What follows belongs to an exercise in optimizing a design on an open flow for small area and a short achievable clock period; a production flow would make more cautious choices.
The RTL was checked by simulation tests, not by an equivalence proof against the original design.
The series may have gaps, and a smaller design here may also do less where the tests do not look.

run_1/layer_met1.png
Bar = 200 um. Supply wires on this layer in grey.
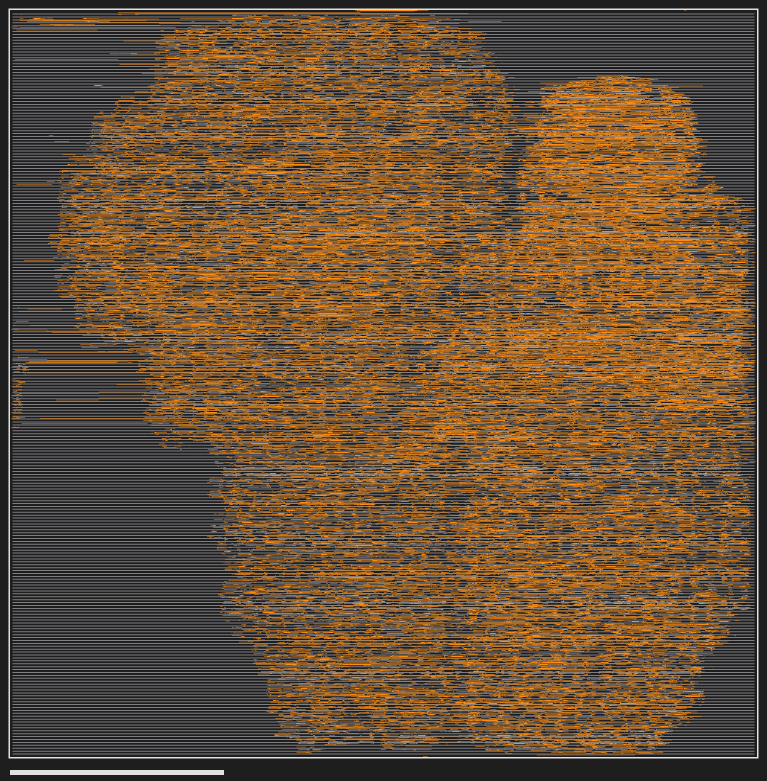
run_1/layer_met2.png
Bar = 200 um. Cells faint in the background.
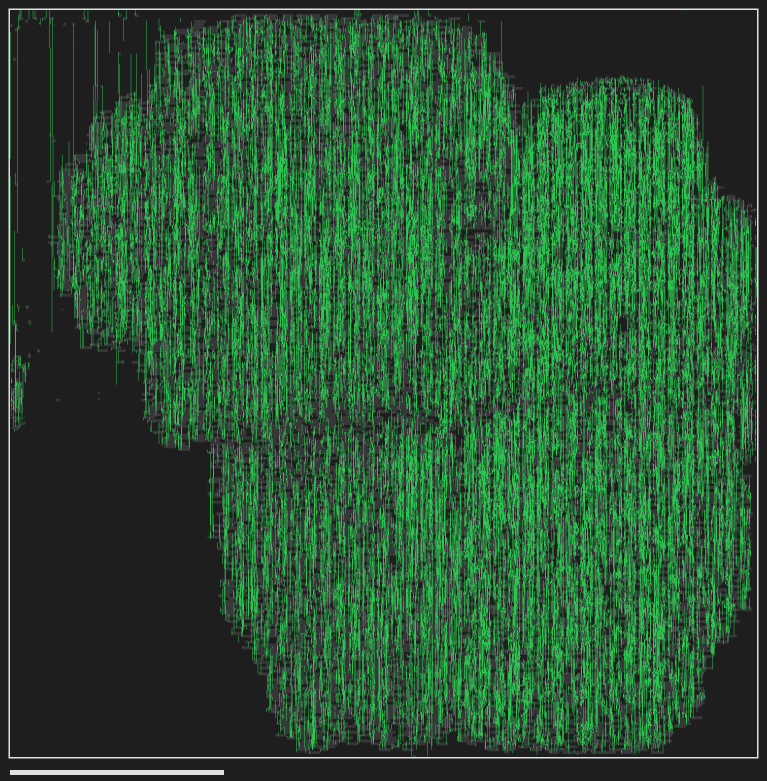
run_1/layer_met3.png
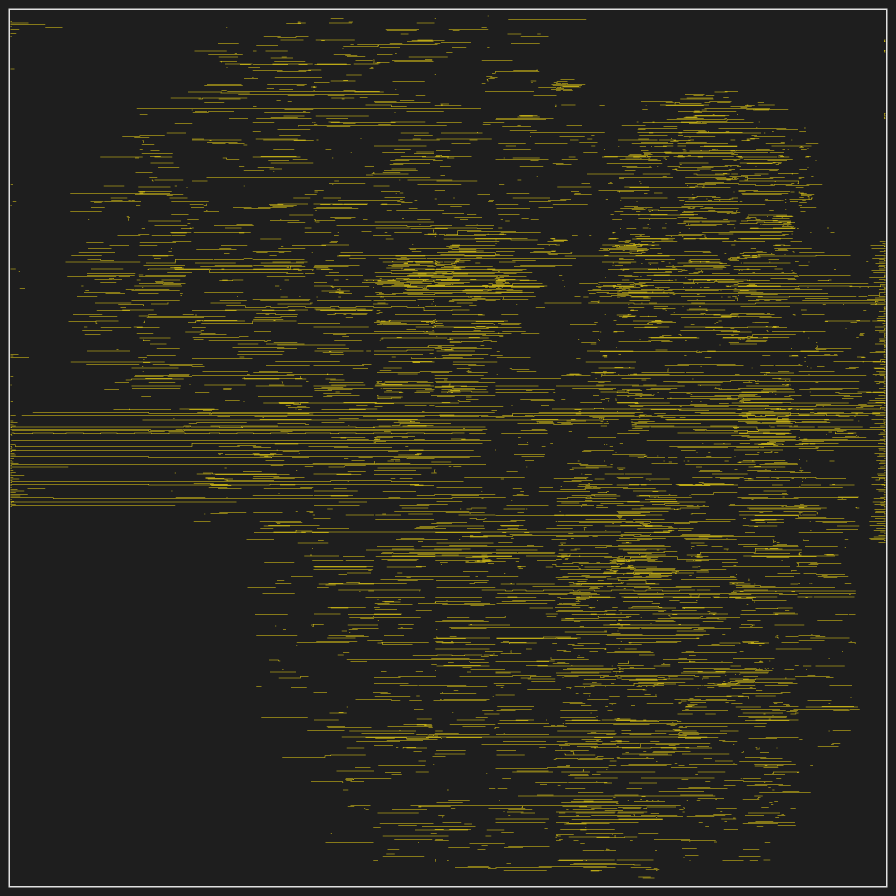
===== flow/config.mk =====
export PLATFORM = sky130hd
export DESIGN_NAME = core_flattened
export DESIGN_NICKNAME = core_flattened
export VERILOG_FILES = /design/flow/design.v
export SDC_FILE = /design/flow/constraint.sdc
export NUM_CORES = 4
export LEC_CHECK = 0
export CAP_MARGIN = 20
export CORE_MARGIN = 2
export CORE_UTILIZATION = 40
export SLEW_MARGIN = 20

===== flow/constraint.sdc =====
create_clock -name core_clock -period 10.0 [get_ports {clk}]
set_input_delay 2.0000 -clock core_clock [delete_from_list [all_inputs] [get_ports {clk}]]
set_output_delay 2.0000 -clock core_clock [all_outputs]
set_load 0.01 [all_outputs]

===== flow/design.v =====
typedef enum logic [1:0] {
IDLE = 2'b00,
RUN  = 2'b01,    
ERR  = 2'b11
} state_e;
parameter rd_size_gp             = 5;
parameter rs_imm_size_gp         = 6; 
parameter instruction_size_gp    = 16;
parameter imem_addr_width_gp     = 7; 
parameter data_mem_addr_width_gp = 12;  
parameter ID_length_gp = 10;
parameter mask_length_gp = 3;
typedef struct packed{
        logic [4:0]  opcode;
        logic [rd_size_gp-1:0] rd;
        logic [rs_imm_size_gp-1:0] rs_imm;
        } instruction_s;
typedef enum logic [2:0] {
NULL  = 3'b000,
INSTR = 3'b001,
REG   = 3'b010,
PC    = 3'b011,
BAR   = 3'b100
} net_op_e;
typedef struct packed{
        logic [ID_length_gp-1:0] ID;  
        net_op_e     net_op;          
        logic [5:0]  reserved;        
        logic [13:0] net_addr;        
        logic [31:0] net_data;        
        } net_packet_s;
typedef struct packed{
        logic [31:0] write_data;
        logic valid;
        logic wen;
        logic byte_not_word;
        logic yumi;    
        } mem_in_s;
typedef struct packed{
        logic [31:0] read_data;
        logic valid;
        logic yumi;    
        } mem_out_s;
typedef struct packed{
        logic [imem_addr_width_gp-1:0] PC_r_f;
        logic [instruction_size_gp-1:0] instruction_i_f;
        logic [1:0] state_r_f;
        logic [mask_length_gp-1:0] barrier_mask_r_f;
        logic [mask_length_gp-1:0] barrier_r_f;
} debug_s;
typedef struct packed{
		instruction_s instruction_fd;
		logic [imem_addr_width_gp-1:0] pc_fd;
} fd_pipeline_s;
typedef struct packed{
		instruction_s instruction_de;
		logic [imem_addr_width_gp-1:0] pc_de;
		logic [31:0] rs_val_de;
		logic [31:0] rd_val_de;
		logic is_load_op_c_de;
		logic op_writes_rf_c_de;
		logic is_store_op_c_de;
		logic is_mem_op_c_de;
		logic is_byte_op_c_de;
} de_pipeline_s;
typedef struct packed{
		instruction_s instruction_em;
		logic [imem_addr_width_gp-1:0] pc_em;
		logic [31:0] rs_val_or_zero_em;
		logic [31:0] alu_result_em;
		logic is_load_op_c_em;
		logic op_writes_rf_c_em;
		logic is_store_op_c_em;
		logic is_mem_op_c_em;
		logic is_byte_op_c_em;
} em_pipeline_s;
typedef struct packed{
		instruction_s instruction_mw;
		logic [imem_addr_width_gp-1:0] pc_mw;
		logic [31:0] rf_wd_mw;
		logic [31:0] alu_result_mw;
		logic is_load_op_c_mw;
		logic op_writes_rf_c_mw;
} mw_pipeline_s;
module alu (input  [31:0] rd_i 
		   ,input  [31:0] rs_i 
		   ,input  instruction_s op_i
		   ,output logic [31:0] result_o
		   ,output logic jump_now_o);
always_comb
begin
	result_o   = 32'd0; 
	jump_now_o = 1'b0; 
	unique casez (op_i)
		16'b00000_?????_??????:		result_o   = rd_i +  rs_i;
		16'b00001_?????_??????:		result_o   = rd_i -  rs_i;
		16'b00010_?????_??????:		result_o   = rd_i << rs_i[4:0];
		16'b00011_?????_??????:		result_o   = $signed (rd_i)   >>> rs_i[4:0];
		16'b00100_?????_??????:		result_o   = $unsigned (rd_i) >>  rs_i[4:0]; 
		16'b00101_?????_??????: 		result_o   = rd_i & rs_i;
		16'b00110_?????_??????:    	result_o   = rd_i | rs_i;
		16'b00111_?????_??????:   	result_o   = ~ (rd_i|rs_i);
		16'b01000_?????_??????:   	result_o   = ($signed(rd_i)<$signed(rs_i))     ? 32'd1 : 32'd0;
		16'b01001_?????_??????:  	result_o   = ($unsigned(rd_i)<$unsigned(rs_i)) ? 32'd1 : 32'd0;
		16'b10000_?????_??????:  	jump_now_o = (rd_i==32'd0)                     ? 1'b1  : 1'b0;
		16'b10001_?????_??????: 	jump_now_o = (rd_i!=32'd0)                     ? 1'b1  : 1'b0;
		16'b10010_?????_??????:  	jump_now_o = ($signed(rd_i)>$signed(32'd0))    ? 1'b1  : 1'b0;
		16'b10011_?????_??????:  	jump_now_o = ($signed(rd_i)<$signed(32'd0))    ? 1'b1  : 1'b0;
		16'b01010_?????_??????, 16'b11000_?????_??????, 16'b11001_?????_??????, 16'b10111_?????_??????, 16'b01100_100??_??????:   
			result_o = rs_i;
		16'b01011_?????_??????:
			result_o = (rd_i << rs_i[4:0]) | (rd_i >> (32 - rs_i[4:0]));
		16'b01101_?????_??????:
			result_o = rd_i ^ rs_i;
		16'b01110_?????_??????:
		   result_o = (rd_i >> rs_i[4:0]) | (rd_i << (32 - rs_i[4:0]));
		16'b11010_?????_??????, 16'b11011_?????_??????:    
			result_o = rd_i;
		default: 
		begin 
			result_o = 32'd0; 
			jump_now_o = 1'b0; 
		end
	endcase
end
endmodule 
module cl_decode (input instruction_s instruction_i
                 ,output logic is_load_op_o
                 ,output logic op_writes_rf_o
                 ,output logic is_store_op_o
                 ,output logic is_mem_op_o
                 ,output logic is_byte_op_o
                 );
always_comb
  unique casez (instruction_i)
    16'b11000_?????_??????,16'b11001_?????_??????:
      is_load_op_o = 1'b1;
    default:
      is_load_op_o = 1'b0;
  endcase
always_comb
  unique casez (instruction_i)
    16'b00000_?????_??????, 16'b00001_?????_??????, 16'b00010_?????_??????, 16'b00011_?????_??????, 16'b00100_?????_??????,
    16'b00101_?????_??????,  16'b00110_?????_??????,   16'b00111_?????_??????,  16'b01000_?????_??????,  16'b01001_?????_??????, 
    16'b01010_?????_??????,  16'b01011_?????_??????, 16'b10111_?????_??????, 16'b11000_?????_??????,   16'b11001_?????_??????,
	16'b01101_?????_??????, 	16'b01110_?????_??????:
      op_writes_rf_o = 1'b1; 
    default:
      op_writes_rf_o = 1'b0;
  endcase
always_comb       
  unique casez (instruction_i)
    16'b11000_?????_??????, 16'b11001_?????_??????, 16'b11010_?????_??????, 16'b11011_?????_??????:
      is_mem_op_o = 1'b1;
    default:
      is_mem_op_o = 1'b0;
  endcase
always_comb       
  unique casez (instruction_i)
    16'b11010_?????_??????, 16'b11011_?????_??????:
      is_store_op_o = 1'b1;
    default:
      is_store_op_o = 1'b0;
  endcase
always_comb
  unique casez (instruction_i)
    16'b11001_?????_??????,16'b11011_?????_??????:
      is_byte_op_o = 1'b1;
    default: 
      is_byte_op_o = 1'b0;
  endcase
endmodule
module cl_state_machine(input  instruction_s instruction_i
                       ,input  state_e       state_i
                       ,input                exception_i
                       ,input                net_PC_write_cmd_IDLE_i
                       ,input                stall_i
                       ,output state_e       state_o
                       );
always_comb	
  if (~stall_i && exception_i)
    state_o = ERR;
  else unique case (state_i)
    IDLE:
      if (net_PC_write_cmd_IDLE_i)   
        state_o = RUN;
	  else
	    state_o = IDLE;
    RUN:
      if(instruction_i==16'b01100_00000_000000)
        state_o = IDLE;
	  else
	    state_o = RUN;
    default:
      state_o = ERR;
  endcase
endmodule
module fd_register
(
		input logic clk,
		input logic reset,
		input logic stall,
		input logic flush,
		input logic bubble,
		input logic IDLE_WAIT,
		input fd_pipeline_s fd_s_i,
		output fd_pipeline_s fd_s_o
);
always_ff @(posedge clk) 
begin
	if (!reset)
	begin
		fd_s_o <= '0;
		fd_s_o.instruction_fd <= 16'b11111_00000_000000;
	end
	else
	if (stall | bubble)
		fd_s_o <= fd_s_o;
	else
	begin
		if (flush | IDLE_WAIT)
		begin
			fd_s_o.instruction_fd <= 16'b11111_00000_000000;
			fd_s_o.pc_fd <= fd_s_o.pc_fd;
		end
		else 
			fd_s_o <= fd_s_i;
	end
end
endmodule
module de_register
(
	 input logic clk,
		input logic reset,
	 input logic stall,
	 input logic flush,
	 input logic bubble,
	 input de_pipeline_s de_s_i,
	 output de_pipeline_s de_s_o
);
always_ff @(posedge clk) 
begin
	if (!reset)
	begin
		de_s_o <= '0;
		de_s_o.instruction_de <= 16'b11111_00000_000000;
	end
	else
	if (stall)
		begin
			de_s_o <= de_s_o;
		end
	else
		begin
			if (flush | bubble)
				begin
					de_s_o.instruction_de <= 16'b11111_00000_000000;
					de_s_o.pc_de <= de_s_o.pc_de;
					de_s_o.rs_val_de <= 32'b0;
					de_s_o.rd_val_de <= 32'b0;
					de_s_o.is_load_op_c_de <= 1'b0;
					de_s_o.op_writes_rf_c_de <= 1'b0;
					de_s_o.is_store_op_c_de <= 1'b0;
					de_s_o.is_mem_op_c_de <= 1'b0;
					de_s_o.is_byte_op_c_de <= 1'b0;
				end
			else 
				de_s_o <= de_s_i;
		end
end
endmodule
module em_register
(
		input logic clk,
		input logic reset,
		input logic stall,
		input em_pipeline_s em_s_i,
		output em_pipeline_s em_s_o
);
always_ff @(posedge clk)
begin
	if (!reset)
	begin
		em_s_o <= '0;
		em_s_o.instruction_em <= 16'b11111_00000_000000;
	end
	else
	if (stall)
		em_s_o <= em_s_o;
	else
		em_s_o <= em_s_i;
end
endmodule
module mw_register
(
		input logic clk,
		input logic reset,
		input logic stall,
		input mw_pipeline_s mw_s_i,
		output mw_pipeline_s mw_s_o
);
always_ff @(posedge clk) 
begin
	if (!reset)
	begin
		mw_s_o <= '0;
		mw_s_o.instruction_mw <= 16'b11111_00000_000000;
	end
	else
	if (stall)
		mw_s_o <= mw_s_o;
	else
		mw_s_o <= mw_s_i;
end
endmodule
module detect_hazards
(
		input logic is_load_op_o,
		input logic is_store_op_o,
		input fd_pipeline_s fd_s_o,
		input de_pipeline_s de_s_o,
		input em_pipeline_s em_s_o,
		input mw_pipeline_s mw_s_o,
		output logic bubble,
		output logic [1:0] fwd_a,
		output logic [1:0] fwd_b,
		output logic [1:0] fwd_c
);
always_comb
begin
	if (em_s_o.op_writes_rf_c_em && em_s_o.instruction_em.rd &&
		(em_s_o.instruction_em.rd == de_s_o.instruction_de.rs_imm))
			fwd_a = 2'b10;
	else if (mw_s_o.op_writes_rf_c_mw && mw_s_o.instruction_mw.rd &&
			~(em_s_o.op_writes_rf_c_em && em_s_o.instruction_em.rd &&
			 (em_s_o.instruction_em.rd == de_s_o.instruction_de.rs_imm)) &&
			 (mw_s_o.instruction_mw.rd == de_s_o.instruction_de.rs_imm))
			fwd_a = 2'b01;
	else
			fwd_a = 2'b00;
end
always_comb
begin
	if (em_s_o.op_writes_rf_c_em && em_s_o.instruction_em.rd &&
		(em_s_o.instruction_em.rd === de_s_o.instruction_de.rd))
			fwd_b = 2'b10;
	else if (mw_s_o.op_writes_rf_c_mw && mw_s_o.instruction_mw.rd &&
			~(em_s_o.op_writes_rf_c_em && em_s_o.instruction_em.rd &&
			 (em_s_o.instruction_em.rd === de_s_o.instruction_de.rd)) &&
			 (mw_s_o.instruction_mw.rd === de_s_o.instruction_de.rd))
			fwd_b = 2'b01;
	else
			fwd_b = 2'b00;
end
always_comb
begin
	if (mw_s_o.is_load_op_c_mw && em_s_o.is_mem_op_c_em)
	begin
		if (mw_s_o.instruction_mw.rd == em_s_o.instruction_em.rd)
			fwd_c = 2'b10;
		else if(mw_s_o.instruction_mw.rd == em_s_o.instruction_em.rs_imm)
			fwd_c = 2'b01;
		else
			fwd_c = 2'b00;
	end
	else
		fwd_c = 2'b00;
end
always_comb
begin
	bubble = 1'b0;
	if (de_s_o.is_load_op_c_de &&
		((de_s_o.instruction_de.rd == fd_s_o.instruction_fd.rd) ||
		 (de_s_o.instruction_de.rd == fd_s_o.instruction_fd.rs_imm)))
			bubble = 1'b1;
end
endmodule
module reg_file#(parameter NUM_REG = 6, BITS = 32)
(
	input clk,
	input wen_i,
	input [NUM_REG - 1 : 0] wa_i,
	input [BITS - 1 : 0] wd_i,
	input [NUM_REG - 1 : 0] ra0_i,
	input [NUM_REG - 1 : 0] ra1_i,
	output [BITS - 1 : 0] rd0_o,
	output [BITS - 1 : 0] rd1_o
);
 logic [BITS - 1 : 0] rf [2**NUM_REG - 1 : 0];
 logic [BITS - 1 : 0] rd0_n, rd1_n;
 always_comb
 begin
	if((wa_i == ra0_i) && wen_i)
		rd0_n = wd_i;
	else
		rd0_n = rf[ra0_i];
	if((wa_i == ra1_i) && wen_i)
		rd1_n = wd_i;
	else
		rd1_n = rf[ra1_i];
 end
 assign rd0_o = rd0_n;
 assign rd1_o = rd1_n;
always_ff @(posedge clk)
begin
	if(wen_i)
	begin
		rf[wa_i] <= wd_i;
	end
end
endmodule
module instr_mem #(parameter addr_width_p = 10)
                 (input clk
                 ,input [addr_width_p-1:0] addr_i
                 ,input instruction_s instruction_i
                 ,input wen_i
                 ,output instruction_s instruction_o
                 );
logic [instruction_size_gp-1:0] mem [(2**addr_width_p)-1:0];
always_ff @ (posedge clk)
  begin
    if (wen_i)
      mem[addr_i] <= instruction_i;
    else
      instruction_o <= mem[addr_i];
  end
endmodule
module core #(parameter imem_addr_width_p=10
                       ,net_ID_p = 10'b0000000001)
             (input  clk
             ,input  reset
             ,input  net_packet_s net_packet_i
             ,output net_packet_s net_packet_o
             ,input  mem_out_s from_mem_i
             ,output mem_in_s  to_mem_o
             ,output logic [mask_length_gp-1:0] barrier_o
             ,output logic                      exception_o
             ,output debug_s                    debug_o
             ,output logic [31:0]               data_mem_addr
             );
logic [imem_addr_width_p-1:0] PC_r, PC_n,
                              pc_plus1, imem_addr,
                              imm_jump_add;
instruction_s instruction, imem_out, instruction_r;
logic [31:0] alu_result, rs_val_or_zero, rd_val_or_zero, rs_val, rd_val;
logic [($bits(instruction.rs_imm))-1:0] rd_addr;
logic [($bits(instruction.rs_imm))-1:0] rd_read_addr;
logic [31:0] rf_wd;
logic jump_now;
logic is_load_op_c,  op_writes_rf_c, valid_to_mem_c,
      is_store_op_c, is_mem_op_c,    PC_wen,
      is_byte_op_c,  PC_wen_r;
logic yumi_to_mem_c;
logic imem_wen, rf_wen;
logic net_ID_match,      net_PC_write_cmd,  net_imem_write_cmd,
      net_reg_write_cmd, net_bar_write_cmd, net_PC_write_cmd_IDLE;
logic [1:0] mem_stage_r, mem_stage_n;
logic stall, stall_non_mem;
logic exception_n;
state_e state_r,state_n;
instruction_s net_instruction;
logic [mask_length_gp-1:0] barrier_r,      barrier_n,
                           barrier_mask_r, barrier_mask_n;
logic bubble;
logic flush;
logic IDLE_WAIT;
logic [1:0] wait_count;
logic [1:0] fwd_a,fwd_b,fwd_c;
logic [31:0] mem_write_data;
fd_pipeline_s fd_s_i, fd_s_o;
de_pipeline_s de_s_i, de_s_o;
em_pipeline_s em_s_i, em_s_o;
mw_pipeline_s mw_s_i, mw_s_o;
logic [31:0] rf_wd_mw_n;
assign fd_s_i.instruction_fd = instruction;
assign fd_s_i.pc_fd = PC_r;
fd_register fd_reg(.clk(clk)
			 ,.reset(reset)
			 ,.stall(stall)
			 ,.flush(flush)
			 ,.bubble(bubble)
			 ,.IDLE_WAIT(IDLE_WAIT)
		     ,.fd_s_i(fd_s_i)
             ,.fd_s_o(fd_s_o)
			 );	 
always_comb
begin
	IDLE_WAIT = 1'b0;
	if(fd_s_o.instruction_fd==16'b01100_00000_000000 || wait_count > 2'b00)
		IDLE_WAIT = 1'b1;
	else
		IDLE_WAIT = 1'b0;
end
always_ff @(posedge clk)
begin
	if(!reset)
		wait_count <= 2'b00;
	else if(fd_s_o.instruction_fd==16'b01100_00000_000000)
		wait_count <= 2'b11;
	else if(wait_count > 2'b00)
		wait_count <= wait_count - 2'b01;
	else
		wait_count <= 2'b00;
end
assign de_s_i.instruction_de = fd_s_o.instruction_fd;
assign de_s_i.pc_de = fd_s_o.pc_fd;
assign de_s_i.rs_val_de = rs_val;
assign de_s_i.rd_val_de = rd_val;
assign de_s_i.is_load_op_c_de = is_load_op_c;
assign de_s_i.op_writes_rf_c_de = op_writes_rf_c;
assign de_s_i.is_store_op_c_de = is_store_op_c;
assign de_s_i.is_mem_op_c_de = is_mem_op_c;
assign de_s_i.is_byte_op_c_de = is_byte_op_c;			 
de_register de_reg(.clk(clk)
			 ,.reset(reset)
			 ,.stall(stall)
			 ,.flush(flush)
			 ,.bubble(bubble)
		     ,.de_s_i(de_s_i)
             ,.de_s_o(de_s_o)
			 );
assign em_s_i.instruction_em = de_s_o.instruction_de;
assign em_s_i.pc_em = de_s_o.pc_de;
assign em_s_i.alu_result_em = alu_result;
assign em_s_i.rs_val_or_zero_em = rs_val_or_zero;
assign em_s_i.is_load_op_c_em = de_s_o.is_load_op_c_de;
assign em_s_i.op_writes_rf_c_em = de_s_o.op_writes_rf_c_de;
assign em_s_i.is_store_op_c_em = de_s_o.is_store_op_c_de;
assign em_s_i.is_mem_op_c_em = de_s_o.is_mem_op_c_de;
assign em_s_i.is_byte_op_c_em = de_s_o.is_byte_op_c_de;			 
em_register em_reg(.clk(clk)
			 ,.reset(reset)
			 ,.stall(stall)
			 ,.em_s_i(em_s_i)
			 ,.em_s_o(em_s_o)
			 );
assign mw_s_i.instruction_mw = em_s_o.instruction_em;
assign mw_s_i.pc_mw = em_s_o.pc_em;
assign mw_s_i.rf_wd_mw = rf_wd_mw_n;
assign mw_s_i.op_writes_rf_c_mw = em_s_o.op_writes_rf_c_em;
assign mw_s_i.alu_result_mw = em_s_o.alu_result_em;
assign mw_s_i.is_load_op_c_mw = em_s_o.is_load_op_c_em;
always_comb
begin
	if (em_s_o.is_load_op_c_em)
		rf_wd_mw_n = from_mem_i.read_data;
	else
		rf_wd_mw_n = em_s_o.alu_result_em;
end				 
mw_register mw_reg(.clk(clk)
			 ,.reset(reset)
			 ,.stall(stall)
			 ,.mw_s_i(mw_s_i)
			 ,.mw_s_o(mw_s_o)
			 );
assign net_packet_o = net_packet_i;
assign to_mem_o.write_data = mem_write_data;
assign to_mem_o.valid = valid_to_mem_c;
assign to_mem_o.wen = em_s_o.is_store_op_c_em;
assign to_mem_o.byte_not_word = em_s_o.is_byte_op_c_em;
assign to_mem_o.yumi = yumi_to_mem_c;
assign debug_o = {mw_s_o.pc_mw, mw_s_o.instruction_mw, state_r, barrier_mask_r, barrier_r};
instr_mem #(.addr_width_p(imem_addr_width_p)) imem
           (.clk(clk)
           ,.addr_i(imem_addr)
           ,.instruction_i(net_instruction)
           ,.wen_i(imem_wen)
           ,.instruction_o(imem_out)
           );
assign instruction = (PC_wen_r) ? imem_out : instruction_r;
reg_file #(.NUM_REG($bits(instruction.rs_imm))) rf
          (.clk(clk)
          ,.ra0_i(fd_s_o.instruction_fd.rs_imm)
          ,.ra1_i(rd_read_addr)
          ,.wen_i(rf_wen)
          ,.wd_i(rf_wd)  
          ,.rd0_o(rs_val)
          ,.rd1_o(rd_val)
			 ,.wa_i(rd_addr)
          );
always_comb
begin
	unique casez (fwd_a)
		2'b10:
			rs_val_or_zero = em_s_o.alu_result_em;
		2'b01:
			rs_val_or_zero = rf_wd;
		default:
			rs_val_or_zero = de_s_o.instruction_de.rs_imm ? de_s_o.rs_val_de : 32'b0;
	endcase
end	
always_comb
begin
	unique casez(fwd_b)
		2'b10:
			rd_val_or_zero = em_s_o.alu_result_em;
		2'b01:
			rd_val_or_zero = rf_wd;
		default:
			rd_val_or_zero = de_s_o.instruction_de.rd     ? de_s_o.rd_val_de : 32'b0;
	endcase
end
always_comb
begin
	unique casez(fwd_c)
		2'b10:
		begin
			data_mem_addr = mw_s_o.rf_wd_mw;
			mem_write_data = em_s_o.rs_val_or_zero_em;
		end
		2'b01:
		begin
			data_mem_addr = em_s_o.alu_result_em;
			mem_write_data = mw_s_o.rf_wd_mw;
		end
		default:
		begin
			data_mem_addr = em_s_o.alu_result_em;
			mem_write_data = em_s_o.rs_val_or_zero_em;
		end
	endcase
end
alu alu_1 (.rd_i(rd_val_or_zero)
          ,.rs_i(rs_val_or_zero)
          ,.op_i(de_s_o.instruction_de)
          ,.result_o(alu_result)
          ,.jump_now_o(jump_now)
          );
always_comb
  begin
    if (net_reg_write_cmd)
      rf_wd = net_packet_i.net_data;
    else if (mw_s_o.instruction_mw.opcode==5'b10111)
      rf_wd = mw_s_o.pc_mw + 1;
    else
      rf_wd = mw_s_o.rf_wd_mw;
  end
assign pc_plus1     = PC_r + 1'b1;
assign imm_jump_add = $signed(de_s_o.instruction_de.rs_imm)  + $signed(de_s_o.pc_de);
always_comb
  begin
    PC_n = pc_plus1;
	if (net_PC_write_cmd_IDLE)
      PC_n = net_packet_i.net_addr;
    else
      unique casez (de_s_o.instruction_de)
        16'b10111_?????_??????: 
		  if(fwd_a == 2'b10)
			PC_n = em_s_o.alu_result_em;
		  else
			PC_n = alu_result[0+:imem_addr_width_p];
        16'b10001_?????_??????,16'b10000_?????_??????,16'b10011_?????_??????,16'b10010_?????_??????: 
          if (jump_now)
            PC_n = imm_jump_add;
        default: begin end
      endcase
  end
always_comb
begin
	if(de_s_o.instruction_de.opcode==5'b10111)
		flush = 1'b1;
	else
		flush = jump_now;
end
detect_hazards hazard (.is_load_op_o(is_load_op_c),
					.is_store_op_o(is_store_op_c),
					.fd_s_o(fd_s_o),
					.de_s_o(de_s_o),
					.em_s_o(em_s_o),
					.mw_s_o(mw_s_o),
					.bubble(bubble),
					.fwd_a(fwd_a),
					.fwd_b(fwd_b),
					.fwd_c(fwd_c)
                  );
assign PC_wen = (net_PC_write_cmd_IDLE || (~stall && ~bubble && ~IDLE_WAIT) || flush);
always_ff @ (posedge clk)
  begin
    if (!reset)
      begin
        PC_r            <= 0;
        barrier_mask_r  <= {(mask_length_gp){1'b0}};
        barrier_r       <= {(mask_length_gp){1'b0}};
        state_r         <= IDLE;
        instruction_r   <= 0;
        PC_wen_r        <= 0;
        exception_o     <= 0;
        mem_stage_r     <= 2'b00;
      end
    else
      begin
        if (PC_wen)
          PC_r         <= PC_n;
        barrier_mask_r <= barrier_mask_n;
        barrier_r      <= barrier_n;
        state_r        <= state_n;
        instruction_r  <= instruction;
        PC_wen_r       <= PC_wen;
        exception_o    <= exception_n;
        mem_stage_r    <= mem_stage_n;
      end
  end
assign stall_non_mem = (net_reg_write_cmd && mw_s_o.op_writes_rf_c_mw)
                    || (net_imem_write_cmd);
assign stall = stall_non_mem || (mem_stage_n != 2'b00) || (state_r != RUN);
assign valid_to_mem_c = em_s_o.is_mem_op_c_em & (mem_stage_r < 2'b10);
always_comb
  begin
    yumi_to_mem_c = 1'b0;
    mem_stage_n   = mem_stage_r;
    if (valid_to_mem_c)
        mem_stage_n   = 2'b01;
    if (from_mem_i.yumi)
        mem_stage_n   = 2'b10;
    if (from_mem_i.valid & ~stall_non_mem)
      begin
        mem_stage_n   = 2'b00;
        yumi_to_mem_c = 1'b1;
      end
  end
cl_decode decode (.instruction_i(fd_s_o.instruction_fd)
                  ,.is_load_op_o(is_load_op_c)
                  ,.op_writes_rf_o(op_writes_rf_c)
                  ,.is_store_op_o(is_store_op_c)
                  ,.is_mem_op_o(is_mem_op_c)
                  ,.is_byte_op_o(is_byte_op_c)
                  );
cl_state_machine state_machine (.instruction_i(mw_s_o.instruction_mw)
                               ,.state_i(state_r)
                               ,.exception_i(exception_o)
                               ,.net_PC_write_cmd_IDLE_i(net_PC_write_cmd_IDLE)
                               ,.stall_i(stall)
                               ,.state_o(state_n)
                               );
assign net_ID_match = (net_packet_i.ID==net_ID_p);
assign net_PC_write_cmd      = (net_ID_match && (net_packet_i.net_op==PC));
assign net_imem_write_cmd    = (net_ID_match && (net_packet_i.net_op==INSTR));
assign net_reg_write_cmd     = (net_ID_match && (net_packet_i.net_op==REG));
assign net_bar_write_cmd     = (net_ID_match && (net_packet_i.net_op==BAR));
assign net_PC_write_cmd_IDLE = (net_PC_write_cmd && (state_r==IDLE));
assign barrier_o = barrier_mask_r & barrier_r;
assign imem_wen  = net_imem_write_cmd;
assign rf_wen    = (net_reg_write_cmd || (mw_s_o.op_writes_rf_c_mw && ~stall));
assign imem_addr = (net_imem_write_cmd) ? net_packet_i.net_addr
                                       : PC_n;
assign rd_addr = (net_reg_write_cmd)
                 ? (net_packet_i.net_addr [0+:($bits(instruction.rs_imm))])
                 : ({{($bits(instruction.rs_imm)-$bits(instruction.rd)){1'b0}}
                    ,{mw_s_o.instruction_mw.rd}});
assign rd_read_addr = (net_reg_write_cmd)
                 ? (net_packet_i.net_addr [0+:($bits(instruction.rs_imm))])
                 : ({{($bits(instruction.rs_imm)-$bits(instruction.rd)){1'b0}}
                    ,{fd_s_o.instruction_fd.rd}});
assign net_instruction = net_packet_i.net_data [0+:($bits(instruction))];
always_comb
  if (net_bar_write_cmd && (state_r != ERR))
    barrier_mask_n = net_packet_i.net_data [0+:mask_length_gp];
  else
    barrier_mask_n = barrier_mask_r;
assign barrier_n = net_PC_write_cmd_IDLE
                   ? net_packet_i.net_data[0+:mask_length_gp]
                   : ((mw_s_o.instruction_mw[15:8]==8'b01100_100) & ~stall)
                     ? mw_s_o.alu_result_mw [0+:mask_length_gp]
                     : barrier_r;
always_comb
  if ((state_r==ERR) || (net_PC_write_cmd && (state_r!=IDLE)))
    exception_n = 1'b1;
  else
    exception_n = exception_o;
endmodule
module core_flattened 
                       (input  clk
                       ,input  reset
                       ,input  [65-1:0] net_packet_flat_i
                       ,output [65-1:0] net_packet_flat_o
                       ,input  [34-1:0] from_mem_flat_i
                       ,output [36-1:0]  to_mem_flat_o
                       ,output logic [mask_length_gp-1:0] barrier_o
                       ,output logic                      exception_o
                       ,output [31-1:0]       debug_flat_o
                       ,output logic [31:0]               data_mem_addr
                       );
core #(.imem_addr_width_p(imem_addr_width_gp),.net_ID_p(10'b0000000001)) core1
             (.clk(clk)
             ,.reset(reset)
             ,.net_packet_i(net_packet_flat_i)
             ,.net_packet_o(net_packet_flat_o)
             ,.from_mem_i(from_mem_flat_i)
             ,.to_mem_o(to_mem_flat_o)
             ,.barrier_o(barrier_o)
             ,.exception_o(exception_o)
             ,.debug_o(debug_flat_o)
             ,.data_mem_addr(data_mem_addr)
             );
endmodule

===== flow/run.sh =====
#!/bin/bash
# synth_recipe.tcl (not shown) runs the flow's synth.tcl, then flattens the netlist and writes it again
# the make line also repeats each setting of config.mk as NAME=value (left out here)
make -C /OpenROAD-flow-scripts/flow DESIGN_CONFIG=/design/flow/config.mk WORK_HOME=/design/flow/orfs CLKGATE_MAP_FILE= SYNTH_SCRIPT=/design/flow/synth_recipe.tcl finish

==> flow_summary.yaml, run 1 <==
status:
  run_status: "timing/DRC/antenna clean"
route:
  wl_per_cell_um: 33.1
  ant_nets: 0
  drcViolationCount: 0
  vias_per_cell: 6.23
synthesis:
  yosysSeqAreaShare: 0.674
  ys_warn_count: 11
  async_reset_ff_frac: 0
  netlist_instances: 12900
  syn-num-nets: 13200
sta:
  worstMarginPinSlew_ns: 1.29
  max_freq_mhz: 105
  layout_setup_ws_ns: 0.431
  fin_crit_sh: 0.957
  slew_viol_final: 0
  rsz0062_at_grt: "false"
  finalWorstPathRequiredPeriod_ns: 9.57
setup_path:
  slowest_stage: "o211ai_1"
  cp.required_ns: 10.79
  r2r_start: "core1.mw_reg.mw_s_o[84]"
  r2r_end: "core1.imem.instruction_o[5]"
  cp.depth: 37
  cp.buffers_inverters: 12
  reg2reg_slack_ns: 0.48
  max_stage_delay_ns: 0.56
global_routing:
  globalRoute.totalOverflow: 0
  grt_first_pass_wirelength_um: 955000
die:
  die_y_um: 697
  num_rows: 254
  pin_count: 269
final_layout:
  layout_commonest_cell: "edfxtp_1"
  stdcell_count: 20700
clock_network:
  cts_sinks: 4422
  clockBufferDepth: 4
  clockRootBuffer: "clkbuf_16"
  clk_transition_reported_paths_ns: 0.07
About layer_met1.png:
share of all routed wire: 39%
main direction: horizontal
nets with wire on the layer: 13379
longest straight run: 255 um
wire length on this layer: 270 mm
vias: 129000
drt total wl: 685000 um
met1 usage: 0.376

About layer_met2.png:
main direction: vertical
longest straight run: 192 um
share of all routed wire: 45%
wire length on this layer: 305 mm
met2 GRT Util: 0.415

About layer_met3.png:
main direction: horizontal
nets with wire on the layer: 1901
wire length on this layer: 73.7 mm
longest straight run: 382 um

-- run 1: final cells by class --
type / count / area [um^2]
antenna: 14 / 35.0
sequential: 4422 / 130000
inverter: 140 / 534
clock buffer: 561 / 11700
fill: 41100 / 251000
timing repair buffer: 1641 / 16400
multi-input combinational: 7290 / 58600
tap: 6400 / 8010
clock inverter: 262 / 2740
-- run 1: state kept, by name, summed over array words and instances (netlist names), 3 cells and up, named ones only --
name / cells
core1.instruction_r: 16
core1.imem.instruction_o: 16
core1.barrier_mask_r: 3
core1.barrier_r: 3
core1.fd_reg.fd_s_o: 23
core1.PC_r: 7
core1.em_reg.em_s_o: 92
core1.rf.rf: 2048
core1.mw_reg.mw_s_o: 60
core1.de_reg.de_s_o: 92
core1.imem.mem: 2048
-- run 1: Yosys cell counts (109+ instances only) --
library cell / n / share of area
a22o_1: 135 / 0.0061
edfxtp_1: 4112 / 0.64
a211oi_1: 516 / 0.020
and2_1: 120 / 0.0039
a21oi_1: 548 / 0.014
mux2i_1: 373 / 0.019
mux4_2: 686 / 0.080
buf_1: 128 / 0.0025
o21ai_0: 268 / 0.0070
ha_1: 109 / 0.0071
nand4_1: 228 / 0.0074
buf_4: 113 / 0.0044
nor2b_1: 123 / 0.0040
nand3_1: 149 / 0.0039
nand2_1: 1092 / 0.021
dfxtp_1: 310 / 0.032
buf_2: 127 / 0.0033
inv_1: 135 / 0.0026
a221oi_1: 164 / 0.0075
a31oi_1: 137 / 0.0045
nor2_1: 780 / 0.015
o211ai_1: 237 / 0.0093
a22oi_1: 724 / 0.028
clkbuf_1: 722 / 0.014
-- run 1: layer usage --
layer	share of wire	up-vias	GRT usage	routed length, um
li1	-	53900	-	-
met1	0.39	66300	0.376	270000
met2	0.45	7525	0.415	305000
met3	0.11	1415	0.0608	73700
met4	0.053	12	0.125	36300
met5	0.00013	-	0	92
-- run 1: kinds of logic after synthesis --
logic type      after synthesis  share of synthesized area
flops                      4422                      0.674
compound gates             3186                      0.117
simple gates               2746                     0.0642
buf+inv                    1235                     0.0273
mux                        1162                      0.106
fa+ha+maj                   113                    0.00745
xor+xnor                     83                    0.00392
-- run 1: worst min-delay path, stage by stage (launching register included) --
cell	delay, ns
dfxtp_1	0.31
nand2_1	0.05
a21oi_1	0.05
-- run 1: repair_timing --
action,CTS,global route
setup buffers,0,0
gates resized for setup,0,1
endpoints found under the setup margin,0,1
==> run 2: a larger rewrite; changed files in full <==
==> flow/design.v <==
module yumi_ctrl (input  [9:0] net_id
                 ,input  [2:0] net_op
                 ,input        mw_writes
                 ,input        mem_valid
                 ,output       yumi
                 );
wire net_stall = (net_id == 10'd1)
               & ((net_op == 3'd1) | ((net_op == 3'd2) & mw_writes));
assign yumi = mem_valid & ~net_stall;
endmodule
module net_ctrl (input  [9:0] net_id
                ,input  [2:0] net_op
                ,input        mw_writes
                ,input        mem_valid
                ,input        mem_yumi
                ,input        mem_busy      
                ,input        running       
                ,input        idle          
                ,input [31:0] net_data
                ,input        fa_mw         
                ,input        fb_mw         
                ,input        is_branch     
                ,input  [1:0] br_kind       
                ,input        jump_int      
                ,input        is_jalr       
                ,input        pc_hold       
                ,output       n_instr
                ,output       n_reg
                ,output       n_pc
                ,output       n_bar
                ,output       stall_non_mem
                ,output       stall
                ,output       n_pc_idle     
                ,output       jump_now      
                ,output       jalr_net      
                ,output       PC_wen
                );
wire net_match = (net_id == 10'd1);
assign n_instr = net_match & (net_op == 3'd1);
assign n_reg   = net_match & (net_op == 3'd2);
assign n_pc    = net_match & (net_op == 3'd3);
assign n_bar   = net_match & (net_op == 3'd4);
assign stall_non_mem = (n_reg & mw_writes) | n_instr;
assign stall = stall_non_mem | ~running | (~mem_valid & (mem_yumi | mem_busy));
wire fwd_net = fb_mw & n_reg;
wire net_zero = (net_data == 32'd0);
wire net_neg  = net_data[31];
logic jump_net;
always_comb
  case (br_kind)
    2'd0: jump_net = net_zero;
    2'd1: jump_net = ~net_zero;
    2'd2: jump_net = ~net_neg & ~net_zero;
    default: jump_net = net_neg;
  endcase
assign jump_now  = fwd_net ? (is_branch & jump_net) : jump_int;
assign jalr_net  = fa_mw & n_reg;
assign n_pc_idle = n_pc & idle;
assign PC_wen    = n_pc_idle | (~stall & ~pc_hold) | is_jalr | jump_now;
endmodule
module core_flattened
                       (input  clk
                       ,input  reset
                       ,input  [65-1:0] net_packet_flat_i
                       ,output [65-1:0] net_packet_flat_o
                       ,input  [34-1:0] from_mem_flat_i
                       ,output [36-1:0]  to_mem_flat_o
                       ,output logic [3-1:0] barrier_o
                       ,output logic         exception_o
                       ,output [31-1:0]       debug_flat_o
                       ,output logic [31:0]   data_mem_addr
                       );
localparam [1:0] IDLE = 2'b00, RUN = 2'b01, ERR = 2'b11;
wire [9:0]  net_id   = net_packet_flat_i[64:55];
wire [2:0]  net_op   = net_packet_flat_i[54:52];
wire [13:0] net_addr = net_packet_flat_i[45:32];
wire [31:0] net_data = net_packet_flat_i[31:0];
wire n_instr, n_reg, n_pc, n_bar;
assign net_packet_flat_o = net_packet_flat_i;
wire [31:0] mem_rdata = from_mem_flat_i[33:2];
wire        mem_valid = from_mem_flat_i[1];
wire        mem_yumi  = from_mem_flat_i[0];
logic [6:0]  PC_r;
logic [2:0]  barrier_mask_r, barrier_r;
logic [1:0]  state_r;
logic [15:0] instruction_alt;
logic        use_arr;
logic [1:0]  mem_stage_r;
logic [1:0]  wait_count;
logic [15:0] fd_instr;  logic [6:0] fd_pc;
logic [15:0] de_instr;  logic [6:0] de_pc;
logic [31:0] de_rs_val, de_rd_val;    
logic        de_is_load, de_writes, de_is_mem;
logic [15:0] em_instr;  logic [6:0] em_pc;
logic [31:0] em_rs_val, em_alu;
logic        em_is_load, em_writes, em_is_store, em_is_mem, em_is_byte;
logic [15:0] mw_instr;  logic [6:0] mw_pc;
logic [31:0] mw_wd;                   
logic        mw_is_load, mw_writes;
logic fa_em, fa_mw, fb_em, fb_mw, fc_rd, fc_rs;
wire net_PC_write_cmd_IDLE, jump_now, jalr_net, PC_wen;
wire stall_non_mem, yumi_to_mem_c, stall;
wire valid_to_mem_c = em_is_mem & (mem_stage_r < 2'b10);
logic [1:0] mem_stage_n;
always_comb begin
  mem_stage_n = mem_stage_r;
  if (valid_to_mem_c) mem_stage_n = 2'b01;
  if (mem_yumi)       mem_stage_n = 2'b10;
  if (mem_valid & ~stall_non_mem) mem_stage_n = 2'b00;
end
wire [4:0] de_op = de_instr[15:11];
wire [4:0] de_rd = de_instr[10:6];
wire [5:0] de_rs = de_instr[5:0];
wire [31:0] rs_op = fa_em ? em_alu : fa_mw ? mw_wd : de_rs_val;
wire [31:0] rd_op = fb_em ? em_alu : fb_mw ? mw_wd : de_rd_val;
logic de_sub, de_sh_left, de_sh_rot, de_sh_sra;
logic de_s_add, de_s_sh, de_s_and, de_s_or, de_s_nor, de_s_slt, de_s_sltu,
      de_s_xor, de_s_rs, de_s_rd, de_branch, de_jalr;
wire [31:0] add_b   = de_sub ? ~rs_op : rs_op;
wire [32:0] add_r   = {1'b0, rd_op} + {1'b0, add_b} + {32'd0, de_sub};
wire        slt_r   = (rd_op[31] ^ rs_op[31]) ? rd_op[31] : add_r[31];
wire        sltu_r  = ~add_r[32];
wire [4:0]  sh      = rs_op[4:0];
wire        sh_left = de_sh_left;
wire        sh_rot  = de_sh_rot;
wire        sh_sra  = de_sh_sra;
logic [31:0] rd_rev, sh_in, rot, sh_mask, sh_t, sh_t_rev, sh_out;
always_comb begin
  for (int i = 0; i < 32; i++) rd_rev[i] = rd_op[31-i];
  sh_in   = sh_left ? rd_rev : rd_op;
  rot     = sh_in;
  if (sh[0]) rot = {rot[0],    rot[31:1]};
  if (sh[1]) rot = {rot[1:0],  rot[31:2]};
  if (sh[2]) rot = {rot[3:0],  rot[31:4]};
  if (sh[3]) rot = {rot[7:0],  rot[31:8]};
  if (sh[4]) rot = {rot[15:0], rot[31:16]};
  sh_mask = 32'hFFFF_FFFF >> sh;
  sh_t    = sh_rot ? rot : ((rot & sh_mask) | ((sh_sra & rd_op[31]) ? ~sh_mask : 32'd0));
  for (int i = 0; i < 32; i++) sh_t_rev[i] = sh_t[31-i];
  sh_out  = sh_left ? sh_t_rev : sh_t;
end
wire [31:0] alu_result = ({32{de_s_add}}  & add_r[31:0])
                      | ({32{de_s_sh}}   & sh_out)
                      | ({32{de_s_and}}  & (rd_op & rs_op))
                      | ({32{de_s_or}}   & (rd_op | rs_op))
                      | ({32{de_s_nor}}  & ~(rd_op | rs_op))
                      | ({32{de_s_xor}}  & (rd_op ^ rs_op))
                      | ({32{de_s_rs}}   & rs_op)
                      | ({32{de_s_rd}}   & rd_op)
                      | {31'd0, (de_s_slt & slt_r) | (de_s_sltu & sltu_r)};
wire is_branch = de_branch;
wire is_jalr  = de_jalr;
logic jump_cond_p;
wire rd_zero_p = (rd_op == 32'd0);
always_comb
  case (de_op[1:0])
    2'd0: jump_cond_p = rd_zero_p;
    2'd1: jump_cond_p = ~rd_zero_p;
    2'd2: jump_cond_p = ~rd_op[31] & ~rd_zero_p;
    default: jump_cond_p = rd_op[31];
  endcase
wire jump_p  = is_branch & jump_cond_p;
wire flush_p = is_jalr | jump_p;
wire [6:0] jalr_target = jalr_net ? net_data[6:0] : rs_op[6:0];
wire [6:0] br_target   = {de_rs[5], de_rs} + de_pc;
wire [4:0] fd_op = fd_instr[15:11];
wire [4:0] fd_rd = fd_instr[10:6];
wire [5:0] fd_rs = fd_instr[5:0];
wire fd_is_load  = (fd_op == 5'd24) | (fd_op == 5'd25);
wire fd_is_store = (fd_op == 5'd26) | (fd_op == 5'd27);
wire fd_is_mem   = fd_is_load | fd_is_store;
wire fd_is_byte  = (fd_op == 5'd25) | (fd_op == 5'd27);
wire fd_writes   = (fd_op <= 5'd11) | (fd_op == 5'd13) | (fd_op == 5'd14)
                 | (fd_op == 5'd23) | fd_is_load;
wire fd_sub     = (fd_op == 5'd1) | (fd_op == 5'd8) | (fd_op == 5'd9);
wire fd_sh_left = (fd_op == 5'd2) | (fd_op == 5'd11);
wire fd_sh_rot  = (fd_op == 5'd11) | (fd_op == 5'd14);
wire fd_sh_sra  = (fd_op == 5'd3);
wire fd_s_add   = (fd_op == 5'd0) | (fd_op == 5'd1);
wire fd_s_sh    = (fd_op == 5'd2) | (fd_op == 5'd3) | (fd_op == 5'd4) | fd_sh_rot;
wire fd_s_rs    = (fd_op == 5'd10) | (fd_op == 5'd23) | fd_is_load
                | ((fd_op == 5'd12) & (fd_rd[4:2] == 3'b100));
wire [15:0] fd_ctl = {fd_sub, fd_sh_left, fd_sh_rot, fd_sh_sra,
                      fd_s_add, fd_s_sh, (fd_op == 5'd5), (fd_op == 5'd6), (fd_op == 5'd7),
                      (fd_op == 5'd8), (fd_op == 5'd9), (fd_op == 5'd13), fd_s_rs, fd_is_store,
                      (fd_op[4:2] == 3'b100), (fd_op == 5'd23)};
wire bubble = de_is_load & ((de_rd == fd_rd) | ({1'b0, de_rd} == fd_rs));
wire IDLE_WAIT = (fd_instr == 16'b01100_00000_000000) | (wait_count != 2'b00);
logic [6:0] PC_n;
always_comb begin
  if (net_PC_write_cmd_IDLE) PC_n = net_addr[6:0];
  else if (is_jalr)          PC_n = jalr_target;
  else if (jump_now)         PC_n = br_target;
  else                       PC_n = PC_r + 7'd1;
end
logic [31:0] rf [1:63];
wire        rf_wen  = n_reg | (mw_writes & ~stall);
wire [5:0]  rd_addr = n_reg ? net_addr[5:0] : {1'b0, mw_instr[10:6]};
wire [31:0] rf_wd   = n_reg ? net_data : mw_wd;
always_ff @(posedge clk)
  for (int i = 1; i < 64; i++)
    if (rf_wen && rd_addr == i[5:0]) rf[i] <= rf_wd;
logic [31:0] rf_rs_arr, rf_rd_arr;
logic [63:1] rs_dec;
logic [31:1] rd_dec;
always_comb begin
  for (int i = 1; i < 64; i++) rs_dec[i] = (fd_rs == i[5:0]);
  for (int i = 1; i < 32; i++) rd_dec[i] = (fd_rd == i[4:0]);
  rf_rs_arr = 32'd0;
  for (int i = 1; i < 64; i++) rf_rs_arr = rf_rs_arr | (rf[i] & {32{rs_dec[i]}});
  rf_rd_arr = 32'd0;
  for (int i = 1; i < 32; i++) rf_rd_arr = rf_rd_arr | (rf[i] & {32{rd_dec[i]}});
end
wire rs_nz = (fd_rs != 6'd0);
wire rd_nz = (fd_rd != 5'd0);
wire rs_hit_w = n_reg ? (net_addr[5:0] == fd_rs) : (mw_writes & ({1'b0, mw_instr[10:6]} == fd_rs));
wire [31:0] rs_read = (rs_hit_w & rs_nz) ? rf_wd : rf_rs_arr;
wire rd_hit_w = mw_writes & (mw_instr[10:6] == fd_rd);
wire [31:0] rd_read = ~rd_nz ? 32'd0 : n_reg ? net_data : rd_hit_w ? mw_wd : rf_rd_arr;
logic [15:0] imem [0:127];
logic [6:0]  imem_aq;
logic        imem_sel;
logic [15:0] imem_hold;
always_ff @(posedge clk)
  if (n_instr) imem[net_addr[6:0]] <= net_data[15:0];
logic [127:0] im_dec;
logic [15:0]  imem_arr;
always_comb begin
  for (int i = 0; i < 128; i++) im_dec[i] = (imem_aq == i[6:0]);
  imem_arr = 16'd0;
  for (int i = 0; i < 128; i++) imem_arr = imem_arr | (imem[i] & {16{im_dec[i]}});
end
wire [15:0] imem_rd = imem_sel ? imem_arr : imem_hold;
always_ff @(posedge clk)
  if (~n_instr) begin
    imem_aq  <= PC_n;
    imem_sel <= 1'b1;
  end else begin
    imem_hold <= imem_rd;
    imem_sel  <= 1'b0;
  end
wire [15:0] instruction = use_arr ? imem_arr : instruction_alt;
logic [1:0] state_n;
always_comb
  if (~stall && exception_o) state_n = ERR;
  else case (state_r)
    IDLE:    state_n = net_PC_write_cmd_IDLE ? RUN : IDLE;
    RUN:     state_n = (mw_instr == 16'b01100_00000_000000) ? IDLE : RUN;
    default: state_n = ERR;
  endcase
wire exception_n = ((state_r == ERR) || (n_pc && (state_r != IDLE))) ? 1'b1 : exception_o;
wire [2:0] barrier_mask_n = (n_bar && (state_r != ERR)) ? net_data[2:0] : barrier_mask_r;
wire [2:0] barrier_n = net_PC_write_cmd_IDLE ? net_data[2:0]
                     : ((mw_instr[15:8] == 8'b01100_100) & ~stall) ? mw_wd[2:0]
                     : barrier_r;
always_ff @(posedge clk)
  if (!reset) begin
    PC_r           <= 7'd0;
    barrier_mask_r <= 3'd0;
    barrier_r      <= 3'd0;
    state_r        <= IDLE;
    instruction_alt <= 16'd0;
    use_arr         <= 1'b0;
    exception_o    <= 1'b0;
    mem_stage_r    <= 2'b00;
  end else begin
    if (PC_wen) PC_r <= PC_n;
    barrier_mask_r <= barrier_mask_n;
    barrier_r      <= barrier_n;
    state_r        <= state_n;
    instruction_alt <= ~PC_wen ? instruction : n_instr ? imem_rd : imem_hold;
    use_arr         <= PC_wen & ~n_instr;
    exception_o    <= exception_n;
    mem_stage_r    <= mem_stage_n;
  end
always_ff @(posedge clk)
  if (!reset)                            wait_count <= 2'b00;
  else if (fd_instr == 16'b01100_00000_000000)           wait_count <= 2'b11;
  else if (wait_count != 2'b00)          wait_count <= wait_count - 2'b01;
always_ff @(posedge clk)
  if (!reset) begin
    fd_instr <= 16'b11111_00000_000000;
    fd_pc    <= 7'd0;
  end else if (~(stall | bubble)) begin
    if (flush_p | IDLE_WAIT)
      fd_instr <= 16'b11111_00000_000000;
    else begin
      fd_instr <= instruction;
      fd_pc    <= PC_r;
    end
  end
wire de_kill = flush_p | bubble;
always_ff @(posedge clk)
  if (!reset) begin
    de_instr   <= 16'b11111_00000_000000;
    de_pc      <= 7'd0;
    de_is_load <= 1'b0;
    de_writes  <= 1'b0;
    de_is_mem  <= 1'b0;
    {de_sub, de_sh_left, de_sh_rot, de_sh_sra, de_s_add, de_s_sh, de_s_and, de_s_or, de_s_nor,
     de_s_slt, de_s_sltu, de_s_xor, de_s_rs, de_s_rd, de_branch, de_jalr} <= 16'd0;
    fa_em <= 1'b0; fa_mw <= 1'b0; fb_em <= 1'b0; fb_mw <= 1'b0;
  end else if (~stall) begin
    if (de_kill) begin
      de_instr   <= 16'b11111_00000_000000;
      de_is_load <= 1'b0;
      de_writes  <= 1'b0;
      de_is_mem  <= 1'b0;
      {de_sub, de_sh_left, de_sh_rot, de_sh_sra, de_s_add, de_s_sh, de_s_and, de_s_or, de_s_nor,
       de_s_slt, de_s_sltu, de_s_xor, de_s_rs, de_s_rd, de_branch, de_jalr} <= 16'd0;
      fa_em <= 1'b0; fa_mw <= 1'b0; fb_em <= 1'b0; fb_mw <= 1'b0;
    end else begin
      de_instr   <= fd_instr;
      de_pc      <= fd_pc;
      de_is_load <= fd_is_load;
      de_writes  <= fd_writes;
      de_is_mem  <= fd_is_mem;
      {de_sub, de_sh_left, de_sh_rot, de_sh_sra, de_s_add, de_s_sh, de_s_and, de_s_or, de_s_nor,
       de_s_slt, de_s_sltu, de_s_xor, de_s_rs, de_s_rd, de_branch, de_jalr} <= fd_ctl;
      fa_em <= de_writes & (de_rd != 5'd0) & ({1'b0, de_rd} == fd_rs);
      fa_mw <= ~(de_writes & (de_rd != 5'd0) & ({1'b0, de_rd} == fd_rs))
             & em_writes & (em_instr[10:6] != 5'd0) & ({1'b0, em_instr[10:6]} == fd_rs);
      fb_em <= de_writes & (de_rd != 5'd0) & (de_rd == fd_rd);
      fb_mw <= ~(de_writes & (de_rd != 5'd0) & (de_rd == fd_rd))
             & em_writes & (em_instr[10:6] != 5'd0) & (em_instr[10:6] == fd_rd);
    end
  end
always_ff @(posedge clk)
  if (~stall) begin
    de_rs_val <= rs_read;
    de_rd_val <= rd_read;
  end
wire de_is_store = (de_op == 5'd26) | (de_op == 5'd27);
wire de_is_byte  = (de_op == 5'd25) | (de_op == 5'd27);
always_ff @(posedge clk)
  if (!reset) begin
    em_instr    <= 16'b11111_00000_000000;
    em_pc       <= 7'd0;
    em_is_load  <= 1'b0;
    em_writes   <= 1'b0;
    em_is_store <= 1'b0;
    em_is_mem   <= 1'b0;
    em_is_byte  <= 1'b0;
    fc_rd <= 1'b0; fc_rs <= 1'b0;
  end else if (~stall) begin
    em_instr    <= de_instr;
    em_pc       <= de_pc;
    em_is_load  <= de_is_load;
    em_writes   <= de_writes;
    em_is_store <= de_is_store;
    em_is_mem   <= de_is_mem;
    em_is_byte  <= de_is_byte;
    fc_rd <= em_is_load & de_is_mem & (em_instr[10:6] == de_rd);
    fc_rs <= em_is_load & de_is_mem & ~(em_instr[10:6] == de_rd)
           & ({1'b0, em_instr[10:6]} == de_rs);
  end
always_ff @(posedge clk)
  if (~stall) begin
    em_rs_val <= rs_op;
    em_alu    <= alu_result;
  end
wire [31:0] mw_wd_n = em_is_load ? mem_rdata
                    : (em_instr[15:11] == 5'd23) ? {24'd0, {1'b0, em_pc} + 8'd1}
                    : em_alu;
always_ff @(posedge clk)
  if (!reset) begin
    mw_instr   <= 16'b11111_00000_000000;
    mw_pc      <= 7'd0;
    mw_is_load <= 1'b0;
    mw_writes  <= 1'b0;
  end else if (~stall) begin
    mw_instr   <= em_instr;
    mw_pc      <= em_pc;
    mw_is_load <= em_is_load;
    mw_writes  <= em_writes;
  end
always_ff @(posedge clk)
  if (~stall) mw_wd <= mw_wd_n;
assign data_mem_addr = fc_rd ? mw_wd : em_alu;
wire [31:0] mem_write_data = fc_rs ? mw_wd : em_rs_val;
assign to_mem_flat_o = {mem_write_data, valid_to_mem_c, em_is_store, em_is_byte, yumi_to_mem_c};
assign barrier_o = barrier_mask_r & barrier_r;
assign debug_flat_o = {mw_pc, mw_instr, state_r, barrier_mask_r, barrier_r};
net_ctrl netc (.net_id(net_id), .net_op(net_op), .mw_writes(mw_writes), .mem_valid(mem_valid)
              ,.mem_yumi(mem_yumi), .mem_busy(valid_to_mem_c | (mem_stage_r != 2'b00))
              ,.running(state_r == RUN)
              ,.n_instr(n_instr), .n_reg(n_reg), .n_pc(n_pc), .n_bar(n_bar)
              ,.idle(state_r == IDLE), .net_data(net_data), .fa_mw(fa_mw), .fb_mw(fb_mw)
              ,.is_branch(is_branch), .br_kind(de_op[1:0]), .jump_int(jump_p), .is_jalr(is_jalr)
              ,.pc_hold(bubble | IDLE_WAIT)
              ,.stall_non_mem(stall_non_mem), .stall(stall)
              ,.n_pc_idle(net_PC_write_cmd_IDLE), .jump_now(jump_now), .jalr_net(jalr_net)
              ,.PC_wen(PC_wen));
yumi_ctrl yumic (.net_id(net_id), .net_op(net_op), .mw_writes(mw_writes), .mem_valid(mem_valid)
                ,.yumi(yumi_to_mem_c));
endmodule
==> flow/config.mk <==
export PLATFORM = sky130hd
export DESIGN_NAME = core_flattened
export DESIGN_NICKNAME = core_flattened
export VERILOG_FILES = /design/flow/design.v
export SDC_FILE = /design/flow/constraint.sdc
export NUM_CORES = 4
export LEC_CHECK = 0
export CAP_MARGIN = 20
export CORE_MARGIN = 2
export CORE_UTILIZATION = 30
export CTS_CLUSTER_DIAMETER = 100
export CTS_CLUSTER_SIZE = 20
export PLACE_DENSITY = 0.45
export SETUP_SLACK_MARGIN = 5
export SLEW_MARGIN = 20
export SYNTH_HIERARCHICAL = 1
run_2/layer_met4.png
Supply wires on this layer in grey.
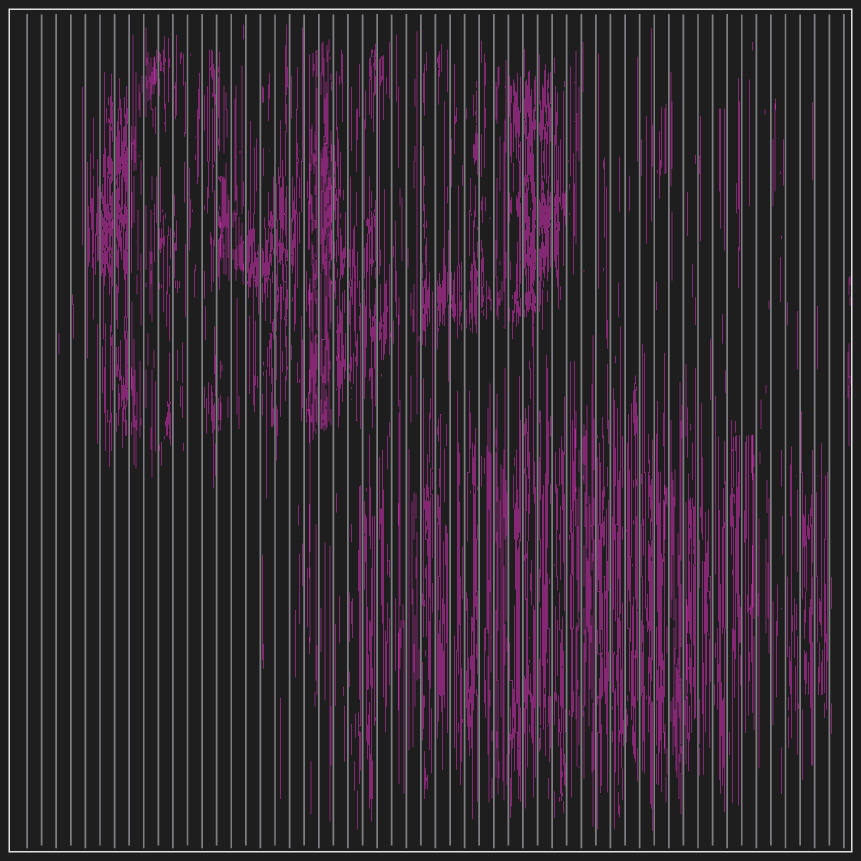
nets with wire on the layer: 1034
share of all routed wire: 7.4%
longest straight run: 356 um
main direction: vertical
vias: 151000
drt total wl: 1260000 um

run_2/clock_tree.png
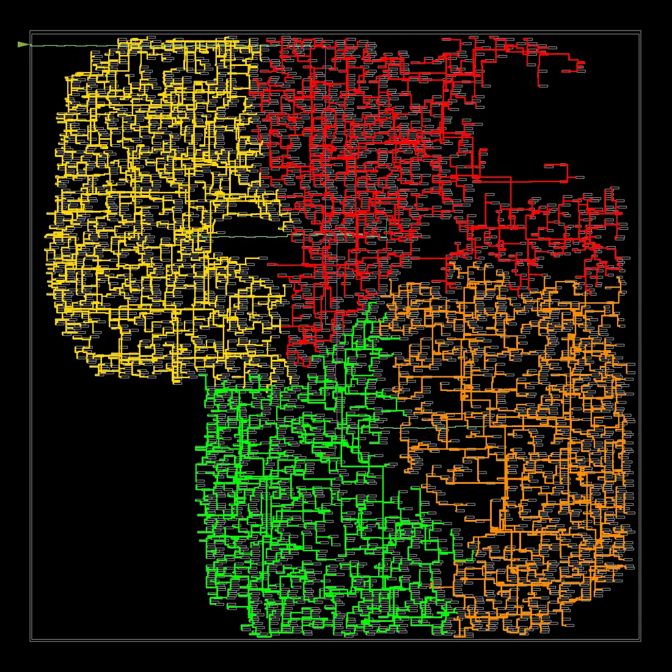
Root Driver: clkbuf_16
clock sink count: 4408
TritonCTS Buffers: 268
Seq Cell Count: 4408

==> flow_summary.yaml, run 2 <==
synthesis:
  ys_seq_elements: 4408
  ys.flop_type: "edfxtp_1"
  synth_top_area_frac: 0.699
  synth_area_leaders: "edfxtp_1 70%, a22oi_1 4.2%, a22o_1 2.9%"
  netlist_area_um2: 182000
  async_reset_ff_frac: 0
  avgSynthCellArea_um2: 15.1
  yosysSeqAreaShare: 0.718
  ys_warn_count: 9
  ys_top_cells_by_count: "4231 x edfxtp_1, 1011 x a22oi_1, 725 x nor2_1"
  yosysMostFrequentCell: "edfxtp_1"
  synth_area_leader_cell: "edfxtp_1"
  netlist_instances: 12000
  synth_cell_types: 107
  synth_edf_count: 4231
  syn-num-nets: 12200
setup_path:
  ff2ff_path_depth: 15
  start_kind: "register"
  cp.required_ns: 10.95
  slowest_stage: "or4_4"
  path_cells: "buf_8 -> buf_12 -> nor4b_2 -> buf_12 -> buf_6 -> buf_4 -> a22oi_2 -> o21ai_1 -> a21oi_1 -> o2111ai_1 -> or4_4 -> nor4_2 -> buf_4 -> a21oi_1 -> a32o_1"
  max_stage_delay_ns: 0.68
  cp.buffers_inverters: 6
  cp.arrival_ns: 6.40
  cp.depth: 15
  crit_path_end_kind: "register"
global_routing:
  track_usage: 0.395
  grt_pass1_vias: 132000
  antenna_found_initial: 229
  globalRoute.totalOverflow: 0
  grt_first_pass_wirelength_um: 1550000
  grt_start_max_net_pins: 119
sta:
  hold-worst-slack_ns: 0.466
  hold_viol_final: 0
  fin_worst_skew_ns: 0.0901
  max_freq_mhz: 184
  rsz0062_at_grt: "true"
  worstMarginPinSlew_ns: 1.49
  finalWorstPathRequiredPeriod_ns: 5.45
  setup_tns_ns: 0
  final-setup-viol-count: 0
  slew_viol_final: 0
  fin_crit_sh: 0.545
final_layout:
  regArea_um2: 131000
  fillers: 57200
  layout.nets: 12800
  layout_commonest_cell: "edfxtp_1"
  layout_common_cells: "4231 x edfxtp_1, 997 x a22oi_1, 840 x buf_4"
  utilization: 0.350
  largest_reg_flops: 2048
  finalInstanceArea_um2: 211000
  synthToLayoutAreaGrowth_pct: 16.2
  multiInputGateArea_um2: 50300
die:
  die_w_um: 782
  pin_count: 269
  die_y_um: 782
  num_rows: 285
  initial_core_util: 0.301
  die_area_um2: 612000
  core_area_um2: 603000
clock_network:
  cts_tree: "yes"
  htreeDepth: 5
  clk_transition_reported_paths_ns: 0.09
  hold_buffers: 0
  clock_latency_ns: 1.09
  clockBufferDepth: 4
route:
  dr.pass1.iters: 22
  vias_per_cell: 7.24
  drcViolationCount: 0
  drt_iter0_markers: 37600
  wl_per_cell_um: 60.4
  ant_nets: 0
place:
  place_area_um2: 201000
  hpwlAfterDp_um: 820000
  port_buffers: 242
run:
  cap_violations: 0
status:
  run_status: "timing/DRC/antenna clean"
==> run 2: final timing paths <==
| check | start | end | slack, ns |
|---|---|---|---|
| worst min-delay path | fd_pc[1] | de_pc[1] | 0.47 |
| worst max-delay path | imem_aq[1] | fd_instr[5] | 4.55 |
| worst max register to register | imem_aq[1] | fd_instr[5] | 4.55 |
| worst min register to register | fd_pc[1] | de_pc[1] | 0.47 |
==> run 2: layer usage <==
metal / wire, um / GRT usage / vias to the layer above
li1: - / - / 50800
met1: 468000 / 0.504 / 78800
met2: 488000 / 0.523 / 17500
met3: 211000 / 0.209 / 4061
met4: 93100 / 0.232 / 120
met5: 2440 / 0.0166 / -
==> run 2: repair_timing <==
action | in CTS | in global routing
resized for setup | 284 | 39
endpoints found under the setup margin | 3146 | 876
cloned | 11 | 1
setup buffers | 109 | 16
pin swaps | 72 | 15
==> run 2: through the flow <==
| step | std cells | worst slack (ns) |
|---|---|---|
| after floorplan | 12000 | 4.80 |
| after global placement | 20200 | 2.61 |
| after detailed placement | 20200 | 2.74 |
| after CTS | 20700 | 5.00 |
| after global routing | 20800 | 4.80 |
| final | 20900 | 4.55 |
==> run 2: layout make-up <==
class / instances / area share
Tap cell: 8036 / 0.0476
Clock inverter: 48 / 0.00302
Clock buffer: 295 / 0.0326
Inverter: 106 / 0.00197
Antenna cell: 181 / 0.00214
Timing Repair Buffer: 1254 / 0.0562
Timing Repair inverter: 1 / 0.0000355
Multi-Input combinational cell: 6570 / 0.238
Sequential cell: 4408 / 0.618
==> run 2: cells by family (layout without fill, tap and decap cells) <==
logic type,after synthesis,count (layout),share of synthesized area
compound gates,3535,3535,0.151
fa+ha+maj,107,107,0.00743
mux,494,494,0.0310
buf+inv,1037,1704,0.0236
xor+xnor,117,117,0.00564
other cells,0,181,0
simple gates,2312,2317,0.0629
flops,4408,4408,0.718
==> run 3: changes to the inputs <==
--- a/flow/config.mk
+++ b/flow/config.mk
@@ -13,3 +13,3 @@
 export PLACE_DENSITY = 0.45
-export SETUP_SLACK_MARGIN = 5
+export SETUP_SLACK_MARGIN = 4.5
 export SLEW_MARGIN = 20
run_3/layer_met4.png
Supply wires on this layer in grey.
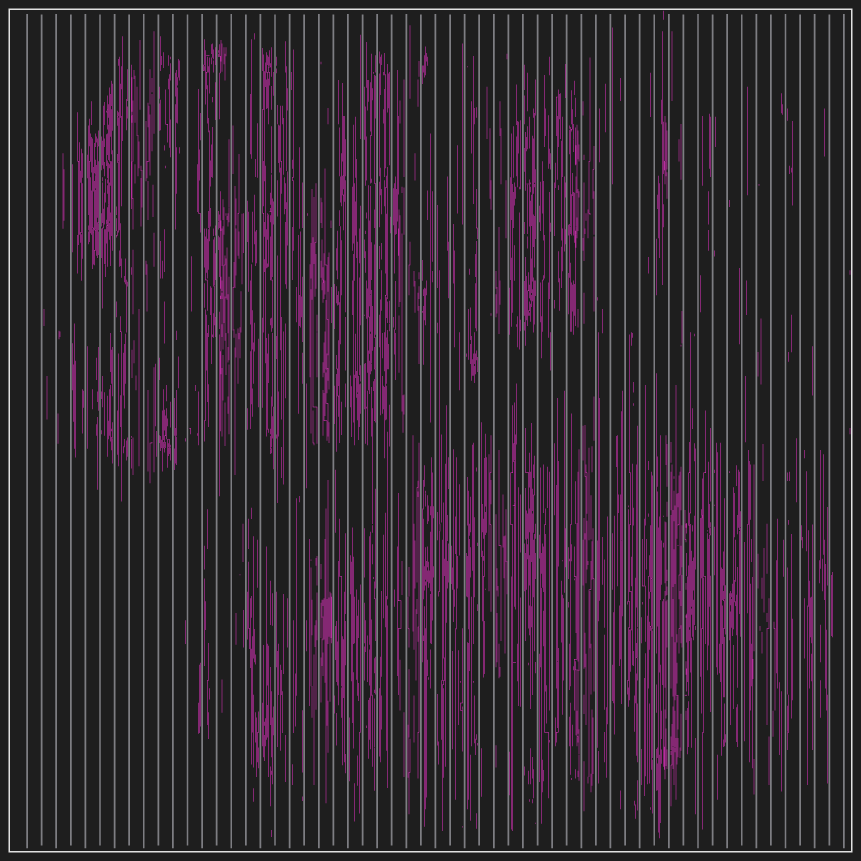
drt total wl: 1280000 um
vias: 149000

run_3/layer_met1.png
Bar = 200 um. Supply wires on this layer in grey.
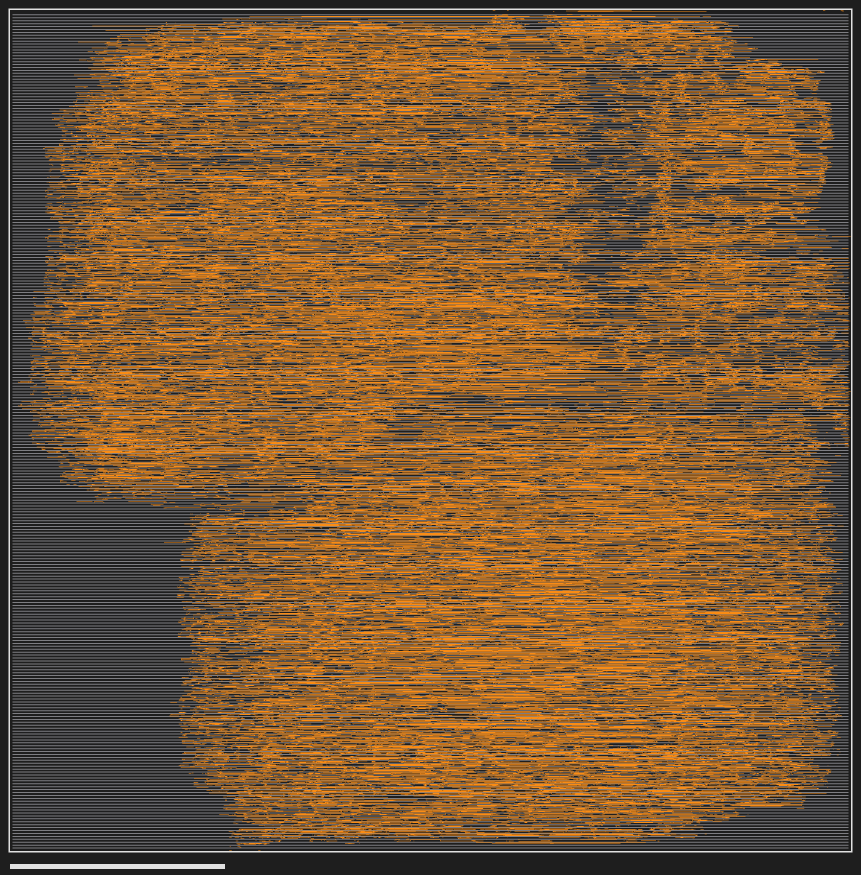
nets with wire on the layer: 12239
share of all routed wire: 38%
wire length on this layer: 487 mm
longest straight run: 371 um

==> flow_summary.yaml, run 3 <==
synthesis:
  ys.flop_type: "edfxtp_1"
  synth_top_area_frac: 0.699
  async_reset_ff_frac: 0
  ys_warn_count: 9
  yosysSeqAreaShare: 0.718
  netlist_area_um2: 182000
  ys_top_cells_by_count: "4231 x edfxtp_1, 1011 x a22oi_1, 725 x nor2_1"
  synth_area_leader_cell: "edfxtp_1"
  synth_area_leaders: "edfxtp_1 70%, a22oi_1 4.2%, a22o_1 2.9%"
  synth_edf_count: 4231
  synth_cell_types: 107
  ys_seq_elements: 4408
  netlist_instances: 12000
  syn-num-nets: 12200
  avgSynthCellArea_um2: 15.1
  yosysMostFrequentCell: "edfxtp_1"
sta:
  hold_viol_final: 0
  worstMarginPinSlew_ns: 1.40
  fin_worst_skew_ns: 0.0793
  layout_setup_ws_ns: 4.12
  slew_viol_final: 0
  hold-worst-slack_ns: 0.454
  final-setup-viol-count: 0
  maxSlewHeadroom: 0.0669
  setup_tns_ns: 0
  finalWorstPathRequiredPeriod_ns: 5.88
  max_freq_mhz: 170
  rsz0062_at_grt: "true"
  fin_crit_sh: 0.588
clock_network:
  clk_transition_reported_paths_ns: 0.09
  cts_tree: "yes"
  clockBufferDepth: 4
  cts_buffers: 266
  clock_latency_ns: 1.10
  clockRootBuffer: "clkbuf_16"
  htreeDepth: 5
  cts_sinks: 4408
global_routing:
  grt_first_pass_wirelength_um: 1580000
  track_usage: 0.403
  grt_pass1_vias: 131000
  globalRoute.totalOverflow: 0
  grt_start_max_net_pins: 109
  antenna_found_initial: 231
final_layout:
  fillers: 57300
  layout.nets: 12800
  stdcell_count: 20800
  finalInstanceArea_um2: 209000
  utilization: 0.347
  layout_common_cells: "4231 x edfxtp_1, 1005 x a22oi_1, 842 x buf_4"
  drive_gt1_frac: 0.166
  largest_reg_flops: 2048
  layout_commonest_cell: "edfxtp_1"
  synthToLayoutAreaGrowth_pct: 15.2
setup_path:
  start_kind: "register"
  crit_path_end_kind: "register"
  cp.arrival_ns: 6.81
  crit_type: "reg -> reg"
  crit_fanout: 22
  cp.required_ns: 10.94
route:
  vias_per_cell: 7.17
  wl_per_cell_um: 61.7
  drcViolationCount: 0
  drt_iter0_markers: 35900
  dr.pass1.iters: 10
  ant_nets: 0
place:
  port_buffers: 242
  place_area_um2: 200000
  post-place-ws_ns: 2.58
  hpwlAfterDp_um: 843000
  dp.cells: 20200
  globalplace.congestion: 1.05
die:
  num_rows: 285
  die_area_um2: 612000
  die_w_um: 782
  core_area_um2: 603000
  pin_count: 269
  initial_core_util: 0.301
  die_y_um: 782
run:
  cap_violations: 0
status:
  run_status: "timing/DRC/antenna clean"
hold_path:
  min_path_type: "reg -> reg"
run 3: cell counts after synthesis:
Identical to the previous run, type by type.
run 3: layout make-up:
| type | count | area, um^2 | area share |
|---|---|---|---|
| Clock inverter | 42 | 504 | 0.00241 |
| Antenna cell | 159 | 398 | 0.00190 |
| Inverter | 106 | 417 | 0.00199 |
| Clock buffer | 294 | 6980 | 0.0333 |
| Multi-Input combinational cell | 6566 | 50000 | 0.238 |
| Tap cell | 8036 | 10100 | 0.0480 |
| Timing Repair Buffer | 1198 | 10600 | 0.0505 |
| Sequential cell | 4408 | 131000 | 0.623 |
| Timing Repair inverter | 1 | 7.51 | 0.0000358 |
run 3: path summary, 6_finish.rpt:
path / from / cells past startpoint / slack (ns) / end
worst max-delay path: imem_aq[0] / 13 / 4.12 / fd_instr[15]
worst min-delay path: fd_pc[4] / 2 / 0.45 / de_pc[4]
worst max register to register: imem_aq[0] / 13 / 4.12 / fd_instr[15]
worst min register to register: fd_pc[4] / 2 / 0.45 / de_pc[4]
run 3: routing by layer:
layer,wire (um),up-vias,track usage
met5,1180,-,0.00384
met4,84200,98,0.214
met3,209000,3604,0.204
met2,502000,16500,0.541
met1,487000,78400,0.524
li1,-,50700,-
run 3: what timing repair did:
item | 4_1_cts | 5_1_grt
cloned | 2 | 0
buffers inserted | 48 | 20
pin swaps | 42 | 9
endpoints found under the setup margin | 2181 | 307
resized for setup | 104 | 28
hold buffers | 0 | 0
run 3: kinds of logic (layout without fill, tap and decap cells):
family                   count (synthesis)  count (layout)  synth area share
flip-flops                            4408            4408             0.718
AO/OA/AOI/OAI                         3535            3535             0.151
AND/OR/NAND/NOR                       2312            2313            0.0629
buffers and inverters                 1037            1641            0.0236
multiplexers                           494             494            0.0310
XOR/XNOR                               117             117           0.00564
adder cells (fa/ha/maj)                107             107           0.00743
other                                    0             159                 0
run 3: critical path, cell delays in order (launching register included):
cell	delay [ns]
edfxtp_1	0.40
buf_4	0.44
buf_4	0.51
nor2_2	0.11
buf_4	0.22
a22oi_1	0.93
nor3_1	0.08
a31oi_1	0.92
nand4_1	0.31
or4_1	0.53
a2111oi_4	0.52
buf_4	0.29
a21oi_1	0.12
o32a_1	0.31

## what the ideal ports hide
The flow's constraints put no driver on any port. The routed layouts listed below were extracted and timed again, unchanged, in two steps. Step 1: set_driving_cell puts a clkbuf_16 on clk and a buf_2 on each other input, an assumption about the parent block. Step 2 adds t to the input delays and takes it off the output delays; t is the mean of the earliest and latest rising clock arrival at the registers after step 1. Input paths then give back, and output paths get back, about the clock's delay inside the block. Slacks: no drivers / after step 1 / after step 2; pairs: no drivers / after step 1.
run	t (ns)	slack for setup (ns)	worst setup path after step 2
run 1	1.137	0.431 / 0.484 / -0.606	input to register
run 2	1.182	4.551 / 4.551 / 3.760	input to register
run 3	1.200	4.124 / 4.124 / 3.445	input to register
With both steps, setup timing fails in run 1, where it was met with ideal ports. The setup slack of run 1, which loses most, moves by +0.053 ns with the drivers and by -1.037 ns with both steps.
